Background: an optimization exercise with open tools, aiming at small area, a short achievable clock period and few clock cycles per item. Do not read the settings as production practice.
At most, simulation tests tie the RTL to the original design; equivalence was not proved.
Not every run is shown, and edits may drop behaviour that the tests do not exercise.
No functional check of the RTL was part of runs 2 to 4.

[flow/constraint.sdc]
create_clock -name core_clock -period 11.0 [get_ports {clk}]
set_input_delay 2.2000 -clock core_clock [delete_from_list [all_inputs] [get_ports {clk}]]
set_output_delay 2.2000 -clock core_clock [all_outputs]
set_load 0.01 [all_outputs]
[flow/design.v]
`timescale 1ns / 1ps
module task3 (
    input  wire        clk,
    input  wire        rst,         
    input  wire [2:0]  opcode,      
    input  wire [7:0]  in2,         
    input  wire [7:0]  in1,         
    input  wire [7:0]  in0,         
    output reg signed [23:0] result,      
    output reg         done         
);
    reg signed [23:0] comb_result;
    always @(*) begin
        case (opcode)
            3'b000: comb_result = $signed({8'd0,in1}) + $signed({8'd0,in0});
            3'b001: comb_result = $signed({8'd0,in0}) - $signed({8'd0,in1});
            3'b010: comb_result = $signed($signed(in0)) * $signed($signed(in1));
            3'b011: comb_result = $signed($signed(in0)) >>> in1; 
            3'b100: comb_result = $signed($signed(in1)) * $signed($signed(in1));
            3'b101: comb_result = $signed($signed(in0)) * $signed($signed(in0)) * $signed($signed(in0));
            3'b110: comb_result = $signed($signed(in2)) + $signed($signed(in1)) + $signed($signed(in0));
            default: comb_result = 24'sd0;
        endcase
    end
    reg [2:0] opcode_reg;
    reg signed [7:0] a_reg, b_reg, c_reg;
    localparam signed [7:0] A_COEF =  8'sd5;
    localparam signed [7:0] B_COEF =  8'sd8;
    localparam signed [7:0] C_COEF = -8'sd4;
    localparam signed [7:0] D_COEF =  8'sd3;
    localparam signed [7:0] E_COEF =  8'sd6;
    localparam signed [7:0] F_COEF = -8'sd2; 
    localparam signed [15:0] G_COEF = 16'sd13;
    reg [2:0] state;
    reg signed [31:0] acc;
    localparam S_IDLE   = 3'd0;
    localparam S_AX2    = 3'd1;
    localparam S_BX     = 3'd2;
    localparam S_CY2    = 3'd3;
    localparam S_DY     = 3'd4;
    localparam S_EZ2    = 3'd5;
    localparam S_FZ     = 3'd6;
    localparam S_DONE   = 3'd7;
    always @(posedge clk) begin
        if (rst) begin
            state      <= S_IDLE;
            acc        <= 0;
            result     <= 0;
            done       <= 0;
            opcode_reg <= 0;
            a_reg      <= 0;
            b_reg      <= 0;
            c_reg      <= 0;
        end
        else begin
            case (state)
                S_IDLE: begin
                    done <= 0;
                    if (opcode == 3'b111) begin
                        opcode_reg <= opcode;
                        a_reg <= $signed(in2);
                        b_reg <= $signed(in1);
                        c_reg <= $signed(in0);
                        acc <= $signed(G_COEF);
                        state <= S_AX2;
                    end
                    else begin
                        result <= comb_result;
                        done   <= 1'b1;
                        state  <= S_IDLE;
                    end
                end
                S_AX2: begin
                    acc <= acc + $signed(A_COEF) * $signed(a_reg) * $signed(a_reg);
                    state <= S_BX;
                end
                S_BX: begin
                    acc <= acc + $signed(B_COEF) * $signed(a_reg);
                    state <= S_CY2;
                end
                S_CY2: begin
                    acc <= acc + $signed(C_COEF) * $signed(b_reg) * $signed(b_reg);
                    state <= S_DY;
                end
                S_DY: begin
                    acc <= acc + $signed(D_COEF) * $signed(b_reg);
                    state <= S_EZ2;
                end
                S_EZ2: begin
                    acc <= acc + $signed(E_COEF) * $signed(c_reg) * $signed(c_reg);
                    state <= S_FZ;
                end
                S_FZ: begin
                    acc <= acc + $signed(F_COEF) * $signed(c_reg);
                    state <= S_DONE; 
                end
                S_DONE: begin
                    result <= acc[23:0];
                    done <= 1'b1;
                    state <= S_IDLE;
                end
                default: state <= S_IDLE;
            endcase
        end
    end
endmodule
[flow/config.mk]
export PLATFORM = sky130hd
export DESIGN_NAME = task3
export DESIGN_NICKNAME = task3
export VERILOG_FILES = /design/flow/design.v
export SDC_FILE = /design/flow/constraint.sdc
export NUM_CORES = 4
export LEC_CHECK = 0
export CAP_MARGIN = 20
export CORE_MARGIN = 2
export CORE_UTILIZATION = 40
export SLEW_MARGIN = 20
[flow/run.sh]
#!/bin/bash
# synth_recipe.tcl (not shown) runs the flow's synth.tcl, then flattens the netlist and writes it again
# the make line also repeats each setting of config.mk as NAME=value (left out here)
make -C /OpenROAD-flow-scripts/flow DESIGN_CONFIG=/design/flow/config.mk WORK_HOME=/design/flow/orfs CLKGATE_MAP_FILE= SYNTH_SCRIPT=/design/flow/synth_recipe.tcl finish
Fig. 1: run 1, supply network
(1.5 px per um) Pins as bars on the die edge.
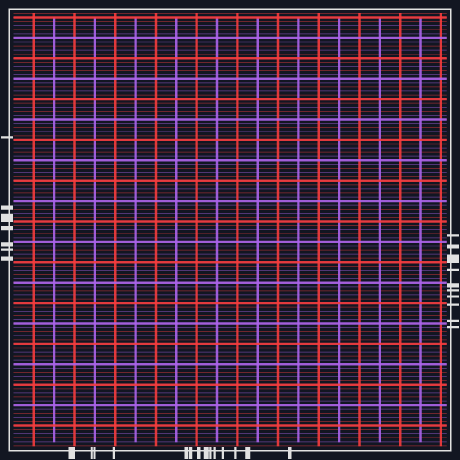
Purple marks VDD. Red marks VSS.
21 straps on met5. 21 straps on met4. 54 signal pins sit on the boundary. 107 met1 rails follow the rows.
die height: 293 um
core footprint: 83,300 sq um

Fig. 2: run 1, cells coloured by class
(1 px per um)
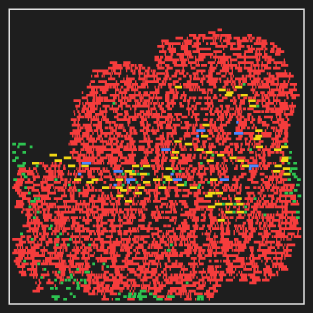
Green marks remaining buffers and delay cells, cells 146, share of their area 3.6%. Blue marks clock drivers and dummy loads, cells 16, share of their area 0.81%. Yellow marks registers, cells 76, share of their area 4.4%. Red marks remaining logic cells, cells 3,812, share of their area 91%.
fin util: 0.432
FP Rows: 106

Fig. 3: run 1, routed clock nets over the placement
(1.5 px per um)
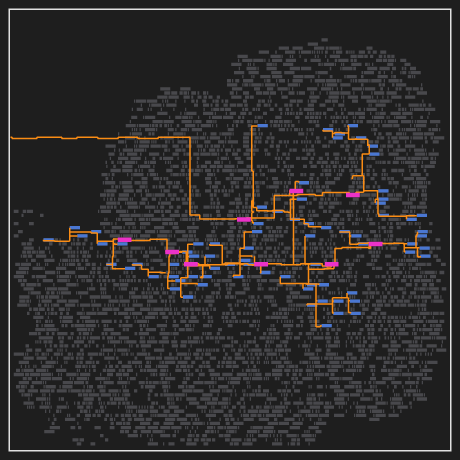
Orange marks clock wires, length 1,550 um. Magenta marks clock-net drivers, count 9. Blue marks flip-flops, count 76.
There are 10 routed clock nets.
clock skew: 0.0133 ns
clock latency (worst-skew pair): 0.38 ns

Fig. 4: run 1, signal wires by layer
(1 px per um)
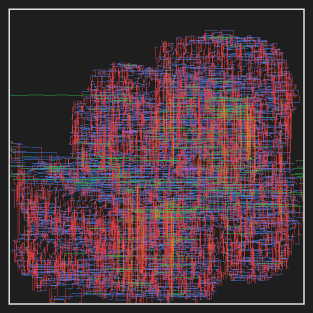
Red marks M2, wire length 44.3 mm. Green marks M3, wire length 5,610 um. Orange marks M4, wire length 2,480 um. Purple marks M5, wire length 27.6 um. Blue marks M1, wire length 43.3 mm.
final wirelength: 95,700 um
routed via count: 27,400

==> metrics.yaml, run 1 <==
netlist_area_sq_um: 33500
wl_per_cell_um: 18.6
hold_slack_ns: 0.513
critPathTopFamily: "adder cells"
dr_wl_met3_um: 5610
antenna_found_initial: 3
port_buffers: 53
overflow: 0
nNetsFinal: 5085
drv_cap: 0
synth_nets: 5041
hold_depth: 2
die_w_um: 293
ys_seq_area_frac: 0.0454
worst-setup-path-type: "primary input to register"
grt_first_pass_wirelength_um: 156000
fin_crit_sh: 0.944
hold_viol_final: 0
cts.sinks: 76
slew_viol_final: 0
yosys_register_bits: 76
viasPerCell: 5.33
first_pass_iters: 8
synthTopCellsByArea: "fa_1 (33%), ha_1 (17%), inv_1 (8.7%), xnor2_1 (4.6%), dfxtp_1 (4.5%)"
routabilityCongestion: 0.940
min_period_ns: 10.38
cts_root_buf: "clkbuf_16"
cp-end-kind: "register"
reg2regPathDepth: 37
clock_path_buffers: 2
cts_made_buffers: 9
worst_path_most_repeated_cell: "fa_1"
slowest_delay_ns: 0.57
outcome: "timing/DRC/antenna clean"
drt-initial-drc-count: 1738
Testbench counts for the RTL of run 1, summed over its fixed seeds: cycles 299,258, ops 160,000.
-- run 1: cell type report --
class,count,area (sq um)
fillers,8452,47300
multi-input cells,3025,28700
inverters,787,2950
flip-flops and latches,76,1520
well taps,1080,1350
repair buffers,146,1230
clock buffers,10,229
clock inverters,6,50.0
-- run 1: worst paths after layout --
check                                from    endpoint  slack, ns
worst max-delay path               in0[5]  result[23]       0.62
worst min-delay path            result[4]   result[4]       0.51
worst max register to register   c_reg[1]     acc[23]       1.38
worst min register to register  result[4]   result[4]       0.51
-- run 1: placed cells by master, fill, tap and decap left out, drive strengths merged, types with 37 or more instances in the layout --
cell and instances:
o21ai 118, a211oi 46, nand2b 75, xor2 61
clkdlybuf4s50 48, ha 464, nor3 50, xnor2 174
fa 547, nand3 37, nor2 291, o21bai 38
and2 203, dfxtp 76, inv 779, a21o 67
buf 94, a21oi 228, nand2 311
-- run 1: tightest hold or removal path, stage by stage (launching register included) --
cell and delay, ns:
dfxtp_1 0.32, nor2_1 0.10, nor3_1 0.05
-- run 1: timing repair --
action / CTS / global route
resized for setup: 0 / 13
endpoints found under the setup margin: 0 / 8
setup buffers: 0 / 0
-- run 1: cell families after synthesis --
group / count (synthesis) / synth area share
DFF: 76 / 0.0454
AOI/OAI and AO/OA: 700 / 0.135
xor gates and xnor gates: 236 / 0.0621
other: 1 / 0.000112
and+or+nand+nor: 1060 / 0.151
adders and majority gates: 1011 / 0.500
buffers and inverters: 900 / 0.101
muxes: 17 / 0.00527
-- run 1: per-stage QoR --
| step | setup TNS (ns) | instances | util |
|---|---|---|---|
| 2_1_floorplan | 0 | 4001 | - |
| 3_3_place_gp | -0.0436 | 5114 | 0.428 |
| 3_5_place_dp | -0.160 | 5114 | 0.428 |
| 4_1_cts | 0 | 5130 | 0.431 |
| 5_1_grt | 0 | 5130 | 0.432 |
| 6_report | 0 | 5130 | 0.432 |
-- run 1: routing by layer --
layer,up-vias,track usage
met1,13500,0.322
met2,787,0.378
met5,-,0
met4,4,0.0566
li1,12900,-
met3,132,0.0276
Fig. 5: run 1, worst path highlighted
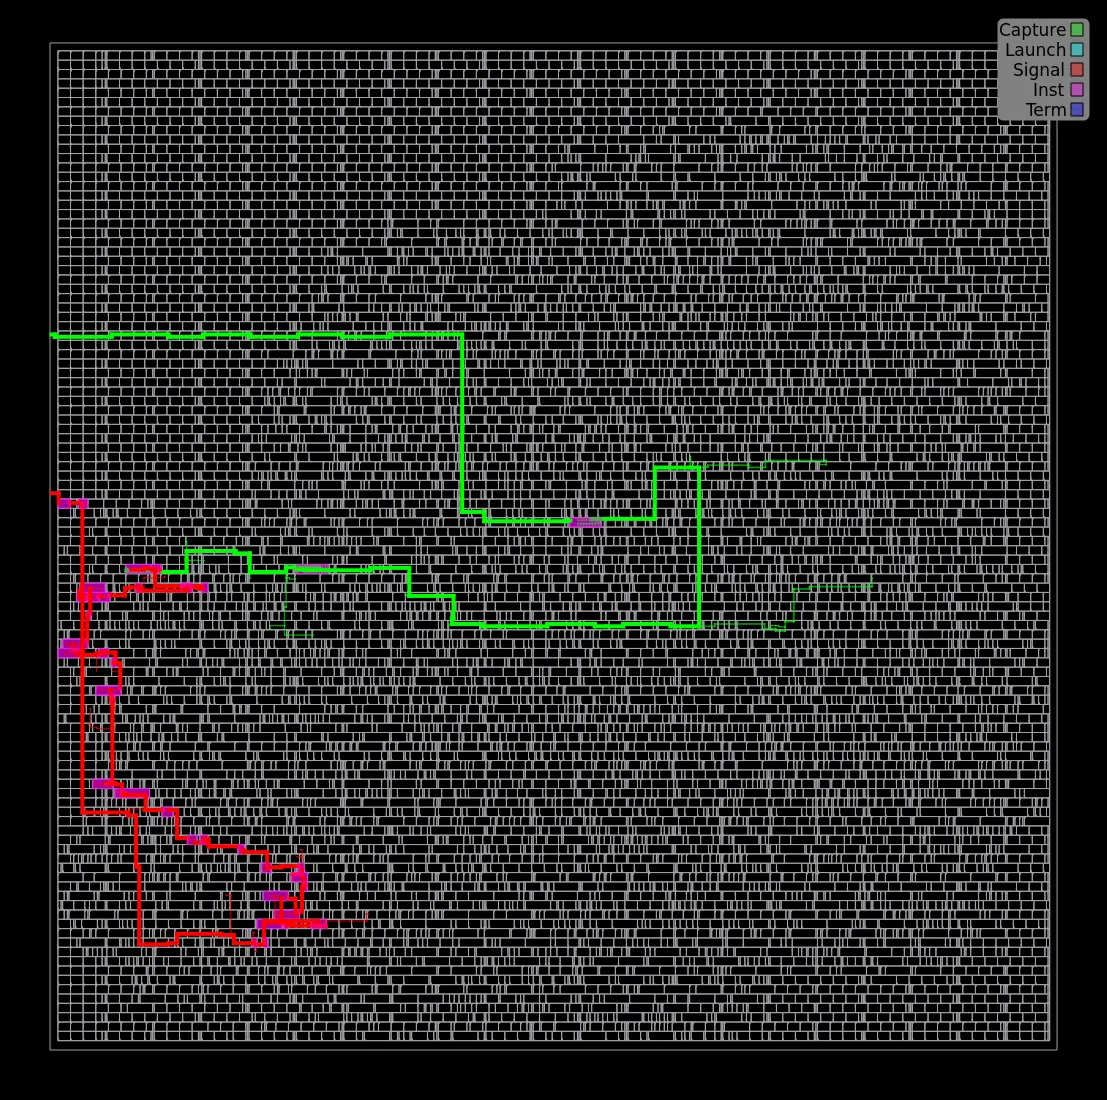

==> inputs of run 2 (changes only) <==
==> flow/design.v (replaced) <==
module task3 (
    input  wire        clk,
    input  wire        rst,
    input  wire [2:0]  opcode,
    input  wire [7:0]  in2,
    input  wire [7:0]  in1,
    input  wire [7:0]  in0,
    output wire [23:0] result,
    output wire        done
);
    wire [7:0] a = in2, b = in1, c = in0;
    reg  [23:0] S, C;
    reg  [7:0]  ar, cr;
    reg  [1:0]  ph;       
    wire acc = (ph == 2'd0);
    assign done   = acc;
    wire [23:0] P = S + C;
    assign result = P;
    wire is0 = opcode == 3'd0, is1 = opcode == 3'd1, is2 = opcode == 3'd2, is3 = opcode == 3'd3;
    wire is4 = opcode == 3'd4, is5 = opcode == 3'd5, is6 = opcode == 3'd6, is7 = opcode == 3'd7;
    wire [23:0] bz = {16'd0, b};
    wire [23:0] cz = {16'd0, c};
    wire [23:0] as = {{16{a[7]}}, a};
    wire [23:0] bs = {{16{b[7]}}, b};
    wire [23:0] cs = {{16{c[7]}}, c};
    wire [23:0] shr = $signed(cs) >>> b;
    wire [15:0] xm4b = ~{{6{b[7]}}, b, 2'b00};      
    wire [15:0] ar5  = {{8{ar[7]}}, ar} + {{6{ar[7]}}, ar, 2'b00} + 16'd8;
    wire [15:0] cr6  = {{7{cr[7]}}, cr, 1'b0} + {{6{cr[7]}}, cr, 2'b00} - 16'd2;
    reg [15:0] X;
    reg [7:0]  Y;
    reg [23:0] F1, F2, F3;
    always @(*) begin
        X = 16'd0; Y = 8'd0; F1 = 24'd0; F2 = 24'd0; F3 = 24'd0;
        case (ph)
            2'd0: begin
                if (is2)      begin X = cs[15:0]; Y = b; end
                else if (is4) begin X = bs[15:0]; Y = b; end
                else if (is5) begin X = cs[15:0]; Y = c; end
                else if (is7) begin X = xm4b;     Y = b; end
                if (is0)      begin F1 = bz;  F2 = cz; end
                if (is1)      begin F1 = ~bz; F2 = cz; F3 = 24'd1; end
                if (is3)      F1 = shr;
                if (is6)      begin F1 = as; F2 = bs; F3 = cs; end
                if (is7)      begin F1 = {bs[21:0], 2'b00}; F3 = 24'd13; end
            end
            2'd1: begin X = P[15:0]; Y = cr; end
            2'd2: begin X = ar5;     Y = ar; F1 = S; F2 = C; end
            default: begin X = cr6;  Y = cr; F1 = S; F2 = C; end
        endcase
    end
    wire [23:0] xs = {{8{X[15]}}, X};
    wire [23:0] R0 = Y[0] ? xs       : 24'd0;
    wire [23:0] R1 = Y[1] ? xs << 1  : 24'd0;
    wire [23:0] R2 = Y[2] ? xs << 2  : 24'd0;
    wire [23:0] R3 = Y[3] ? xs << 3  : 24'd0;
    wire [23:0] R4 = Y[4] ? xs << 4  : 24'd0;
    wire [23:0] R5 = Y[5] ? xs << 5  : 24'd0;
    wire [23:0] R6 = Y[6] ? xs << 6  : 24'd0;
    wire [23:0] R7 = {~(Y[7] ? xs[16:0] : 17'd0), 7'd0};
    wire [23:0] K  = 24'd128;
    function [47:0] csa(input [23:0] x, input [23:0] y, input [23:0] z);
        csa = {x ^ y ^ z, ((x & y) | (x & z) | (y & z)) << 1};
    endfunction
    wire [23:0] s1, c1, s2, c2, s3, c3, s4, c4;
    assign {s1, c1} = csa(R0, R1, R2);
    assign {s2, c2} = csa(R3, R4, R5);
    assign {s3, c3} = csa(R6, R7, F1);
    assign {s4, c4} = csa(F2, F3, K);
    wire [23:0] s5, c5, s6, c6;
    assign {s5, c5} = csa(s1, c1, s2);
    assign {s6, c6} = csa(c2, s3, c3);
    wire [23:0] s7, c7, s8, c8;
    assign {s7, c7} = csa(s5, c5, s6);
    assign {s8, c8} = csa(c6, s4, c4);
    wire [23:0] s9, c9;
    assign {s9, c9} = csa(s7, c7, s8);
    wire [23:0] s10, c10;
    assign {s10, c10} = csa(s9, c9, c8);
    always @(posedge clk) begin
        S <= s10;
        C <= c10;
        if (acc) begin ar <= a; cr <= c; end
        if (rst) ph <= 2'd0;
        else case (ph)
            2'd0: ph <= is5 ? 2'd1 : is7 ? 2'd2 : 2'd0;
            2'd2: ph <= 2'd3;
            default: ph <= 2'd0;
        endcase
    end
endmodule
Fig. 6: run 2, worst path highlighted
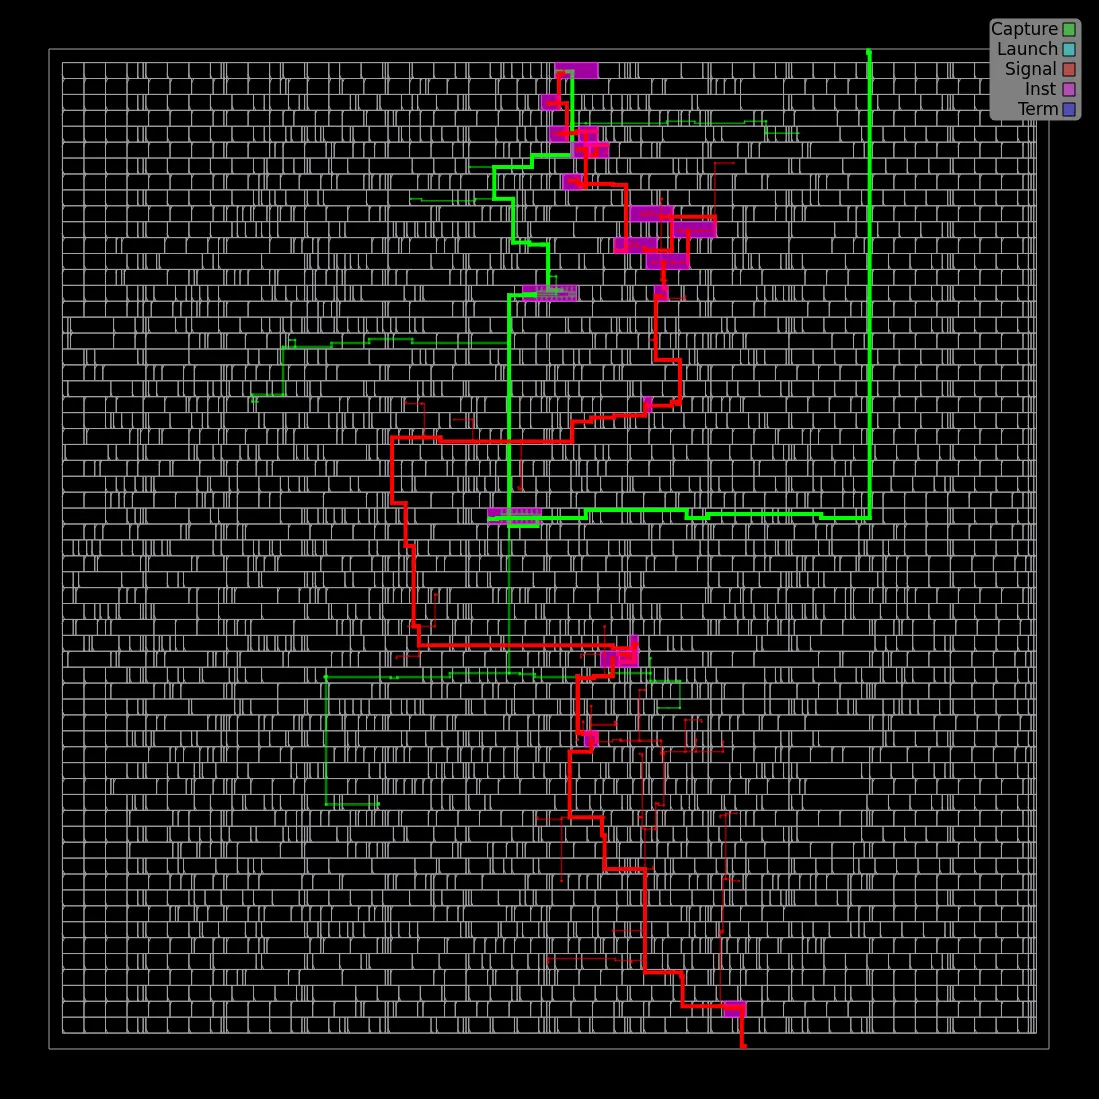
Final WS setup: 2.58 ns
Post-Route Setup TNS: 0 ns
Cell Count, Final, Fillers Out: 1,673
fin util: 0.446
minimum clock period: 8.42 ns

Fig. 7: run 2, routed clock nets over the placement
(3 px per um)
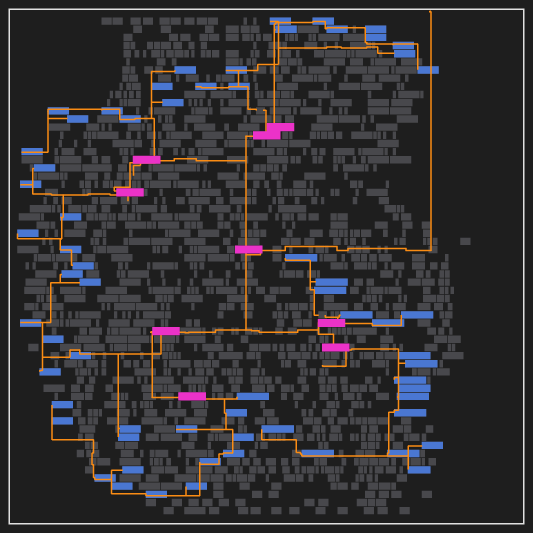
clock skew: 0.0133 ns
clock latency (worst-skew pair): 0.36 ns

==> run 2 against run 1 <==
Compared with the run above:
- final cell count down 67%
- highest routed layer is now met4
- flip-flop and latch count is 12 lower
- critical path depth shrank 17
- utilization is 1.4 points higher
- still clean on timing, DRC and antenna
- count of clock-buffer cells in the layout did not move
- die area fell by 66%
==> metrics.yaml, run 2 <==
outcome: "timing/DRC/antenna clean"  # unchanged
worst_path_most_repeated_cell: "xnor2_1"  # was fa_1
cts_setup_buffers: 0  # unchanged
grt_first_pass_wirelength_um: 53800  # was 156,000 um
synthTopCellsByArea: "fa_1 (29%), ha_1 (10%), dfxtp_1 (8.6%), inv_1 (7.7%), edfxtp_1 (4.3%)"  # was fa_1 (33%), ha_1 (17%), inv_1 (8.7%), xnor2_1 (4.6%), dfxtp_1 (4.5%)
drt_wl_total_um: 33600  # was 95,700 um
antenna_found_initial: 0  # was 3
yosys_register_bits: 64  # was 76
dr_total_vias: 9417  # was 27,400
final_cell_mix: "inv_1 (230), fa_1 (164), ha_1 (90)"  # was inv_1 (777), fa_1 (547), ha_1 (464)
hp-class: "register to register"  # unchanged
worst-setup-path-type: "primary input to register"  # unchanged
clock_path_buffers: 2  # unchanged
cts_made_buffers: 9  # unchanged
cts_resized: 0  # unchanged
ys_seq_area_frac: 0.129  # was 0.0454
grt_use_total: 0.243  # was 0.230
hold_slack_ns: 0.666  # was 0.513 ns
hold_viol_final: 0  # unchanged
seqCellArea_sq_um: 1440  # was 1520 sq um
path_cells: "clkdlybuf4s50_1 > nor2b_1 > a22o_1 > a221oi_1 > nor2_1 > nand2_1 > or2_1 > fa_1 > fa_1 > fa_1 > fa_1 > xor2_1 > xnor2_1 > xnor2_1 > xnor2_1 > xnor2_1 > xnor2_1"
synth_nets: 1549  # was 5,041
num_rows: 61  # was 106
drv_cap: 0  # unchanged
cts.sinks: 64  # was 76
netlist_area_sq_um: 11200  # was 33,500 sq um
dieHeight_um: 171  # was 293 um
nNetsFinal: 1573  # was 5,085
port_buffers: 53  # unchanged
synth-edff-count: 16  # was 0
postSynthAreaPerCell_sq_um: 8.81  # was 8.37 sq um
wl_per_cell_um: 20.1  # was 18.6 um
multiInputGateArea_sq_um: 8620  # was 28,700 sq um
slew_viol_final: 0  # unchanged
synth_commonest_cells: "inv_1 (230), fa_1 (164), ha_1 (90)"  # was inv_1 (777), fa_1 (547), ha_1 (464)
largest_reg_flops: 24
fillCellCount: 2792  # was 8,452
slowest_delay_ns: 0.91  # was 0.57 ns
die_w_um: 171  # was 293 um
cp-end-kind: "register"  # unchanged
routabilityCongestion: 0.932  # was 0.940
drt-initial-drc-count: 995  # was 1,738
first_pass_iters: 6  # was 8
critPathTopFamily: "simple AND/OR/NAND/NOR gates"  # was adder cells
synth_top_area_share: 0.294  # was 0.327
core_area_sq_um: 27600  # was 83,300 sq um
viasPerCell: 5.63  # was 5.33
max_freq_ghz: 0.119  # was 0.0963 GHz
overflow: 0  # unchanged
reg_top3: "S: 24 flops, C: 22 flops"  # was acc: 24 flops, result: 24 flops
cts_root_buf: "clkbuf_16"  # unchanged
fin_crit_sh: 0.766  # was 0.944
==> run 2: changes by cell type in the layout (fill, tap and decap cells not counted), moves of 69 or more <==
cell / before / now
ha_1: 464 / 90
o21ai_0: 116 / 47
inv_1: 777 / 230
and2_1: 202 / 7
nand2_1: 310 / 70
buf_4: 93 / 13
xnor2_1: 172 / 30
fa_1: 547 / 164
a21oi_1: 226 / 89
nor2_1: 288 / 86
==> run 2: cell type report <==
cell class	instances	area share
inverters	231	0.0704
clock buffers	10	0.0194
multi-input cells	918	0.700
repair buffers	66	0.0510
clock inverters	6	0.00406
well taps	378	0.0384
flip-flops and latches	64	0.117
==> run 2: cells by family (layout without fill, tap and decap cells) <==
kind of cell,Yosys count,count (layout),synth area share
AO/OA/AOI/OAI,305,305,0.190
multiplexers,30,30,0.0313
flip-flops,64,64,0.129
AND/OR/NAND/NOR,288,288,0.124
adder cells (fa/ha/maj),254,254,0.395
XOR/XNOR,41,41,0.0322
buffers and inverters,284,313,0.0981
==> run 2: layer usage <==
metal  track usage  wire [um]  vias up
li1              -          -     4315
met3        0.0694       3500       50
met5             0          0        -
met4        0.0604        740        0
met1         0.355      15100     4625
met2         0.353      14300      427
==> run 2: worst paths after layout <==
check,startpoint,to,slack [ns],cells after the start
min,C[23],S[23],0.67,3
min reg2reg,C[23],S[23],0.67,3
max,opcode[1],S[23],2.58,17
max reg2reg,ar[3],S[23],4.40,23
==> run 2: metrics by stage <==
step	utilization	instance area [sq um]	std cells
floorplan	-	11200	1266
global placement	0.436	12000	1657
detailed placement	0.436	12000	1657
CTS	0.446	12300	1673
global route	0.446	12300	1673
finish	0.446	12300	1673
==> run 2: worst min-delay path, delay by kind of cell, from the launching register on <==
kind / cells / cell delay [ns]
DFF: 1 / 0.34
AOI/OAI and AO/OA: 1 / 0.09
and+or+nand+nor: 1 / 0.09
xor gates and xnor gates: 1 / 0.13
Fig. 8: run 2, cells coloured by class
(2 px per um)
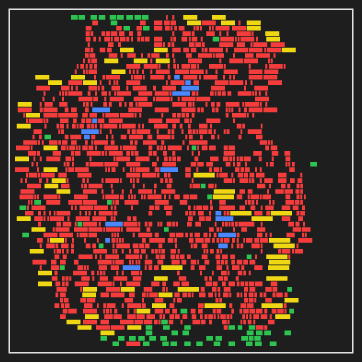

==> inputs of run 3 (changes only) <==
==> flow/design.v (replaced) <==
module task3 (
    input  wire        clk,
    input  wire        rst,
    input  wire [2:0]  opcode,
    input  wire [7:0]  in2,
    input  wire [7:0]  in1,
    input  wire [7:0]  in0,
    output wire [23:0] result,
    output wire        done
);
    wire [7:0] a = in2, b = in1, c = in0;
    reg  [23:0] S, C;
    reg  [7:0]  ar, cr;
    reg  [1:0]  ph;       
    wire acc = (ph == 2'd0);
    assign done   = acc;
    wire [23:0] P = S + C;
    assign result = P;
    wire is0 = opcode == 3'd0, is1 = opcode == 3'd1, is2 = opcode == 3'd2, is3 = opcode == 3'd3;
    wire is4 = opcode == 3'd4, is5 = opcode == 3'd5, is6 = opcode == 3'd6, is7 = opcode == 3'd7;
    wire [23:0] bz = {16'd0, b};
    wire [23:0] cz = {16'd0, c};
    wire [23:0] bs = {{16{b[7]}}, b};
    wire [23:0] cs = {{16{c[7]}}, c};
    wire [23:0] shr = $signed(cs) >>> b;
    wire [7:0]  t  = (ph == 2'd2) ? ar : cr;
    wire [15:0] ts = {{8{t[7]}}, t};
    wire [15:0] x7 = (ts << 2) + ((ph == 2'd2) ? ts : (ts << 1)) + ((ph == 2'd2) ? 16'd8 : 16'hfffe);
    reg [15:0] X;
    reg [7:0]  Y;
    reg [23:0] F1, F2;
    reg [23:0] K;
    always @(*) begin
        X = 16'd0; Y = 8'd0; F1 = 24'd0; F2 = 24'd0; K = 24'h808080;
        case (ph)
            2'd0: begin
                if (is2)      begin X = cs[15:0]; Y = b; end
                if (is4)      begin X = bs[15:0]; Y = b; end
                if (is5)      begin X = cs[15:0]; Y = c; end
                if (is6)      begin X = {{8{a[7]}}, a}; Y = 8'd1; end
                if (is7)      begin X = ~{bs[13:0], 2'b00}; Y = b; end
                if (is0)      begin F1 = bz;  F2 = cz; end
                if (is1)      begin F1 = ~bz; F2 = cz; K = 24'h808081; end
                if (is3)      F1 = shr;
                if (is6)      begin F1 = bs; F2 = cs; end
                if (is7)      begin F1 = {bs[21:0], 2'b00}; K = 24'h80808d; end
            end
            2'd1: begin X = P[15:0]; Y = cr; end
            default: begin X = x7; Y = t; F1 = S; F2 = C; end
        endcase
    end
    wire [23:0] R0 = {8'd0, ~(X[15] & Y[0]), X[14:0] & {15{Y[0]}}};
    wire [23:0] R1 = {7'd0, ~(X[15] & Y[1]), X[14:0] & {15{Y[1]}}, 1'd0};
    wire [23:0] R2 = {6'd0, ~(X[15] & Y[2]), X[14:0] & {15{Y[2]}}, 2'd0};
    wire [23:0] R3 = {5'd0, ~(X[15] & Y[3]), X[14:0] & {15{Y[3]}}, 3'd0};
    wire [23:0] R4 = {4'd0, ~(X[15] & Y[4]), X[14:0] & {15{Y[4]}}, 4'd0};
    wire [23:0] R5 = {3'd0, ~(X[15] & Y[5]), X[14:0] & {15{Y[5]}}, 5'd0};
    wire [23:0] R6 = {2'd0, ~(X[15] & Y[6]), X[14:0] & {15{Y[6]}}, 6'd0};
    wire [23:0] R7 = {1'd0, (X[15] & Y[7]), ~(X[14:0] & {15{Y[7]}}), 7'd0};
    function [47:0] csa(input [23:0] x, input [23:0] y, input [23:0] z);
        csa = {x ^ y ^ z, ((x & y) | (x & z) | (y & z)) << 1};
    endfunction
    wire [23:0] s1, c1, s2, c2, s3, c3, s4, c4;
    assign {s1, c1} = csa(R0, R1, R2);
    assign {s2, c2} = csa(R3, R4, R5);
    assign {s3, c3} = csa(R6, R7, K);
    wire [23:0] s5, c5, s6, c6;
    assign {s5, c5} = csa(s1, c1, s2);
    assign {s6, c6} = csa(c2, s3, c3);
    assign {s4, c4} = csa(F1, F2, s6);
    wire [23:0] s7, c7, s8, c8;
    assign {s7, c7} = csa(s5, c5, c6);
    wire [23:0] s9, c9;
    assign {s9, c9} = csa(s7, c7, s4);
    wire [23:0] s10, c10;
    assign {s10, c10} = csa(s9, c9, c4);
    always @(posedge clk) begin
        S <= s10;
        C <= c10;
        if (acc) begin ar <= a; cr <= c; end
        if (rst) ph <= 2'd0;
        else case (ph)
            2'd0: ph <= is5 ? 2'd1 : is7 ? 2'd2 : 2'd0;
            2'd2: ph <= 2'd3;
            default: ph <= 2'd0;
        endcase
    end
endmodule
--- a/flow/config.mk
+++ b/flow/config.mk
@@ -8,4 +8,6 @@
 export CAP_MARGIN = 20
 export CORE_MARGIN = 2
 export CORE_UTILIZATION = 40
+export SETUP_SLACK_MARGIN = 5
 export SLEW_MARGIN = 20
+export TNS_END_PERCENT = 100
Fig. 9: run 3, cells coloured by class
(2 px per um)
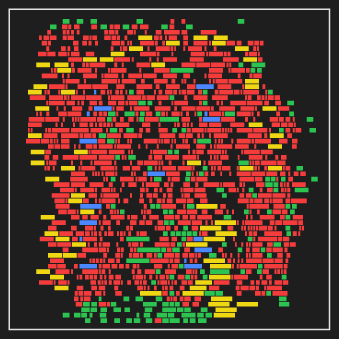
fin area: 12,800 sq um
core footprint: 23,600 sq um
fin util: 0.542
sequential cell area share: 0.113
FP Rows: 56

==> run 3 against run 2 <==
Compared with the run above:
- still clean on timing, DRC and antenna
- wire length is 0.86% higher
- sequential share of layout area is 0.38 points lower
- design area rose by 3.8%
- count of clock-buffer cells in the layout rose by 2
- setup slack gained 2.0 ns
- critical path depth rose by 7
- critical path type is now register to register
- highest routed layer unchanged
==> metrics.yaml, run 3 <==
port_buffers: 53  # unchanged
grt_use_met3: 0.0518  # was 0.0694
drv_cap: 0  # unchanged
top_usage_layer: "met2"  # was met1
routabilityCongestion: 0.933  # was 0.932
synth_top_family_by_area: "adder cells"  # unchanged
nNetsFinal: 1458  # was 1,573
synth_xor_area_frac: 0.0295  # was 0.0322
hp-class: "register to register"  # unchanged
dr_total_vias: 9246  # was 9,417
synth_nets: 1324  # was 1,549
outcome: "timing/DRC/antenna clean"  # unchanged
synthTopCellsByArea: "fa_1 (27%), dfxtp_1 (9.9%), ha_1 (8.9%), inv_1 (5.4%), edfxtp_1 (5.0%)"  # was fa_1 (29%), ha_1 (10%), dfxtp_1 (8.6%), inv_1 (7.7%), edfxtp_1 (4.3%)
synth-simple-area-share: 0.158  # was 0.124
synthAdderAreaFrac: 0.363  # was 0.395
fin_skew_ns: 0.00944  # was 0.0133 ns
cp-end-kind: "register"  # unchanged
antenna_found_initial: 0  # unchanged
synth-edff-count: 16  # unchanged
dieHeight_um: 159  # was 171 um
final_cell_mix: "inv_1 (118), nand2_1 (94), fa_1 (94)"  # was inv_1 (230), fa_1 (164), ha_1 (90)
postSynthAreaPerCell_sq_um: 8.83  # was 8.81 sq um
synthMuxAreaShare: 0.0298  # was 0.0313
wl_per_cell_um: 21.8  # was 20.1 um
synth_top_area_share: 0.274  # was 0.294
viasPerCell: 5.95  # was 5.63
slew_viol_final: 0  # unchanged
mostFrequentLayoutCell: "inv_1"  # unchanged
fin_crit_sh: 0.588  # was 0.766
drt-initial-drc-count: 931  # was 995
fillCellCount: 2092  # was 2,792
netlist_area_sq_um: 9660  # was 11,200 sq um
setup.worst_path.start_class: "register"  # was primary input
overflow: 0  # unchanged
grt.met2_usage: 0.414  # was 0.353
cts_root_buf: "clkbuf_16"  # unchanged
cts_made_buffers: 9  # unchanged
ys_seq_area_frac: 0.149  # was 0.129
cts.sinks: 64  # unchanged
worst-setup-path-type: "register to register"  # was primary input to register
met1_usage: 0.371  # was 0.355
tns_ns: 0  # unchanged
reg2reg_slack_ns: 4.53  # was 4.40 ns
reg2regPathDepth: 24  # was 23
place_area_sq_um: 10700  # was 12,000 sq um
grt_first_pass_wirelength_um: 53400  # was 53,800 um
clk_latency_ns: 0.35  # was 0.36 ns
max_freq_ghz: 0.155  # was 0.119 GHz
reg_top3: "S: 24 flops, C: 22 flops"  # unchanged
first_pass_iters: 5  # was 6
cp.required_ns: 11.30  # was 11.24 ns
largest_reg_flops: 24  # unchanged
clock_path_buffers: 2  # unchanged
synth-compound-area-share: 0.192  # was 0.190
drt_wl_total_um: 33900  # was 33,600 um
Fig. 10: run 3, worst path highlighted
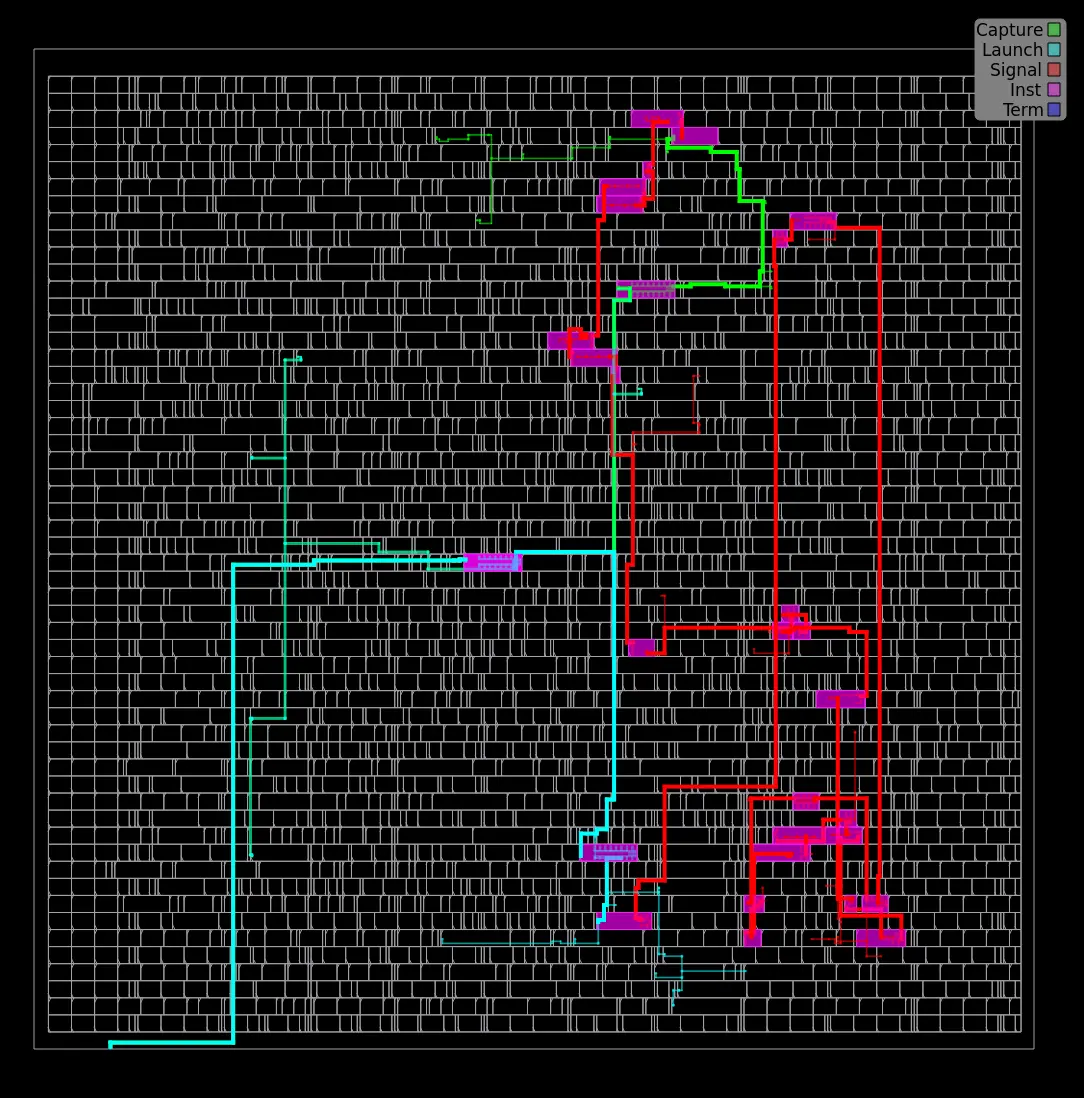
Cell Count, Final, Fillers Out: 1,553
minimum clock period: 6.47 ns
Final WS setup: 4.53 ns

run 3: cell count changes after synthesis, moves of 11 or more:
cell | previous run | this run
a21oi_1 | 89 | 55
a22oi_1 | 20 | 6
fa_1 | 164 | 132
ha_1 | 90 | 69
inv_1 | 230 | 139
nand2_1 | 70 | 96
nand3_1 | 21 | 33
nor2_1 | 87 | 64
xnor2_1 | 30 | 19
run 3: per-stage QoR:
step	instances	hold WS [ns]
2_1_floorplan	1094	0.617
3_3_place_gp	1427	0.647
3_5_place_dp	1427	0.668
4_1_cts	1541	0.679
5_1_grt	1552	0.721
6_report	1553	0.677
run 3: layer usage:
layer / vias to the layer above / wire (um) / part of all wire
met5: - / 0 / 0
met3: 112 / 3090 / 0.091
met1: 4558 / 14100 / 0.42
li1: 4072 / - / -
met4: 0 / 1550 / 0.046
met2: 504 / 15200 / 0.45
run 3: cell type report:
cell class | instances | area (sq um) | area share
repair buffers | 170 | 1720 | 0.134
clock inverters | 4 | 45.0 | 0.00352
inverters | 143 | 551 | 0.0430
clock buffers | 12 | 246 | 0.0193
flip-flops and latches | 64 | 1450 | 0.113
repair inverters | 2 | 12.5 | 0.000978
diodes | 1 | 2.50 | 0.000196
well taps | 319 | 399 | 0.0312
multi-input cells | 838 | 8370 | 0.654
run 3: worst paths after layout:
| path | from | end |
|---|---|---|
| max reg2reg | ph[1] | S[14] |
| min | S[23] | S[23] |
| min reg2reg | S[23] | S[23] |
| max | ph[1] | S[14] |
run 3: logic make-up after synthesis:
kind of cell / Yosys count
DFF: 64
and+or+nand+nor: 314
xor gates and xnor gates: 31
AOI/OAI and AO/OA: 265
adders and majority gates: 201
buffers and inverters: 194
muxes: 25
run 3: critical path, cell delays in order (launching register included):
cell     delay, ns
dfxtp_4       0.40
inv_4         0.05
buf_12        0.13
nor2_4        0.19
inv_8         0.04
and2_4        0.16
a21o_1        0.19
ha_4          0.17
fa_2          0.37
buf_4         0.15
xor2_2        0.31
a21oi_1       0.17
o31ai_4       0.31
a31oi_4       0.19
buf_4         0.17
buf_4         0.13
xnor2_1       0.33
mux2_2        0.31
nand2_1       0.09
fa_1          0.44
fa_1          0.50
fa_1          0.52
fa_1          0.55
inv_1         0.05
fa_2          0.50
run 3: timing repair:
item | in CTS | in global routing
endpoints found under the hold margin | 0 | 0
setup buffers | 88 | 11
resized for setup | 169 | 73
cloned | 10 | 0
endpoints found under the setup margin | 47 | 42
pin swaps | 61 | 32
==> inputs of run 4 (changes only) <==
--- a/flow/config.mk
+++ b/flow/config.mk
@@ -5,6 +5,7 @@
 export SDC_FILE = /design/flow/constraint.sdc
 export NUM_CORES = 4
 export LEC_CHECK = 0
+export ABC_CLOCK_PERIOD_IN_PS = 4000
 export CAP_MARGIN = 20
 export CORE_MARGIN = 2
 export CORE_UTILIZATION = 40
Fig. 11: run 4, routed clock nets over the placement
(3 px per um)
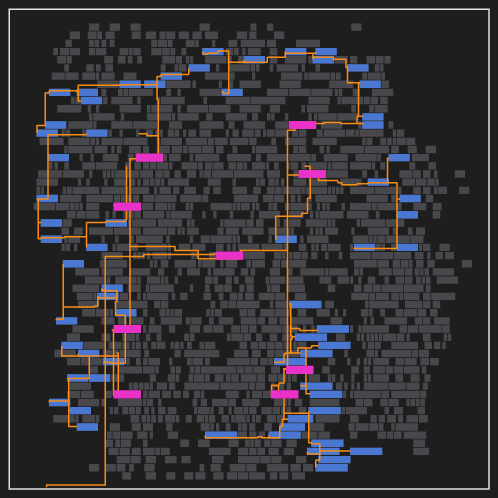
Orange marks clock wires, length 1,190 um. Magenta marks clock-net drivers, count 9. Blue marks flip-flops, count 64.
Position of the flops: widely spread.
clock latency (worst-skew pair): 0.35 ns

Fig. 12: run 4, supply network
(3 px per um) Pins as bars on the die edge.
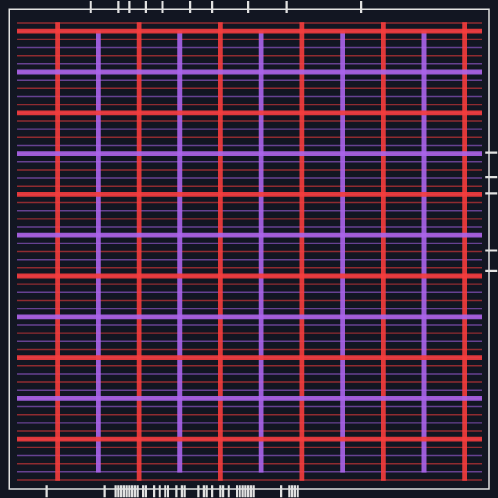
Red marks VSS. Purple marks VDD.
57 met1 rails follow the rows. The core has 56 rows. 54 signal pins sit on the boundary. 11 straps on met5.
Die W: 159 um
die height: 159 um

==> run 4 against run 3 <==
Compared with the run above:
- first-iteration DRC count unchanged
- register-to-register slack about the same
- sequential share of layout area is the same
- still clean on timing, DRC and antenna
- worst hold slack did not move
- non-clock buffer count unchanged
- global-route usage is the same
- count of clock-buffer cells in the layout unchanged
- clock skew stayed put
- highest routed layer unchanged
==> metrics.yaml, run 4 <==
setup.worst_path.start_class: "register"  # unchanged
viasPerCell: 5.95  # unchanged
yosys_register_bits: 64  # unchanged
dr_total_vias: 9246  # unchanged
port_buffers: 53  # unchanged
final_area_sq_um: 12800  # unchanged
outcome: "timing/DRC/antenna clean"  # unchanged
reg_top3: "S: 24 flops, C: 22 flops"  # unchanged
routabilityCongestion: 0.933  # unchanged
nNetsFinal: 1458  # unchanged
netlist_area_sq_um: 9660  # unchanged
mostFrequentLayoutCell: "inv_1"  # unchanged
drt_wl_total_um: 33900  # unchanged
synth_top_area_share: 0.274  # unchanged
startpoint: "ph[1]"  # unchanged
hp-class: "register to register"  # unchanged
max_freq_ghz: 0.155  # unchanged
fin_crit_sh: 0.588  # unchanged
final_cell_mix: "inv_1 (118), nand2_1 (94), fa_1 (94)"  # unchanged
synthTopCellsByArea: "fa_1 (27%), dfxtp_1 (9.9%), ha_1 (8.9%), inv_1 (5.4%), edfxtp_1 (5.0%)"  # unchanged
grt_use_total: 0.270  # unchanged
num_rows: 56  # unchanged
cts_root_buf: "clkbuf_16"  # unchanged
core_area_sq_um: 23600  # unchanged
fin_util: 0.542  # unchanged
synth_commonest_cells: "inv_1 (139), fa_1 (132), nand2_1 (96)"  # unchanged
ys_seq_area_frac: 0.149  # unchanged
synth-edff-count: 16  # unchanged
worst-setup-path-type: "register to register"  # unchanged
r2r-end: "S[14]"  # unchanged
synthMuxAreaShare: 0.0298  # unchanged
synth_xor_area_frac: 0.0295  # unchanged
cts_made_buffers: 9  # unchanged
synth_top_family_by_area: "adder cells"  # unchanged
min_period_ns: 6.47  # unchanged
overflow: 0  # unchanged
fillCellCount: 2092  # unchanged
fin_skew_ns: 0.00944  # unchanged
cts.sinks: 64  # unchanged
drt-initial-drc-count: 931  # unchanged
run 4: repair_timing:
action | 4_1_cts | 5_1_grt
pin swaps | 61 | 32
gates resized for setup | 169 | 73
gates cloned | 10 | 0
endpoints found under the setup margin | 47 | 42
buffers inserted | 88 | 11
run 4: per-layer routing:
metal | up-vias | wire (um) | track usage
met5 | - | 0 | 0
met4 | 0 | 1550 | 0.122
met3 | 112 | 3090 | 0.0518
met2 | 504 | 15200 | 0.414
met1 | 4558 | 14100 | 0.371
li1 | 4072 | - | -
run 4: worst max-delay path, cell delays in order (launching register included):
cell and delay (ns):
dfxtp_4 0.40, inv_4 0.05, buf_12 0.13, nor2_4 0.19, inv_8 0.04, and2_4 0.16
a21o_1 0.19, ha_4 0.17, fa_2 0.37, buf_4 0.15, xor2_2 0.31, a21oi_1 0.17
o31ai_4 0.31, a31oi_4 0.19, buf_4 0.17, buf_4 0.13, xnor2_1 0.33, mux2_2 0.31
nand2_1 0.09, fa_1 0.44, fa_1 0.50, fa_1 0.52, fa_1 0.55, inv_1 0.05
fa_2 0.50
run 4: cell families after synthesis:
kind of cell,after synthesis
and+or+nand+nor,314
adders and majority gates,201
muxes,25
buffers and inverters,194
xor gates and xnor gates,31
AOI/OAI and AO/OA,265
DFF,64
run 4: area by class of cell:
type	instances	area (sq um)	share of cell area
well taps	319	399	0.0312
diodes	1	2.50	0.000196
multi-input cells	838	8370	0.654
inverters	143	551	0.0430
repair buffers	170	1720	0.134
clock buffers	12	246	0.0193
clock inverters	4	45.0	0.00352
repair inverters	2	12.5	0.000978
flip-flops and latches	64	1450	0.113
run 4: through the flow:
step | hold WS (ns)
after floorplan | 0.617
after global placement | 0.647
after detailed placement | 0.668
after CTS | 0.679
after global routing | 0.721
final | 0.677
run 4: worst min-delay path by stage:
| stage | to | slack [ns] | cells after the start | start |
|---|---|---|---|---|
| finish | S[23] | 0.68 | 3 | S[23] |
| global route | S[23] | 0.72 | 3 | S[23] |
| CTS | S[23] | 0.68 | 3 | S[23] |
| detailed placement | S[23] | 0.67 | 3 | S[23] |
| global placement | S[23] | 0.65 | 3 | S[23] |
| floorplan | S[23] | 0.62 | 3 | S[23] |
Fig. 13: run 4, signal wires by layer
(2 px per um)
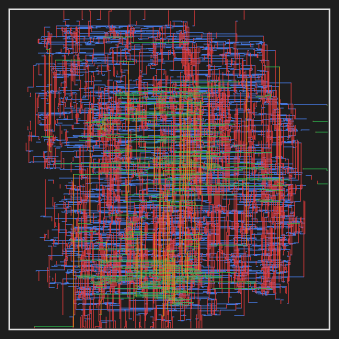

==> inputs of run 5 (changes only) <==
==> flow/design.v (replaced) <==
module task3 (
    input  wire        clk,
    input  wire        rst,
    input  wire [2:0]  opcode,
    input  wire [7:0]  in2,
    input  wire [7:0]  in1,
    input  wire [7:0]  in0,
    output wire [23:0] result,
    output wire        done
);
    wire [7:0] a = in2, b = in1, c = in0;
    reg  [23:0] S, C;         
    reg  [7:0]  ar, yr;       
    reg  [10:0] xr;           
    reg  [1:0]  ph;           
    wire acc = (ph == 2'd0);
    assign done   = acc;
    wire [23:0] P = S + C;
    assign result = P;
    wire is0 = opcode == 3'd0, is1 = opcode == 3'd1, is2 = opcode == 3'd2, is3 = opcode == 3'd3;
    wire is4 = opcode == 3'd4, is5 = opcode == 3'd5, is6 = opcode == 3'd6, is7 = opcode == 3'd7;
    wire [23:0] bz = {16'd0, b};
    wire [23:0] cz = {16'd0, c};
    wire [23:0] bs = {{16{b[7]}}, b};
    wire [23:0] cs = {{16{c[7]}}, c};
    wire [23:0] shr = $signed(cs) >>> b;
    wire [1:0]  s7 = {1'b0, a[7]} + {1'b0, b[7]} + {1'b0, c[7]};
    reg [15:0] X;
    reg [7:0]  Y;
    reg [23:0] F1, F2;
    reg        k1, k13;
    always @(*) begin
        X = 16'd0; Y = 8'd0; F1 = 24'd0; F2 = 24'd0; k1 = 1'b0; k13 = 1'b0;
        case (ph)
            2'd0: begin
                if (is0) begin F1 = bz;  F2 = cz; end
                if (is1) begin F1 = ~bz; F2 = cz; k1 = 1'b1; end
                if (is2) begin X = cs[15:0]; Y = b; F2 = {17'd0, b[7], 6'd0}; end
                if (is3) F1 = shr;
                if (is4) begin X = bs[15:0]; Y = b; F2 = {17'd0, b[7], 6'd0}; end
                if (is5) begin X = cs[15:0]; Y = c; F2 = {17'd0, c[7], 6'd0}; end
                if (is6) begin X = {{8{a[7]}}, a}; Y = 8'd1; F1 = bs; F2 = cs; end
                if (is7) begin X = ~{bs[13:0], 2'b00}; Y = b; F1 = {bs[21:0], 2'b00};
                               F2 = {16'd0, s7, 6'd0}; k13 = 1'b1; end
            end
            2'd1: begin X = P[15:0]; Y = yr; F2 = {17'd0, yr[7], 6'd0}; end
            default: begin X = {{5{xr[10]}}, xr}; Y = yr; F1 = S; F2 = C; end
        endcase
    end
    wire [16:0] xe = {X[15], X};
    wire [8:0]  yb = {Y, 1'b0};
    wire [16:0] v0, v1, v2, v3;
    wire [3:0]  ng;
    genvar j;
    generate for (j = 0; j < 4; j = j + 1) begin : bth
        wire y2 = yb[2*j+2], y1 = yb[2*j+1], y0 = yb[2*j];
        wire one = y1 ^ y0;
        wire two = (y2 & ~y1 & ~y0) | (~y2 & y1 & y0);
        wire [16:0] sel = ({17{one}} & xe) | ({17{two}} & {xe[15:0], 1'b0});
        wire [16:0] v = sel ^ {17{y2}};
        assign ng[j] = y2;
        if (j == 0) assign v0 = v;
        if (j == 1) assign v1 = v;
        if (j == 2) assign v2 = v;
        if (j == 3) assign v3 = v;
    end endgenerate
    wire [23:0] B0 = {5'd0, ~v0[16], v0[16], v0[16], v0[15:0]};
    wire [23:0] B1 = {3'd0, 1'b1, ~v1[16], v1[15:0], 1'b0, ng[0]};
    wire [23:0] B2 = {1'd0, 1'b1, ~v2[16], v2[15:0], 1'b0, ng[1], 1'b0, k1};
    wire [23:0] B3 = {1'b1, ~v3[16], v3[15:0], 1'b0, ng[2], k13, k13, 1'b0, k13};
    function [47:0] csa(input [23:0] x, input [23:0] y, input [23:0] z);
        csa = {x ^ y ^ z, ((x & y) | (x & z) | (y & z)) << 1};
    endfunction
    wire [23:0] s1, c1, s2, c2, s3, c3, s4, c4;
    assign {s1, c1} = csa(B0, B1, B2);
    assign {s2, c2} = csa(B3, F1, F2);
    assign {s3, c3} = csa(s1, c1, s2);
    assign {s4, c4} = csa(s3, c3, c2);
    always @(posedge clk) begin
        S <= s4;
        C <= c4;
        if (acc) begin
            ar <= a;
            yr <= c;
            xr <= {c[7], c[7], c[7], c} * 11'sd6 - 11'sd2;
        end else if (ph == 2'd2) begin
            yr <= ar;
            xr <= {ar[7], ar[7], ar[7], ar} * 11'sd5 + 11'sd8;
        end
        if (rst) ph <= 2'd0;
        else case (ph)
            2'd0: ph <= is5 ? 2'd1 : is7 ? 2'd2 : 2'd0;
            2'd2: ph <= 2'd3;
            default: ph <= 2'd0;
        endcase
    end
endmodule
==> flow/config.mk (replaced) <==
export PLATFORM = sky130hd
export DESIGN_NAME = task3
export DESIGN_NICKNAME = task3
export VERILOG_FILES = /design/flow/design.v
export SDC_FILE = /design/flow/constraint.sdc
export NUM_CORES = 4
export LEC_CHECK = 0
export ABC_AREA = 1
export CAP_MARGIN = 20
export CORE_MARGIN = 2
export CORE_UTILIZATION = 60
export SETUP_SLACK_MARGIN = 5
export SLEW_MARGIN = 20
export TNS_END_PERCENT = 100
Fig. 14: run 5, signal wires by layer
(3 px per um)
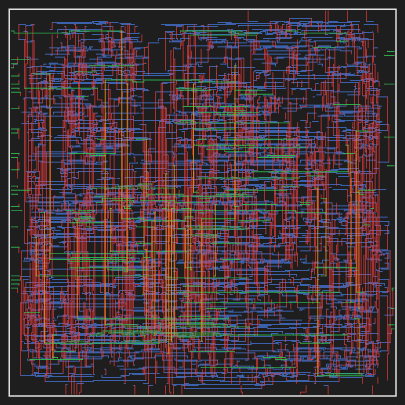
routed via count: 8,547
Overall Global Routing Usage: 0.338
final wirelength: 26,900 um

==> run 5 against run 4 <==
Compared with the run above:
- setup slack improved by 0.58 ns
- final cell count decreased by 4.8%
- register-to-register slack improved by 1.5 ns
- largest cell class unchanged
- count of clock-buffer cells in the layout decreased by 3
- utilization increased by 14 points
- sequential share of layout area increased by 5.8 points
- still clean on timing, DRC and antenna
==> metrics.yaml, run 5 <==
outcome: "timing/DRC/antenna clean"  # unchanged
routabilityCongestion: 0.956  # was 0.933
hp-class: "register to register"  # unchanged
ios: 54  # unchanged
synth_nets: 1406  # was 1,324
synth-edff-count: 27  # was 16
reg_top3: "S: 24 flops, C: 22 flops, xr: 11 flops"  # was S: 24 flops, C: 22 flops
postSynthAreaPerCell_sq_um: 7.44  # was 8.83 sq um
synth_xor_area_frac: 0.0632  # was 0.0295
layout-drive-gt1-share: 0.0922  # was 0.273
synth_top_area_share: 0.172  # was 0.274
ys_seq_area_frac: 0.191  # was 0.149
clock_path_buffers: 2  # unchanged
hold_viol_final: 0  # unchanged
nNetsFinal: 1444  # was 1,458
grt_start_max_net_pins: 38  # was 29
min_from: "ar[0]"  # was S[23]
setup_viol: 0  # unchanged
cts_root_buf: "clkbuf_16"  # unchanged
synth_commonest_cells: "nand2_1 (280), inv_1 (189), o21ai_0 (102)"  # was inv_1 (139), fa_1 (132), nand2_1 (96)
startpoint: "in1[0]"  # was ph[1]
ys.warnings.count: 1  # unchanged
fin_crit_sh: 0.535  # was 0.588
mostFrequentLayoutCell: "nand2_1"  # was inv_1
core_area_sq_um: 15100  # was 23,600 sq um
clk_pin_slew_ns: 0.06  # about the same
slew_viol_final: 0  # unchanged
cp.required_ns: 11.23  # was 11.30 ns
antenna_found_initial: 0  # unchanged
fin_skew_ns: 0.00971  # was 0.00944 ns
yosys_register_bits: 75  # was 64
rr_startpoint: "ph[0]"  # was ph[1]
num_rows: 45  # was 56
clk_latency_ns: 0.35  # about the same
netlist_area_sq_um: 9290  # was 9660 sq um
antenna_cells: 0  # was 1
dieHeight_um: 128  # was 159 um
tns_ns: 0  # unchanged
dp.cells: 1458  # was 1,427
synthMuxAreaShare: 0.00108  # was 0.0298
cts.sinks: 75  # was 64
drv_cap: 0  # unchanged
synth-compound-area-share: 0.185  # was 0.192
cp-end-kind: "register"  # unchanged
cts_made_buffers: 9  # unchanged
viasPerCell: 5.78  # was 5.95
largest_reg_flops: 24  # unchanged
max_freq_ghz: 0.170  # was 0.155 GHz
synthAdderAreaFrac: 0.239  # was 0.363
rsz0062_at_grt: "no"  # was yes
final_cell_mix: "nand2_1 (279), inv_1 (186), o21ai_0 (101)"  # was inv_1 (118), nand2_1 (94), fa_1 (94)
die_w_um: 128  # was 159 um
grt_first_pass_wirelength_um: 42400  # was 53,400 um
port_buffers: 53  # unchanged
first_pass_iters: 6  # was 5
wl_per_cell_um: 18.2  # was 21.8 um
worst-setup-path-type: "primary input to register"  # was register to register
Testbench counts for the RTL of run 5, summed over its fixed seeds: cycles 219,878, ops 160,000.
Fig. 15: run 5, worst path highlighted
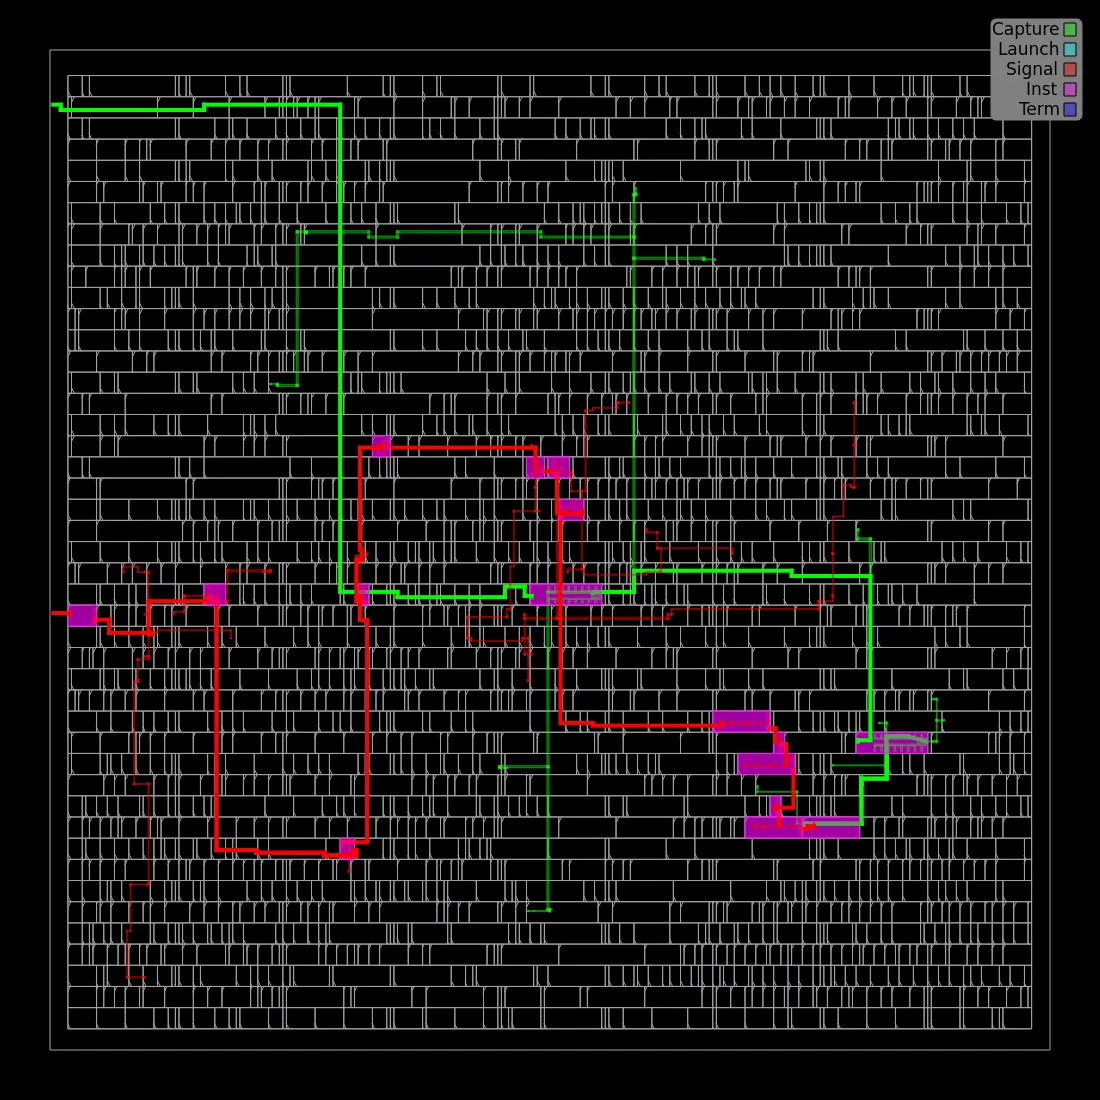
minimum clock period: 5.89 ns
fin util: 0.682
Cell Count, Final, Fillers Out: 1,479
Final WS setup: 5.11 ns

[run 5: worst paths after layout]
| path | end | slack (ns) | cells after the start |
|---|---|---|---|
| max | S[8] | 5.11 | 13 |
| min | xr[0] | 0.63 | 2 |
| max reg2reg | S[11] | 6.00 | 12 |
| min reg2reg | xr[0] | 0.63 | 2 |
[run 5: layer usage]
| layer | global-route usage | part of all wire |
|---|---|---|
| met2 | 0.539 | 0.46 |
| met4 | 0.164 | 0.045 |
| met3 | 0.0640 | 0.071 |
| met5 | 0 | 0 |
| met1 | 0.446 | 0.42 |
[run 5: cells by family after synthesis]
family                     Yosys count
muxes                                1
and+or+nand+nor                    456
buffers and inverters              246
DFF                                 75
AOI/OAI and AO/OA                  274
xor gates and xnor gates            67
adders and majority gates          129
[run 5: cell type report]
type | count | area [sq um]
multi-input cells | 927 | 6590
repair buffers | 63 | 593
fillers | 1333 | 4820
clock inverters | 7 | 82.6
flip-flops and latches | 75 | 1770
inverters | 210 | 828
well taps | 188 | 235
clock buffers | 9 | 225
[run 5: timing repair]
item	4_1_cts	5_1_grt
pin swaps	1	0
setup buffers	3	2
resized for setup	20	20
setup endpoints to repair	39	38
[run 5: per-stage QoR]
stage / hold slack (ns) / area, sq um
3_5_place_dp: 0.609 / 9890
4_1_cts: 0.626 / 10300
5_1_grt: 0.688 / 10300
3_3_place_gp: 0.617 / 9890
6_report: 0.626 / 10300
2_1_floorplan: 0.559 / 9290
[run 5: worst max-delay path, stage by stage]
cell	delay [ns]
clkdlybuf4s50_1	0.72
clkinvlp_4	0.28
a21oi_1	0.35
nand2_1	0.14
nand2_2	0.17
nor2_2	0.12
clkinvlp_4	0.19
o221ai_1	0.25
fa_1	0.59
inv_1	0.05
fa_1	0.53
inv_1	0.05
fa_1	0.45
Fig. 16: run 5, routed clock nets over the placement
(4 px per um)
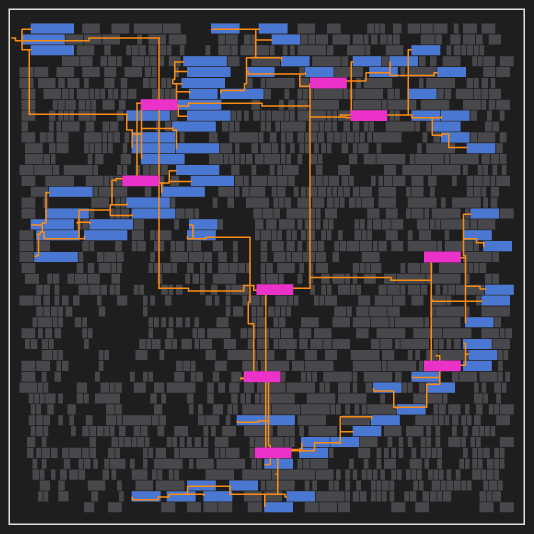

==> inputs of run 6 (changes only) <==
--- a/flow/config.mk
+++ b/flow/config.mk
@@ -8,7 +8,7 @@
 export ABC_AREA = 1
 export CAP_MARGIN = 20
 export CORE_MARGIN = 2
-export CORE_UTILIZATION = 60
+export CORE_UTILIZATION = 40
 export SETUP_SLACK_MARGIN = 5
 export SLEW_MARGIN = 20
 export TNS_END_PERCENT = 100
Fig. 17: run 6, routed clock nets over the placement
(3 px per um)
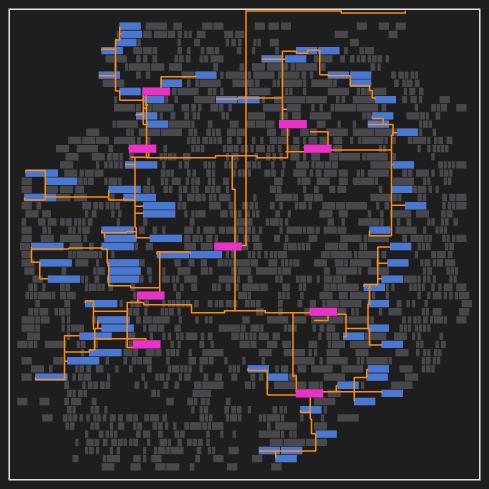
Magenta marks clock-net drivers, count 9. Blue marks flip-flops, count 75. Orange marks clock wires, length 1,240 um.
Position of the flops: widely spread.
clock skew: 0.00590 ns

Fig. 18: run 6, supply network
(3 px per um) Pins as bars on the die edge.
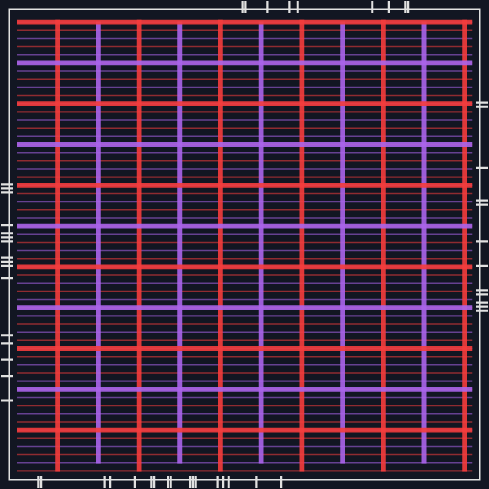
die height: 156 um
Die W: 156 um
core footprint: 22,700 sq um

==> run 6 against run 5 <==
Compared with the run above:
- die area increased by 48%
- worst hold slack gained 0.022 ns
- final cell count rose by 6.8%
- wire length up 5.3%
- utilization is 22 points lower
- via count up 0.26%
- count of clock-buffer cells in the layout is 3 higher
==> metrics.yaml, run 6 <==
multiInputGateArea_sq_um: 6630  # was 6590 sq um
ys_seq_area_frac: 0.191  # unchanged
cts_made_buffers: 9  # unchanged
seqCellArea_sq_um: 1770  # unchanged
reg_top3: "S: 24 flops, C: 22 flops, xr: 11 flops"  # unchanged
rsz0062_at_grt: "no"  # unchanged
min_to: "S[23]"  # was xr[0]
hold_viol_final: 0  # unchanged
largest_reg_flops: 24  # unchanged
cp_slowest_cell: "clkdlybuf4s50_1"  # unchanged
final_area_sq_um: 10500  # was 10,300 sq um
worst_path_most_repeated_cell: "fa_1"  # unchanged
drt_wl_total_um: 28300  # was 26,900 um
synth_top_family_by_area: "adder cells"  # unchanged
yosys_register_bits: 75  # unchanged
postSynthAreaPerCell_sq_um: 7.44  # unchanged
overflow: 0  # unchanged
dr_total_vias: 8569  # was 8,547
synth-compound-area-share: 0.185  # unchanged
synth-simple-area-share: 0.215  # unchanged
place_area_sq_um: 10000  # was 9890 sq um
synth-edff-count: 27  # unchanged
fin_crit_sh: 0.528  # was 0.535
grt_use_total: 0.243  # was 0.338
r2r-end: "S[4]"  # was S[11]
setup.worst_path.start_class: "primary input"  # unchanged
outcome: "timing/DRC/antenna clean"  # unchanged
netlist_area_sq_um: 9290  # unchanged
-- run 6: how the worst max path moves through the flow --
| stage | startpoint | end | cells after the start |
|---|---|---|---|
| 2_1_floorplan | opcode[0] | S[9] | 19 |
| 3_3_place_gp | opcode[0] | S[7] | 18 |
| 3_5_place_dp | opcode[0] | S[7] | 18 |
| 4_1_cts | in1[7] | S[15] | 16 |
| 5_1_grt | in1[0] | S[6] | 14 |
| 6_report | in1[0] | S[7] | 14 |
-- run 6: area by class of cell --
type,instances,area share
inverters,210,0.0780
clock inverters,4,0.00464
flip-flops and latches,75,0.169
well taps,285,0.0339
repair buffers,66,0.0602
clock buffers,12,0.0236
multi-input cells,927,0.631
-- run 6: routing by layer --
metal,vias to the layer above,track usage,share of wire
met4,0,0.0603,0.020
met3,46,0.0346,0.060
met5,-,0,0
met2,286,0.391,0.45
met1,4082,0.345,0.47
li1,4155,-,-
-- run 6: through the flow --
step                 util
CTS                 0.460
finish              0.463
floorplan               -
global placement    0.441
global route        0.463
detailed placement  0.441
-- run 6: kinds of logic after synthesis --
| family | after synthesis |
|---|---|
| simple gates | 456 |
| compound gates | 274 |
| buf+inv | 246 |
| fa+ha+maj | 129 |
| flops | 75 |
| xor+xnor | 67 |
| mux | 1 |
-- run 6: worst max-delay path: cells and delay by family --
kind | cells | cell delay, ns
adders and majority gates | 3 | 1.54
buffers and inverters | 5 | 1.32
AOI/OAI and AO/OA | 3 | 0.55
and+or+nand+nor | 3 | 0.41
-- run 6: repair_timing --
action,CTS,global route
setup endpoints to repair,40,38
buffers inserted,4,3
hold endpoints to repair,0,0
pin swaps,1,0
gates resized for setup,27,29
Fig. 19: run 6, cells coloured by class
(2 px per um)
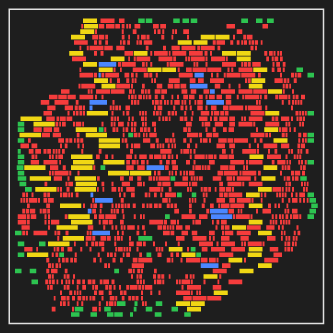

==> inputs of run 7 (changes only) <==
--- a/flow/config.mk
+++ b/flow/config.mk
@@ -5,7 +5,6 @@
 export SDC_FILE = /design/flow/constraint.sdc
 export NUM_CORES = 4
 export LEC_CHECK = 0
-export ABC_AREA = 1
 export CAP_MARGIN = 20
 export CORE_MARGIN = 2
 export CORE_UTILIZATION = 40
Fig. 20: run 7, cells coloured by class
(2 px per um)
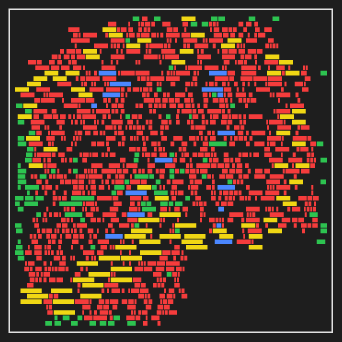
Yellow marks registers, cells 75, share of their area 16%. Blue marks clock drivers and dummy loads, cells 16, share of their area 3.1%. Green marks remaining buffers and delay cells, cells 101, share of their area 9.3%. Red marks remaining logic cells, cells 1,048, share of their area 72%.

Fig. 21: run 7, signal wires by layer
(2 px per um)
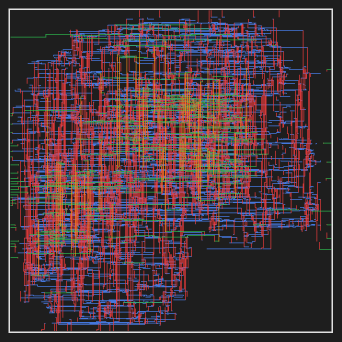
Red marks M2, wire length 15,600 um. Orange marks M4, wire length 1,630 um. Green marks M3, wire length 2,820 um. Blue marks M1, wire length 14,500 um.

==> run 7 against run 6 <==
Compared with the run above:
- utilization is 1.7 points higher
- still clean
- fmax is 1.4% lower
- non-clock buffer count is 35 higher
- largest cell class unchanged
- register-to-register slack worse by 0.46 ns
- final cell count is 0.89% lower
- via count is 15% higher
- clock skew is 0.0031 ns higher
- global-route usage is 2.4 points higher
==> metrics.yaml, run 7 <==
grt_use_met3: 0.0455  # was 0.0346
core_area_sq_um: 24200  # was 22,700 sq um
worst-setup-path-type: "primary input to register"  # unchanged
cts.sinks: 75  # unchanged
cp.required_ns: 11.24  # was 11.23 ns
critPathTopFamily: "compound AO/OA/AOI/OAI gates"  # was adder cells
mostFrequentLayoutCell: "o21ai_0"  # was nand2_1
drv_cap: 0  # unchanged
cts_made_buffers: 9  # unchanged
fillCellCount: 2403  # was 2,344
drt_wl_total_um: 34500  # was 28,300 um
synth_nets: 1376  # was 1,406
grt_start_max_net_pins: 58  # was 38
tns_ns: 0  # unchanged
met1_usage: 0.360  # was 0.345
grt.met2_usage: 0.424  # was 0.391
setup.worst_path.start_class: "primary input"  # unchanged
layout-drive-gt1-share: 0.144  # was 0.0989
die_w_um: 161  # was 156 um
ys.warnings.count: 1  # unchanged
fin_crit_sh: 0.535  # was 0.528
ios: 54  # unchanged
nNetsFinal: 1393  # was 1,447
synth-edff-count: 27  # unchanged
ys_seq_area_frac: 0.180  # was 0.191
slew_viol_final: 0  # unchanged
largest_reg_flops: 24  # unchanged
hp-class: "register to register"  # unchanged
final_cell_mix: "o21ai_0 (126), nand2_1 (106), a21oi_1 (94)"  # was nand2_1 (277), inv_1 (185), o21ai_0 (100)
yosys_register_bits: 75  # unchanged
cp_slowest_cell: "a21oi_2"  # was clkdlybuf4s50_1
clk_latency_ns: 0.36  # was 0.35 ns
wl_per_cell_um: 22.1  # was 17.9 um
viasPerCell: 6.28  # was 5.43
min_period_ns: 5.89  # was 5.81 ns
cts_root_buf: "clkbuf_16"  # unchanged
outcome: "timing/DRC/antenna clean"  # unchanged
fin_skew_ns: 0.00896  # was 0.00590 ns
[run 7: cell types whose count changed after synthesis, moves of 18 or more]
| cell | before | now |
|---|---|---|
| a21oi_1 | 51 | 102 |
| a22oi_1 | 6 | 26 |
| clkbuf_1 | 14 | 52 |
| inv_1 | 189 | 95 |
| mux2i_1 | 1 | 20 |
| nand2_1 | 280 | 115 |
| nand3_1 | 64 | 13 |
| nor2_1 | 54 | 72 |
| o21ai_0 | 102 | 131 |
| o221ai_1 | 14 | 38 |
| o22ai_1 | 18 | 41 |
| xnor2_1 | 9 | 30 |
| xor2_1 | 58 | 20 |
[run 7: logic make-up (layout without fill, tap and decap cells)]
| group | after synthesis | after routing | share of synthesized area |
|---|---|---|---|
| AOI/OAI and AO/OA | 474 | 476 | 0.315 |
| and+or+nand+nor | 258 | 258 | 0.117 |
| buffers and inverters | 198 | 218 | 0.0815 |
| muxes | 22 | 22 | 0.0227 |
| other | 0 | 1 | 0 |
| DFF | 75 | 75 | 0.180 |
| xor gates and xnor gates | 52 | 52 | 0.0479 |
| adders and majority gates | 139 | 139 | 0.236 |
[run 7: timing repair]
item,4_1_cts,5_1_grt
resized for setup,93,55
setup buffers,19,5
setup endpoints to repair,48,38
pin swaps,10,15
gates cloned,5,2
[run 7: final timing paths]
path	start	to	cells past startpoint
setup / recovery	opcode[1]	S[11]	14
hold / removal	ar[5]	yr[5]	2
setup reg to reg	ph[1]	S[20]	14
hold reg to reg	ar[5]	yr[5]	2
[run 7: through the flow]
| step | std cells | setup slack, ns | area (sq um) | hold WS, ns |
|---|---|---|---|---|
| final | 1565 | 5.11 | 11600 | 0.608 |
| after global routing | 1564 | 4.97 | 11600 | 0.657 |
| after CTS | 1556 | 5.00 | 11400 | 0.617 |
| after detailed placement | 1516 | 3.33 | 10500 | 0.599 |
| after global placement | 1516 | 3.29 | 10500 | 0.595 |
| after floorplan | 1218 | 5.16 | 9830 | 0.552 |
[run 7: worst register-to-register path: stages, from the launching register on]
cell and delay (ns):
dfxtp_1 0.32, inv_2 0.62, nand2_1 0.11, buf_4 0.27, inv_2 0.32, buf_12 0.28, o21ai_0 0.14, a211oi_1 0.36
o21ai_0 0.16, nand2_1 0.59, o21ai_0 0.31, fa_1 0.55, fa_1 0.56, inv_1 0.05, fa_1 0.42
[run 7: final cells by class]
cell class	count	area [sq um]	share of cell area
multi-input combinational	947	7660	0.659
sequential	75	1770	0.152
timing repair buffer	101	1050	0.0900
tap	324	405	0.0348
inverter	101	394	0.0339
clock buffer	9	225	0.0194
clock inverter	7	124	0.0106
antenna	1	2.50	0.000215
[run 7: per-layer routing]
layer | routed length, um | vias to the layer above
met1 | 14500 | 4722
met4 | 1630 | 0
met2 | 15600 | 539
li1 | - | 4434
met3 | 2820 | 132
met5 | 0 | -
Fig. 22: run 7, routed clock nets over the placement
(3 px per um)
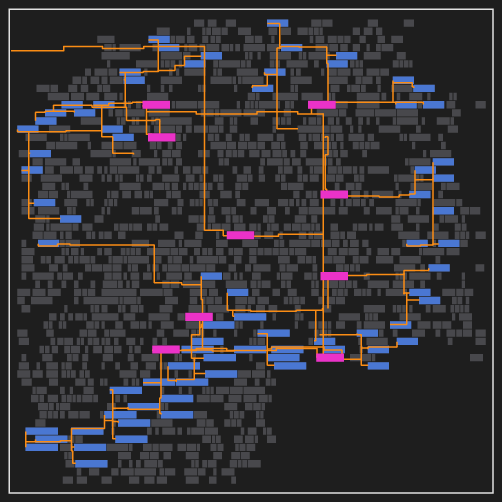

==> inputs of run 8 (changes only) <==
==> flow/flow/run.sh (new file) <==
#!/bin/bash
# Standard layout with port buffers of a faster cell and the timing repair
# aimed at a tighter setup margin. The make output goes to standard.log;
# each ORFS step's full log stays under orfs/logs.
set -o pipefail
bash standard.sh "BUFFER_PORTS_ARGS=-buffer_cell sky130_fd_sc_hd__buf_4" SETUP_SLACK_MARGIN=5.5 TNS_END_PERCENT=100 finish > standard.log 2>&1
==> flow/standard.sh (new file) <==
#!/bin/bash
# synth_recipe.tcl (not shown) runs the flow's synth.tcl, then flattens the netlist and writes it again
# the make line also repeats each setting of config.mk as NAME=value (left out here)
make -C /OpenROAD-flow-scripts/flow DESIGN_CONFIG=/design/flow/config.mk WORK_HOME=/design/flow/orfs CLKGATE_MAP_FILE= SYNTH_SCRIPT=/design/flow/synth_recipe.tcl "${@:-finish}"
--- a/flow/config.mk
+++ b/flow/config.mk
@@ -5,6 +5,7 @@
 export SDC_FILE = /design/flow/constraint.sdc
 export NUM_CORES = 4
 export LEC_CHECK = 0
+export ABC_AREA = 1
 export CAP_MARGIN = 20
 export CORE_MARGIN = 2
 export CORE_UTILIZATION = 40
removed: flow/run.sh
Fig. 23: run 8, routed clock nets over the placement
(3 px per um)
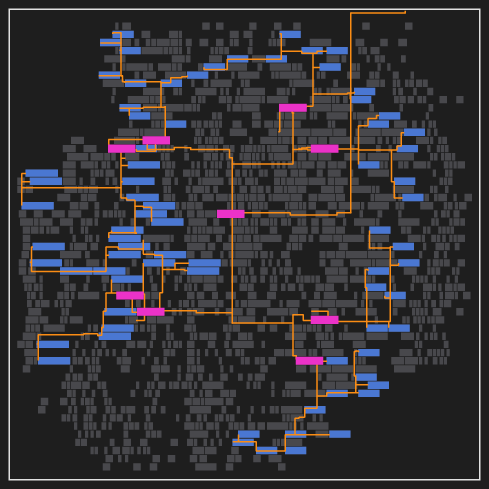
Orange marks clock wires, length 1,210 um. Blue marks flip-flops, count 75. Magenta marks clock-net drivers, count 9.
Position of the flops: widely spread. There are 10 routed clock nets.

Fig. 24: run 8, signal wires by layer
(2 px per um)
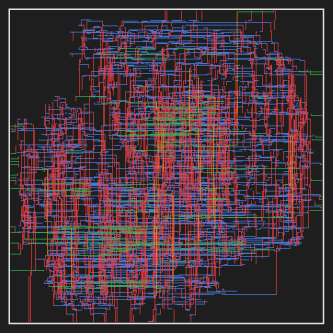
Blue marks M1, wire length 13,400 um. Red marks M2, wire length 13,400 um. Green marks M3, wire length 2,050 um. Orange marks M4, wire length 603 um.

==> run 8 against run 7 <==
Compared with the run above:
- count of clock-buffer cells in the layout is 3 higher
- sequential share of layout area is 0.92 points higher
- non-clock buffer count is 2 higher
- register-to-register slack better by 0.47 ns
- clock skew is 0.0044 ns lower
- global-route usage is 2.2 points lower
- fmax is 8.1% higher
- design area is 5.7% lower
- synthesized area is 5.5% lower
- worst hold slack better by 0.046 ns
- final cell count is 3.5% higher
- setup slack better by 0.44 ns
- critical endpoint is now S[12]
- largest cell class unchanged
==> metrics.yaml, run 8 <==
outcome: "timing/DRC/antenna clean"  # unchanged
fin_skew_ns: 0.00455  # was 0.00896 ns
grt_use_total: 0.246  # was 0.267
first_pass_iters: 6  # was 8
setup_viol: 0  # unchanged
cts_made_buffers: 9  # unchanged
antenna_cells: 0  # was 1
cts_root_buf: "clkbuf_16"  # unchanged
rsz0062_at_grt: "yes"  # unchanged
ys_seq_area_frac: 0.191  # was 0.180
dr_total_vias: 8835  # was 9,827
yosys_register_bits: 75  # unchanged
rr_startpoint: "ph[0]"  # was ph[1]
core_area_sq_um: 22700  # was 24,200 sq um
port_buffers: 53  # unchanged
netlist_area_sq_um: 9290  # was 9830 sq um
ios: 54  # unchanged
die_w_um: 156  # was 161 um
synth_nets: 1406  # was 1,376
hold_viol_final: 0  # unchanged
drt-initial-drc-count: 848  # was 1,075
reg_top3: "S: 24 flops, C: 22 flops, xr: 11 flops"  # unchanged
hold_depth: 3  # was 2
ys.warnings.count: 1  # unchanged
mostFrequentLayoutCell: "nand2_1"  # was o21ai_0
r2r-end: "S[18]"  # was S[20]
viasPerCell: 5.46  # was 6.28
clock_path_buffers: 2  # unchanged
## run 8: tightest hold or removal path, delay by kind of cell, from the launching register on
| kind | cells | cell delay (ns) |
|---|---|---|
| flops | 1 | 0.34 |
| xor+xnor | 1 | 0.15 |
| compound gates | 1 | 0.10 |
| buf+inv | 1 | 0.04 |
## run 8: routing by layer
layer  share of wire  GRT usage
met1            0.45      0.344
met2            0.45      0.390
met3           0.070     0.0526
met4           0.020     0.0542
met5               0          0
## run 8: per-stage QoR
stage                     setup WS, ns  cell area, sq um
after floorplan                   5.55              9290
after global placement            4.50              9880
after detailed placement          4.39              9880
after CTS                         5.53             10500
after global routing              5.42             11000
final                             5.55             11000
## run 8: cell families (layout without fill, tap and decap cells)
family	count (synthesis)	count (layout)	synth area share
compound gates	274	275	0.185
xor+xnor	67	67	0.0632
fa+ha+maj	129	129	0.239
buf+inv	246	330	0.106
flops	75	75	0.191
mux	1	1	0.00108
simple gates	456	457	0.215
## run 8: how the worst max path moves through the flow
stage	to	startpoint	cells past startpoint
after global placement	S[7]	opcode[0]	18
after global routing	S[17]	opcode[0]	16
final	S[12]	opcode[1]	16
after floorplan	S[9]	opcode[0]	19
after CTS	S[17]	opcode[0]	21
after detailed placement	S[19]	opcode[0]	17
## run 8: timing repair
item | in CTS | in global routing
pin swaps | 11 | 15
gates cloned | 2 | 1
buffers inserted | 20 | 25
endpoints found under the hold margin | 0 | 0
resized for setup | 37 | 59
setup endpoints to repair | 38 | 39
## run 8: final cells by class
cell class | count | area, sq um | share of cell area
sequential | 75 | 1770 | 0.161
multi-input combinational | 929 | 6870 | 0.626
clock buffer | 12 | 278 | 0.0253
clock inverter | 4 | 55.1 | 0.00502
timing repair inverter | 1 | 8.76 | 0.000798
inverter | 210 | 836 | 0.0762
timing repair buffer | 103 | 796 | 0.0725
tap | 285 | 357 | 0.0325
Fig. 25: run 8, worst path highlighted
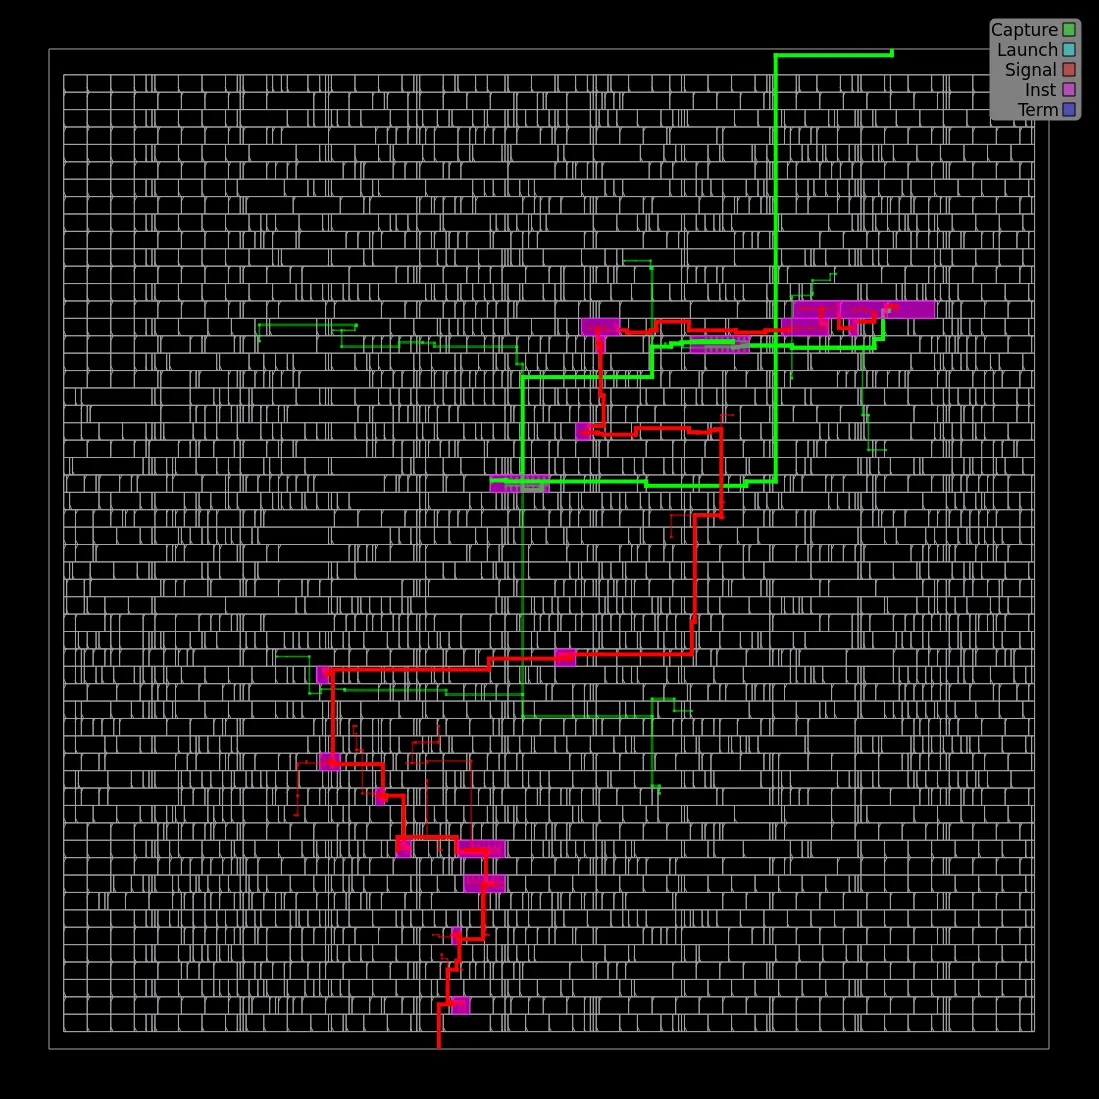

==> inputs of run 9 (changes only) <==
==> flow/flow/run.sh (replaced) <==
#!/bin/bash
# Standard layout with port buffers of a faster cell and the timing repair
# aimed at a tighter setup margin. The make output goes to standard.log;
# each ORFS step's full log stays under orfs/logs.
set -o pipefail
bash standard.sh "BUFFER_PORTS_ARGS=-buffer_cell sky130_fd_sc_hd__buf_4" SETUP_SLACK_MARGIN=5 TNS_END_PERCENT=100 finish > standard.log 2>&1
Fig. 26: run 9, worst path highlighted
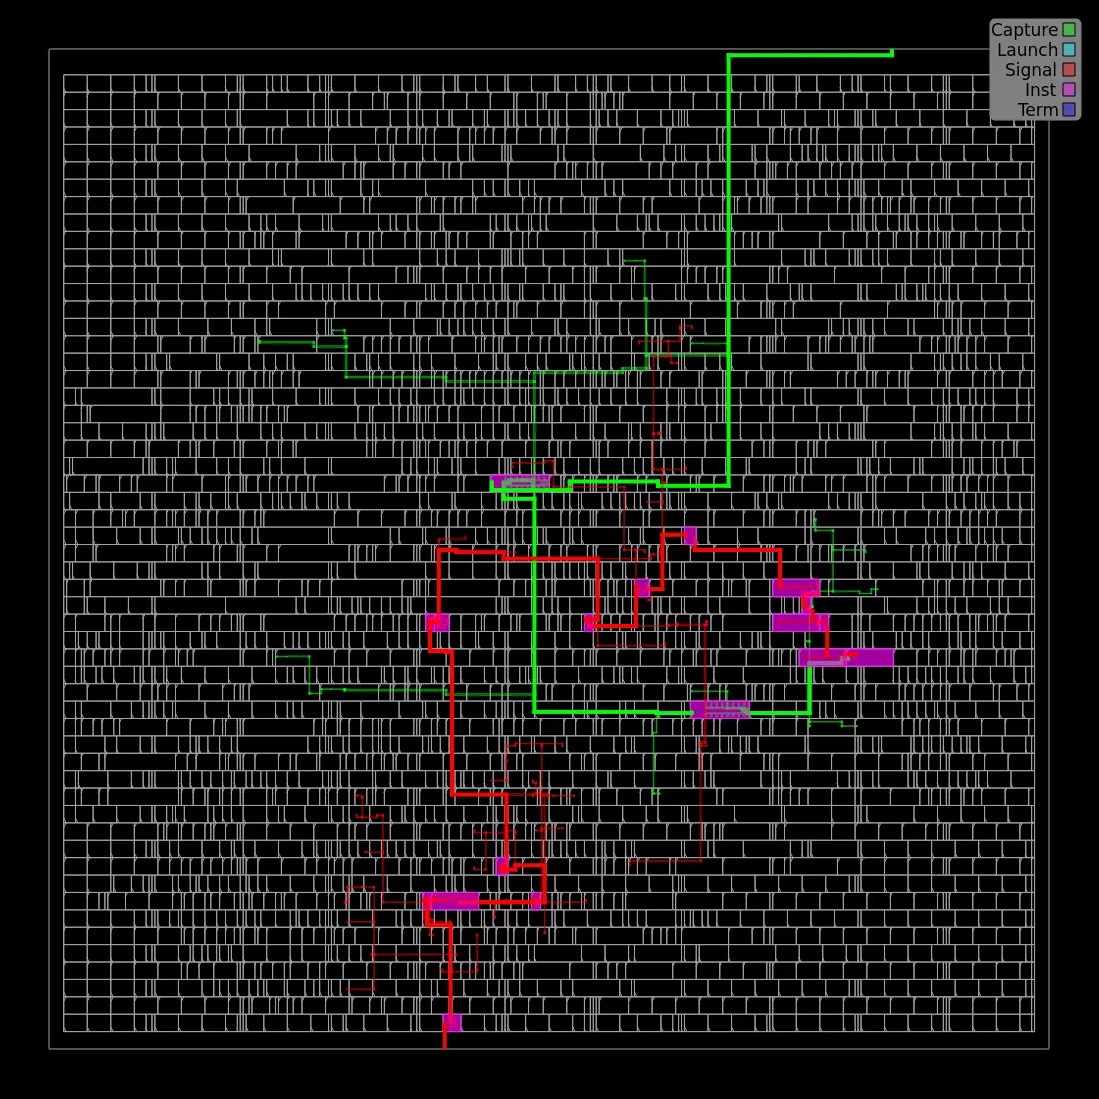
Cell Count, Final, Fillers Out: 1,571
fin util: 0.452
minimum clock period: 5.78 ns

==> run 9 against run 8 <==
Compared with the run above:
- via count decreased by 4.0%
- sequential share of layout area increased by 1.1 points
- worst hold slack about the same
- global-route usage decreased by 0.39 points
- register-to-register slack got worse by 0.33 ns
- design area decreased by 6.5%
- synthesized cell count unchanged
- final cell count decreased by 3.0%
- highest routed layer unchanged
==> metrics.yaml, run 9 <==
outcome: "timing/DRC/antenna clean"  # unchanged
fillCellCount: 2379  # was 2,301
tns_ns: 0  # unchanged
num_rows: 55  # unchanged
port_buffers: 53  # unchanged
dr_total_vias: 8480  # was 8,835
fin_skew_ns: 0.00499  # was 0.00455 ns
hp-class: "register to register"  # unchanged
layout-drive-gt1-share: 0.122  # was 0.187
dp.cells: 1555  # unchanged
ys_seq_area_frac: 0.191  # unchanged
cts_setup_buffers: 0  # was 20
viasPerCell: 5.40  # was 5.46
first_pass_iters: 5  # was 6
synth-edff-count: 27  # unchanged
cts_root_buf: "clkbuf_16"  # unchanged
drv_cap: 0  # unchanged
antenna_found_initial: 0  # unchanged
final_area_sq_um: 10300  # was 11,000 sq um
nNetsFinal: 1439  # was 1,487
reg_top3: "S: 24 flops, C: 22 flops, xr: 11 flops"  # unchanged
drt_wl_total_um: 28200  # was 29,400 um
max_freq_ghz: 0.173  # was 0.184 GHz
cts_made_buffers: 9  # unchanged
grt_start_max_net_pins: 38  # unchanged
postSynthAreaPerCell_sq_um: 7.44  # unchanged
die_w_um: 156  # unchanged
rsz0062_at_grt: "yes"  # unchanged
Fig. 27: run 9, cells coloured by class
(2 px per um)
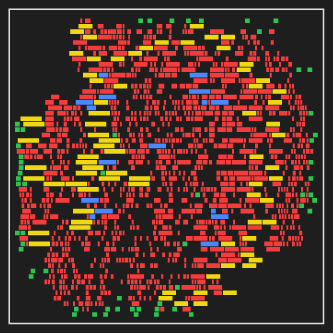
Red marks remaining logic cells, cells 1,137, share of their area 74%. Blue marks clock drivers and dummy loads, cells 16, share of their area 3.4%. Yellow marks registers, cells 75, share of their area 18%. Green marks remaining buffers and delay cells, cells 58, share of their area 4.4%.

run 9: metrics by stage:
stage | hold WS [ns] | setup slack [ns]
final | 0.654 | 5.22
after global routing | 0.710 | 4.97
after global placement | 0.620 | 4.50
after CTS | 0.663 | 5.01
after floorplan | 0.559 | 5.55
after detailed placement | 0.646 | 4.39
run 9: cells by family after synthesis:
kind of cell	synth area share
AND/OR/NAND/NOR	0.215
AO/OA/AOI/OAI	0.185
buffers and inverters	0.106
adder cells (fa/ha/maj)	0.239
flip-flops	0.191
XOR/XNOR	0.0632
multiplexers	0.00108
run 9: cell type report:
type	count	area, sq um	share of cell area
clock buffers	12	278	0.0271
clock inverters	4	55.1	0.00537
inverters	210	801	0.0780
multi-input cells	927	6560	0.640
flip-flops and latches	75	1770	0.173
well taps	285	357	0.0348
repair buffers	58	435	0.0424
run 9: repair_timing:
item | CTS | global route
hold endpoints to repair | 0 | 0
pin swaps | 0 | 0
hold buffers | 0 | 0
endpoints found under the setup margin | 17 | 30
gates resized for setup | 1 | 11
run 9: critical path: cells and delay by family:
family,cells,cell delay [ns]
fa+ha+maj,3,1.60
simple gates,4,0.87
buf+inv,6,0.88
compound gates,2,0.51
run 9: path summary, 6_finish.rpt:
kind	slack, ns	start	cells after the start	endpoint
max	5.22	opcode[0]	15	S[7]
min	0.65	S[23]	3	S[23]
max reg2reg	5.97	ph[0]	15	S[19]
min reg2reg	0.65	S[23]	3	S[23]
run 9: layer usage:
layer	vias up	global-route usage	share of wire
li1	4149	-	-
met1	4042	0.344	0.47
met2	254	0.381	0.45
met3	35	0.0476	0.063
met4	0	0.0511	0.016
met5	-	0	0
Fig. 28: run 9, routed clock nets over the placement
(3 px per um)
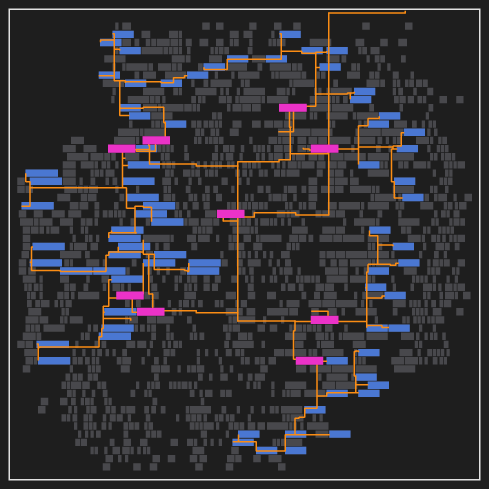

==> inputs of run 10 (changes only) <==
--- a/flow/design.v
+++ b/flow/design.v
@@ -79,13 +79,13 @@
     always @(posedge clk) begin
         S <= s4;
         C <= c4;
-        if (acc) begin
-            ar <= a;
+        ar <= a;
+        if (ph == 2'd2) begin
+            yr <= ar;
+            xr <= {ar[7], ar[7], ar[7], ar} * 11'sd5 + 11'sd8;
+        end else begin
             yr <= c;
             xr <= {c[7], c[7], c[7], c} * 11'sd6 - 11'sd2;
-        end else if (ph == 2'd2) begin
-            yr <= ar;
-            xr <= {ar[7], ar[7], ar[7], ar} * 11'sd5 + 11'sd8;
         end
         if (rst) ph <= 2'd0;
         else case (ph)
--- a/flow/config.mk
+++ b/flow/config.mk
@@ -9,6 +9,7 @@
 export CAP_MARGIN = 20
 export CORE_MARGIN = 2
 export CORE_UTILIZATION = 40
+export GPL_TIMING_DRIVEN = 1
 export SETUP_SLACK_MARGIN = 5
 export SLEW_MARGIN = 20
 export TNS_END_PERCENT = 100
Fig. 29: run 10, routed clock nets over the placement
(3 px per um)
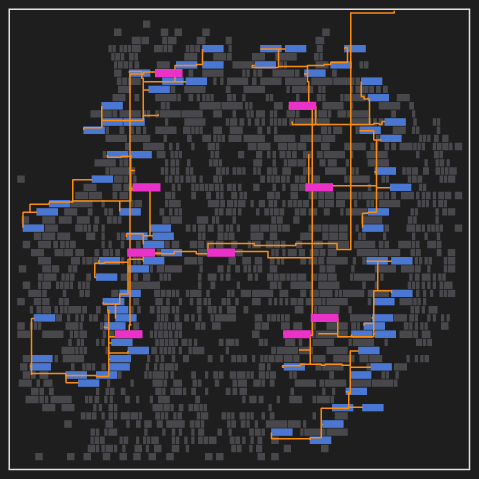
clock skew: 0.00979 ns

==> run 10 against run 9 <==
Compared with the run above:
- still clean on timing, DRC and antenna
- first-iteration DRC count shrank 10%
- final cell count shrank 0.76%
- critical path depth grew 2
- sequential share of layout area shrank 2.1 points
- clock skew grew 0.0048 ns
- non-clock buffer count grew 10
- setup slack gained 0.0065 ns
- critical endpoint is now S[13]
- highest routed layer unchanged
==> metrics.yaml, run 10 <==
port_buffers: 53  # unchanged
grt_use_total: 0.237  # was 0.242
cts.sinks: 75  # unchanged
place_area_sq_um: 9450  # was 9880 sq um
synth_top_area_share: 0.180  # was 0.172
fillCellCount: 2256  # was 2,379
cp_slowest_cell: "fa_1"  # unchanged
synth_commonest_cells: "nand2_1 (257), inv_1 (188), o21ai_0 (112)"  # was nand2_1 (280), inv_1 (189), o21ai_0 (102)
setup.worst_path.start_class: "primary input"  # unchanged
worst-setup-path-type: "primary input to register"  # unchanged
fin_crit_sh: 0.525  # was 0.526
min_from: "ar[0]"  # was S[23]
dieHeight_um: 153  # was 156 um
cts_root_buf: "clkbuf_16"  # unchanged
rr_startpoint: "ph[1]"  # was ph[0]
rsz0062_at_grt: "no"  # was yes
ios: 54  # unchanged
outcome: "timing/DRC/antenna clean"  # unchanged
dp_slack_ns: 4.54  # was 4.39 ns
viasPerCell: 5.37  # was 5.40
hold_viol_final: 0  # unchanged
nNetsFinal: 1432  # was 1,439
cts_made_buffers: 9  # unchanged
hold_slack_ns: 0.478  # was 0.654 ns
path_cells: "buf_4 > inv_2 > nand3_2 > nand2_1 > nand2_1 > nand3_1 > a21oi_2 > a21oi_1 > inv_1 > nor2_1 > o21ai_0 > o21ai_0 > fa_1 > inv_1 > fa_1 > inv_1 > fa_1"  # was buf_4 > inv_1 > nor2_8 > inv_2 > o21ai_1 > nand2_1 > nand2_2 > clkinv_1 > nand2_2 > o21ai_0 > fa_1 > inv_1 > fa_1 > inv_1 > fa_1
clk_pin_slew_ns: 0.06  # about the same
clk_latency_ns: 0.35  # about the same
cp.required_ns: 11.23  # was 11.29 ns
synthTopCellsByArea: "fa_1 (18%), dfxtp_1 (17%), nand2_1 (11%), inv_1 (8.0%), ha_1 (6.9%)"  # was fa_1 (17%), nand2_1 (11%), dfxtp_1 (10%), edfxtp_1 (8.7%), inv_1 (7.6%)
routabilityCongestion: 0.999  # was 0.978
num_rows: 54  # was 55
grt_first_pass_wirelength_um: 44100  # was 45,400 um
antenna_cells: 0  # unchanged
final_area_sq_um: 9880  # was 10,300 sq um
ys.warnings.count: 1  # unchanged
setup_viol: 0  # unchanged
mostFrequentLayoutCell: "nand2_1"  # unchanged
hp-class: "register to register"  # unchanged
synth_nets: 1391  # was 1,406
slowest_delay_ns: 0.54  # was 0.56 ns
top_usage_layer: "met2"  # unchanged
netlist_area_sq_um: 8870  # was 9290 sq um
yosys_register_bits: 75  # unchanged
layout-drive-gt1-share: 0.115  # was 0.122
clock_path_buffers: 2  # unchanged
Testbench counts for the RTL of run 10, summed over its fixed seeds: cycles 219,878, ops 160,000.
Fig. 30: run 10, worst path highlighted
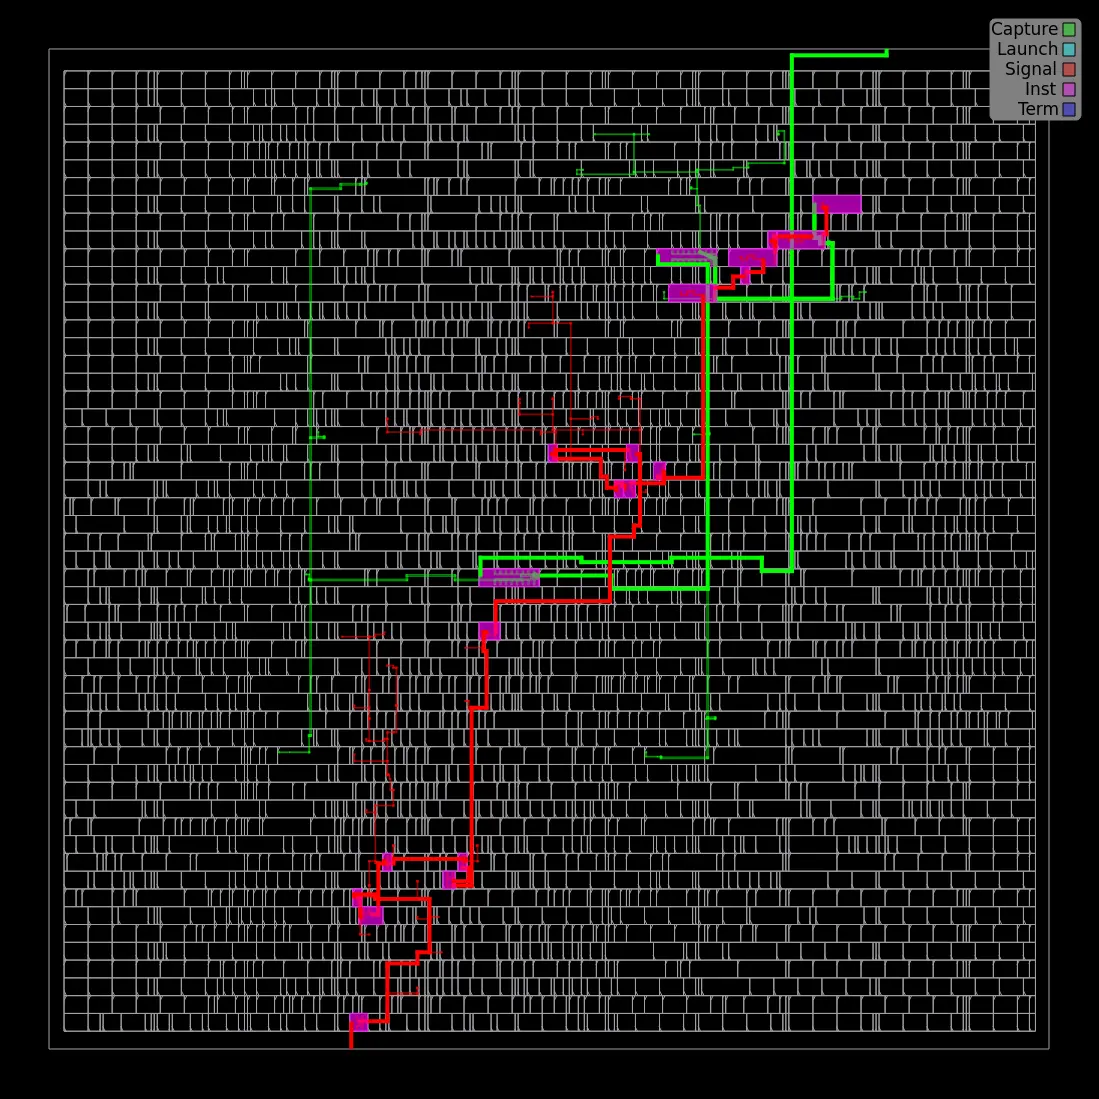
Final WS setup: 5.22 ns
fin util: 0.453
minimum clock period: 5.78 ns

## run 10: per-stage QoR
stage	cells	utilization
6_report	1559	0.453
5_1_grt	1559	0.453
4_1_cts	1551	0.448
3_5_place_dp	1533	0.433
3_3_place_gp	1533	0.433
2_1_floorplan	1233	-
## run 10: metal layers
| layer | up-vias | routed length (um) |
|---|---|---|
| li1 | 4080 | - |
| met4 | 0 | 533 |
| met2 | 292 | 11900 |
| met3 | 39 | 2030 |
| met1 | 3962 | 12400 |
| met5 | - | 0 |
## run 10: path summary, 6_finish.rpt
path	end	slack [ns]	depth (start not counted)
hold reg to reg	xr[0]	0.48	2
hold / removal	xr[0]	0.48	2
setup reg to reg	S[18]	5.81	17
setup / recovery	S[13]	5.22	17
## run 10: critical path, delay by kind of cell
kind            cells  cell delay [ns]
fa+ha+maj           3             1.43
simple gates        5             0.71
compound gates      4             1.07
buf+inv             5             0.59
## run 10: kinds of logic after synthesis
logic type | Yosys count | share of synthesized area
flops | 75 | 0.169
simple gates | 429 | 0.206
xor+xnor | 74 | 0.0730
fa+ha+maj | 129 | 0.250
compound gates | 283 | 0.191
buf+inv | 243 | 0.111
## run 10: cell type report
| class | count | area, sq um | area share |
|---|---|---|---|
| flip-flops and latches | 75 | 1500 | 0.152 |
| clock buffers | 12 | 246 | 0.0250 |
| repair buffers | 68 | 510 | 0.0517 |
| inverters | 205 | 782 | 0.0792 |
| multi-input cells | 915 | 6410 | 0.649 |
| well taps | 280 | 350 | 0.0355 |
| clock inverters | 4 | 73.8 | 0.00747 |
## run 10: timing repair
item                       CTS  global route
resized for setup            1             7
pin swaps                    1             0
hold buffers                 0             0
setup buffers                2             8
setup endpoints to repair    8            24
==> inputs of run 11 (changes only) <==
--- a/flow/config.mk
+++ b/flow/config.mk
@@ -9,7 +9,6 @@
 export CAP_MARGIN = 20
 export CORE_MARGIN = 2
 export CORE_UTILIZATION = 40
-export GPL_TIMING_DRIVEN = 1
 export SETUP_SLACK_MARGIN = 5
 export SLEW_MARGIN = 20
 export TNS_END_PERCENT = 100
Fig. 31: run 11, cells coloured by class
(2 px per um)
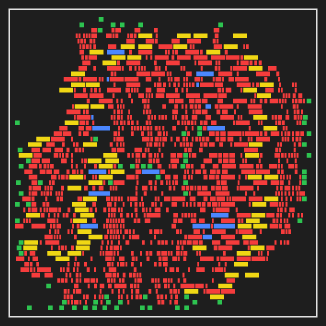
Blue marks clock drivers and dummy loads, cells 16, share of their area 3.4%. Yellow marks registers, cells 75, share of their area 16%. Red marks remaining logic cells, cells 1,120, share of their area 76%. Green marks remaining buffers and delay cells, cells 68, share of their area 5.4%.

Fig. 32: run 11, signal wires by layer
(2 px per um)
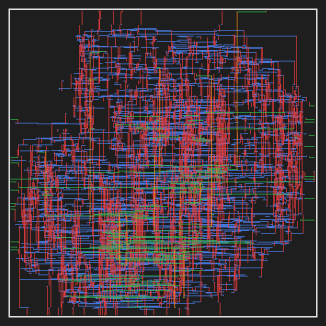
Blue marks M1, wire length 12,400 um. Orange marks M4, wire length 534 um. Green marks M3, wire length 2,030 um. Red marks M2, wire length 11,900 um.
final wirelength: 26,900 um
routed via count: 8,373
wire per inst: 17.3 um
Overall Global Routing Usage: 0.237

==> run 11 against run 10 <==
Compared with the run above:
- final cell count unchanged
- still clean
- setup slack unchanged
- die area unchanged
- first-iteration DRC count unchanged
- global-route usage unchanged
- non-clock buffer count unchanged
- highest routed layer unchanged
- worst hold slack unchanged
- critical path type unchanged
- fmax unchanged
- sequential share of layout area unchanged
- critical path depth unchanged
- synthesized cell count unchanged
==> metrics.yaml, run 11 <==
slew_viol_final: 0  # unchanged
cp_slowest_cell: "fa_1"  # unchanged
grt_first_pass_wirelength_um: 44100  # unchanged
port_buffers: 53  # unchanged
wl_met1_um: 12400  # unchanged
grt_start_max_net_pins: 53  # unchanged
drt-initial-drc-count: 695  # unchanged
fin_skew_ns: 0.00979  # unchanged
setup_viol: 0  # unchanged
overflow: 0  # unchanged
cts_made_buffers: 9  # unchanged
nNetsFinal: 1432  # unchanged
num_rows: 54  # unchanged
fin_crit_sh: 0.525  # unchanged
max_freq_ghz: 0.173  # unchanged
ys_seq_area_frac: 0.169  # unchanged
mostFrequentLayoutCell: "nand2_1"  # unchanged
final_cell_mix: "nand2_1 (255), inv_1 (187), o21ai_0 (112)"  # unchanged
worst-setup-path-type: "primary input to register"  # unchanged
outcome: "timing/DRC/antenna clean"  # unchanged
synthTopCellsByArea: "fa_1 (18%), dfxtp_1 (17%), nand2_1 (11%), inv_1 (8.0%), ha_1 (6.9%)"  # unchanged
synth-edff-count: 0  # unchanged
postSynthAreaPerCell_sq_um: 7.20  # unchanged
slowest_delay_ns: 0.54  # about the same
first_pass_iters: 5  # unchanged
antenna_cells: 0  # unchanged
setup.worst_path.start_class: "primary input"  # unchanged
reg_top3: "S: 24 flops, C: 22 flops, xr: 11 flops"  # unchanged
multiInputGateArea_sq_um: 6410  # unchanged
antenna_found_initial: 0  # unchanged
yosys_register_bits: 75  # unchanged
critPathTopFamily: "adder cells"  # unchanged
netlist_area_sq_um: 8870  # unchanged
path_cells: "buf_4 > inv_2 > nand3_2 > nand2_1 > nand2_1 > nand3_1 > a21oi_2 > a21oi_1 > inv_1 > nor2_1 > o21ai_0 > o21ai_0 > fa_1 > inv_1 > fa_1 > inv_1 > fa_1"  # unchanged
die_w_um: 153  # unchanged
ys.warnings.count: 1  # unchanged
largest_reg_flops: 24  # unchanged
cp.required_ns: 11.23  # about the same
crit_buf_inv: 5  # unchanged
clk_pin_slew_ns: 0.06  # about the same
ios: 54  # unchanged
hold_viol_final: 0  # unchanged
cts_root_buf: "clkbuf_16"  # unchanged
topRoutingLayerUsed: "met4"  # unchanged
rsz0062_at_grt: "no"  # unchanged
routabilityCongestion: 0.999  # unchanged
viasPerCell: 5.37  # unchanged
place_area_sq_um: 9450  # unchanged
fillCellCount: 2256  # unchanged
cts.sinks: 75  # unchanged
tns_ns: 0  # unchanged
final_area_sq_um: 9880  # unchanged
## run 11: worst paths after layout
check | cells after the start | end | from | slack [ns]
max | 17 | S[13] | opcode[1] | 5.22
max reg2reg | 17 | S[18] | ph[1] | 5.81
min | 2 | xr[0] | ar[0] | 0.48
min reg2reg | 2 | xr[0] | ar[0] | 0.48
## run 11: through the flow
step / hold WS (ns) / instances / worst slack, ns
final: 0.478 / 1559 / 5.22
after global routing: 0.515 / 1559 / 5.01
after CTS: 0.477 / 1551 / 5.00
after detailed placement: 0.468 / 1533 / 4.54
after global placement: 0.467 / 1533 / 4.51
after floorplan: 0.421 / 1233 / 5.50
## run 11: area by class of cell
| cell class | count | area share |
|---|---|---|
| sequential | 75 | 0.152 |
| tap | 280 | 0.0355 |
| multi-input combinational | 915 | 0.649 |
| timing repair buffer | 68 | 0.0517 |
| inverter | 205 | 0.0792 |
| clock buffer | 12 | 0.0250 |
| clock inverter | 4 | 0.00747 |
## run 11: cell families (layout without fill, tap and decap cells)
family | Yosys count | in the layout | share of synthesized area
AND/OR/NAND/NOR | 429 | 429 | 0.206
AO/OA/AOI/OAI | 283 | 283 | 0.191
buffers and inverters | 243 | 289 | 0.111
adder cells (fa/ha/maj) | 129 | 129 | 0.250
flip-flops | 75 | 75 | 0.169
XOR/XNOR | 74 | 74 | 0.0730
## run 11: timing repair
| item | CTS | global route |
|---|---|---|
| hold buffers | 0 | 0 |
| pin swaps | 1 | 0 |
| resized for setup | 1 | 7 |
| endpoints found under the setup margin | 8 | 24 |
| buffers inserted | 2 | 8 |
## run 11: layer usage
layer,GRT usage,vias up
li1,-,4080
met5,0,-
met2,0.371,292
met3,0.0428,39
met1,0.336,3962
met4,0.0653,0
## run 11: worst min-delay path: cells and delay by family, from the launching register on
kind | cells | cell delay, ns
and+or+nand+nor | 1 | 0.05
buffers and inverters | 1 | 0.05
DFF | 1 | 0.32
==> inputs of run 12 (changes only) <==
==> flow/flow/run.sh (replaced) <==
#!/bin/bash
# Standard layout with port buffers of a faster cell and the timing repair
# aimed at a tighter setup margin. The make output goes to standard.log;
# each ORFS step's full log stays under orfs/logs.
set -o pipefail
bash standard.sh "BUFFER_PORTS_ARGS=-buffer_cell sky130_fd_sc_hd__buf_4" SETUP_SLACK_MARGIN=4.5 TNS_END_PERCENT=100 finish > standard.log 2>&1
Fig. 33: run 12, cells coloured by class
(2 px per um)
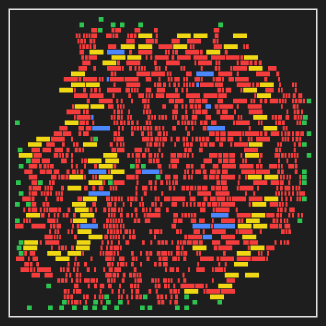
Yellow marks registers, cells 75, share of their area 16%. Blue marks clock drivers and dummy loads, cells 16, share of their area 3.4%. Green marks remaining buffers and delay cells, cells 58, share of their area 4.6%. Red marks remaining logic cells, cells 1,120, share of their area 76%.

==> run 12 against run 11 <==
Compared with the run above:
- still clean
- design area is 1.1% lower
- sequential share of layout area is 0.17 points higher
==> metrics.yaml, run 12 <==
synthTopCellsByArea: "fa_1 (18%), dfxtp_1 (17%), nand2_1 (11%), inv_1 (8.0%), ha_1 (6.9%)"  # unchanged
slowest_delay_ns: 0.63  # was 0.54 ns
port_buffers: 53  # unchanged
fin_crit_sh: 0.552  # was 0.525
wl_per_cell_um: 17.3  # about the same
setup_viol: 0  # unchanged
nNetsFinal: 1422  # was 1,432
clk_latency_ns: 0.35  # about the same
grt_start_max_net_pins: 53  # unchanged
tns_ns: 0  # unchanged
outcome: "timing/DRC/antenna clean"  # unchanged
cp_slowest_cell: "a21oi_4"  # was fa_1
hp-class: "register to register"  # unchanged
ys.warnings.count: 1  # unchanged
first_pass_iters: 5  # unchanged
clk_pin_slew_ns: 0.06  # about the same
overflow: 0  # unchanged
mostFrequentLayoutCell: "nand2_1"  # unchanged
fin_skew_ns: 0.00955  # was 0.00979 ns
netlist_area_sq_um: 8870  # unchanged
grt_first_pass_wirelength_um: 44000  # was 44,100 um
core_area_sq_um: 21800  # unchanged
synth-edff-count: 0  # unchanged
antenna_cells: 0  # unchanged
cp-end-kind: "register"  # unchanged
layout-drive-gt1-share: 0.106  # was 0.115
hold_viol_final: 0  # unchanged
die_w_um: 153  # unchanged
clock_path_buffers: 2  # unchanged
slew_viol_final: 0  # unchanged
cp.required_ns: 11.23  # about the same
antenna_found_initial: 0  # unchanged
num_rows: 54  # unchanged
setup.worst_path.start_class: "primary input"  # unchanged
dieHeight_um: 153  # unchanged
grt_use_total: 0.237  # about the same
cts_made_buffers: 9  # unchanged
drv_cap: 0  # unchanged
max_freq_ghz: 0.165  # was 0.173 GHz
cts_resized: 0  # was 1
Fig. 34: run 12, worst path highlighted
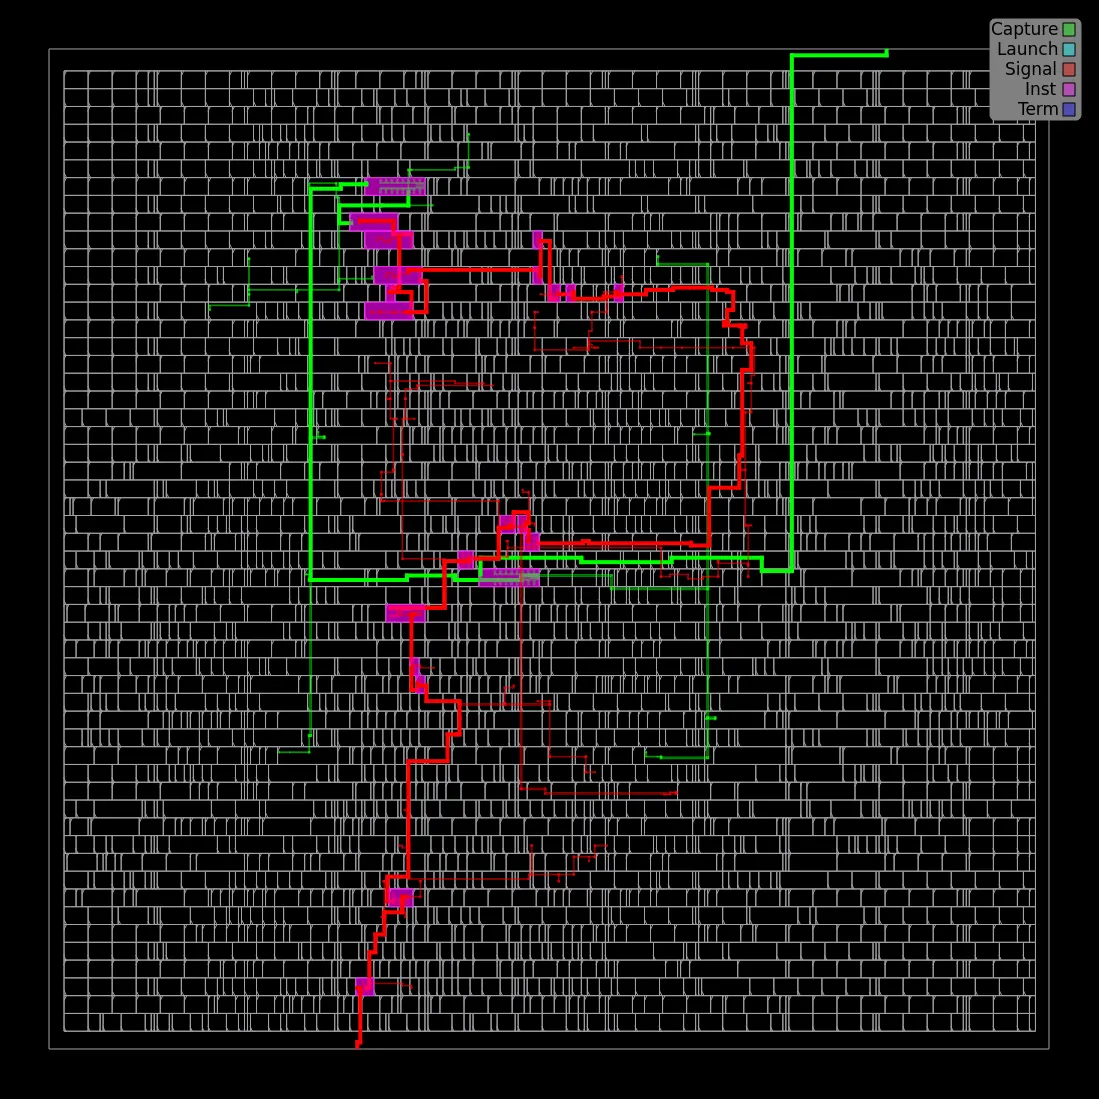
Cell Count, Final, Fillers Out: 1,549
minimum clock period: 6.07 ns
fin util: 0.448
Final WS setup: 4.93 ns

==> run 12: cell counts after synthesis <==
No cell type changed its count.
==> run 12: worst min-delay path, cell delays in order (launching register included) <==
cell and delay [ns]:
dfxtp_1 0.32, inv_1 0.05, nor2_1 0.05
==> run 12: cell families after synthesis <==
group / count (synthesis) / share of synthesized area
buffers and inverters: 243 / 0.111
AOI/OAI and AO/OA: 283 / 0.191
and+or+nand+nor: 429 / 0.206
adders and majority gates: 129 / 0.250
xor gates and xnor gates: 74 / 0.0730
DFF: 75 / 0.169
==> run 12: area by class of cell <==
class | count | area (sq um)
sequential | 75 | 1500
clock buffer | 12 | 246
timing repair buffer | 58 | 435
fill | 2266 | 12100
tap | 280 | 350
multi-input combinational | 915 | 6390
clock inverter | 4 | 73.8
inverter | 205 | 774
==> run 12: worst paths after layout <==
check,from,to,slack [ns],depth (start not counted)
worst max-delay path,opcode[2],S[19],4.93,18
worst min-delay path,ar[0],xr[0],0.48,2
worst max register to register,ph[1],S[7],5.58,16
worst min register to register,ar[0],xr[0],0.48,2
==> run 12: metrics by stage <==
stage                     std cells  utilization  setup WS (ns)  hold WS (ns)
final                          1549        0.448           4.93         0.479
after global routing           1549        0.448           4.64         0.515
after CTS                      1549        0.448           4.90         0.477
after detailed placement       1533        0.433           4.54         0.468
after global placement         1533        0.433           4.51         0.467
after floorplan                1233            -           5.50         0.421
==> run 12: metal layers <==
layer | up-vias | wire, um | GRT usage
met5 | - | 0 | 0
met4 | 0 | 546 | 0.0653
met3 | 42 | 1920 | 0.0428
met2 | 284 | 11800 | 0.371
met1 | 3968 | 12600 | 0.336
li1 | 4059 | - | -
Fig. 35: run 12, routed clock nets over the placement
(3 px per um)
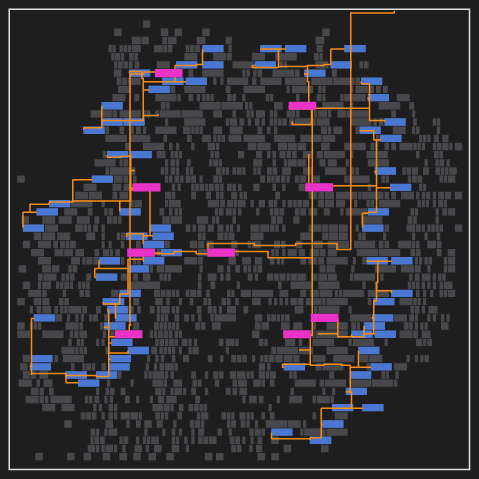

==> inputs of run 13 (changes only) <==
==> flow/flow/run.sh (replaced) <==
#!/bin/bash
# Standard layout with port buffers of a faster cell and the timing repair
# aimed at a tighter setup margin. The make output goes to standard.log;
# each ORFS step's full log stays under orfs/logs.
set -o pipefail
bash standard.sh "BUFFER_PORTS_ARGS=-buffer_cell sky130_fd_sc_hd__buf_4" SETUP_SLACK_MARGIN=5 TNS_END_PERCENT=5 finish > standard.log 2>&1
--- a/flow/config.mk
+++ b/flow/config.mk
@@ -11,4 +11,4 @@
 export CORE_UTILIZATION = 40
 export SETUP_SLACK_MARGIN = 5
 export SLEW_MARGIN = 20
-export TNS_END_PERCENT = 100
+export TNS_END_PERCENT = 5
Fig. 36: run 13, routed clock nets over the placement
(3 px per um)
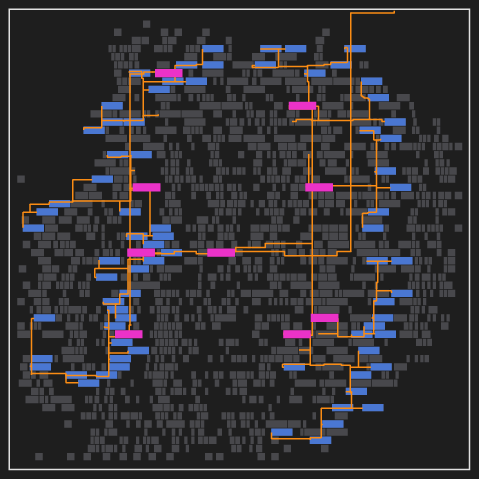
clock skew: 0.00971 ns

==> run 13 against run 12 <==
Compared with the run above:
- clock skew about the same
- worst hold slack better by 0.0029 ns
- via count about the same
- wire length up 0.41%
- sequential share of layout area down 0.15 points
- count of clock-buffer cells in the layout unchanged
==> metrics.yaml, run 13 <==
outcome: "timing/DRC/antenna clean"  # unchanged
overflow: 0  # unchanged
cp.required_ns: 11.23  # about the same
cts.sinks: 75  # unchanged
synthMuxAreaShare: 0  # unchanged
drv_cap: 0  # unchanged
grt_use_total: 0.237  # about the same
grt_first_pass_wirelength_um: 44100  # was 44,000 um
max_freq_ghz: 0.172  # was 0.165 GHz
topRoutingLayerUsed: "met4"  # unchanged
port_buffers: 53  # unchanged
postSynthAreaPerCell_sq_um: 7.20  # unchanged
viasPerCell: 5.35  # was 5.39
drt-initial-drc-count: 754  # was 714
synthTopCellsByArea: "fa_1 (18%), dfxtp_1 (17%), nand2_1 (11%), inv_1 (8.0%), ha_1 (6.9%)"  # unchanged
num_rows: 54  # unchanged
nNetsFinal: 1432  # was 1,422
routabilityCongestion: 0.999  # unchanged
synthAdderAreaFrac: 0.250  # unchanged
setup_viol: 0  # unchanged
layout-drive-gt1-share: 0.115  # was 0.106
hold_buffers: 0  # unchanged
critPathTopFamily: "adder cells"  # unchanged
synth-simple-area-share: 0.206  # unchanged
path_cells: "buf_4 > inv_2 > nand2_2 > nor2_4 > inv_2 > nand2_1 > inv_1 > o211ai_1 > nand2_1 > nand2_2 > clkinvlp_4 > buf_4 > o22ai_1 > xor2_1 > fa_1 > inv_1 > fa_1 > inv_1 > fa_1"  # was buf_4 > nand3_2 > nor2_1 > nor2_1 > a21oi_4 > inv_4 > nand2_2 > nand2_1 > nand2_2 > inv_1 > nand2_1 > o21ai_0 > nand2_1 > nand2_1 > fa_1 > fa_1 > inv_1 > fa_1
wl_met1_um: 12700  # was 12,600 um
netlist_area_sq_um: 8870  # unchanged
antenna_found_initial: 0  # unchanged
Fig. 37: run 13, cells coloured by class
(2 px per um)
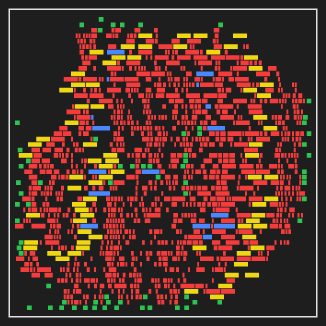
Blue marks clock drivers and dummy loads, cells 16, share of their area 3.4%. Yellow marks registers, cells 75, share of their area 16%. Red marks remaining logic cells, cells 1,120, share of their area 75%. Green marks remaining buffers and delay cells, cells 68, share of their area 5.4%.
core footprint: 21,800 sq um
sequential cell area share: 0.152
fin util: 0.452
fin area: 9870 sq um

## run 13: cell counts after synthesis
Identical to the previous run, type by type.
## run 13: path summary, 6_finish.rpt
path | from | to | slack [ns] | depth (start not counted)
worst min register to register | ar[0] | xr[0] | 0.48 | 2
worst min-delay path | ar[0] | xr[0] | 0.48 | 2
worst max-delay path | opcode[0] | S[7] | 5.18 | 19
worst max register to register | ph[1] | S[18] | 5.80 | 17
## run 13: tightest hold or removal path, cell delays in order, from the launching register on
cell     delay, ns
dfxtp_1       0.32
inv_1         0.05
nor2_1        0.05
## run 13: cell families (layout without fill, tap and decap cells)
kind of cell             after synthesis  count (layout)
XOR/XNOR                              74              74
AO/OA/AOI/OAI                        283             283
adder cells (fa/ha/maj)              129             129
buffers and inverters                243             289
flip-flops                            75              75
AND/OR/NAND/NOR                      429             429
## run 13: timing repair
item,CTS,global route
gates resized for setup,1,5
pin swaps,1,0
setup buffers,2,8
setup endpoints to repair,8,24
hold endpoints to repair,0,0
## run 13: area by class of cell
class,count,area (sq um)
clock buffers,12,246
clock inverters,4,73.8
fillers,2257,12000
inverters,205,782
multi-input cells,915,6400
flip-flops and latches,75,1500
well taps,280,350
repair buffers,68,510
## run 13: per-layer routing
layer / up-vias / track usage
li1: 4083 / -
met1: 3968 / 0.336
met2: 262 / 0.371
met3: 35 / 0.0428
met4: 0 / 0.0653
met5: - / 0
## run 13: through the flow
stage / cells / setup WS [ns]
2_1_floorplan: 1233 / 5.50
3_3_place_gp: 1533 / 4.51
3_5_place_dp: 1533 / 4.54
4_1_cts: 1551 / 5.00
5_1_grt: 1559 / 4.95
6_report: 1559 / 5.18

[separate check: timing with driven ports]
Ports are ideal in the flow. The routed layouts listed here were re-timed in OpenROAD.
Step 1 sets driving cells, clkbuf_16 on the clock port and buf_2 on the other inputs (assumed; they add their load-dependent delay and slew).
Step 2 adds t to the input delays and takes it off the output delays; t is the mean of the earliest and latest rising clock arrival at the registers after step 1. Input paths then give back, and output paths get back, about the clock's delay inside the block.
Slacks: ideal ports / drivers / drivers and shift; pairs: ideal ports / drivers.
| run | t (ns) | setup slack, ns | worst slew at a driven data input, ns |
|---|---|---|---|
| run 1 | 0.427 | 0.615 / 0.650 / 0.222 | 0.06 |
| run 2 | 0.398 | 2.579 / 2.601 / 2.203 | 0.05 |
| run 3 | 0.392 | 4.530 / 4.530 / 4.229 | 0.05 |
| run 4 | 0.392 | 4.530 / 4.530 / 4.229 | 0.05 |
| run 5 | 0.396 | 5.115 / 5.140 / 4.745 | 0.03 |
| run 6 | 0.397 | 5.193 / 5.219 / 4.822 | 0.04 |
| run 7 | 0.402 | 5.110 / 5.137 / 4.735 | 0.03 |
| run 8 | 0.395 | 5.551 / 5.542 / 5.148 | 0.06 |
| run 9 | 0.394 | 5.217 / 5.239 / 4.845 | 0.04 |
| run 10 | 0.395 | 5.223 / 5.247 / 4.852 | 0.03 |
| run 11 | 0.395 | 5.223 / 5.247 / 4.852 | 0.03 |
| run 12 | 0.395 | 4.926 / 4.943 / 4.549 | 0.03 |
| run 13 | 0.394 | 5.177 / 5.201 / 4.807 | 0.03 |
After both steps every run listed still meets setup and hold. The setup slack of run 8, which loses most, moves by -0.009 ns with the drivers and by -0.403 ns with both steps.
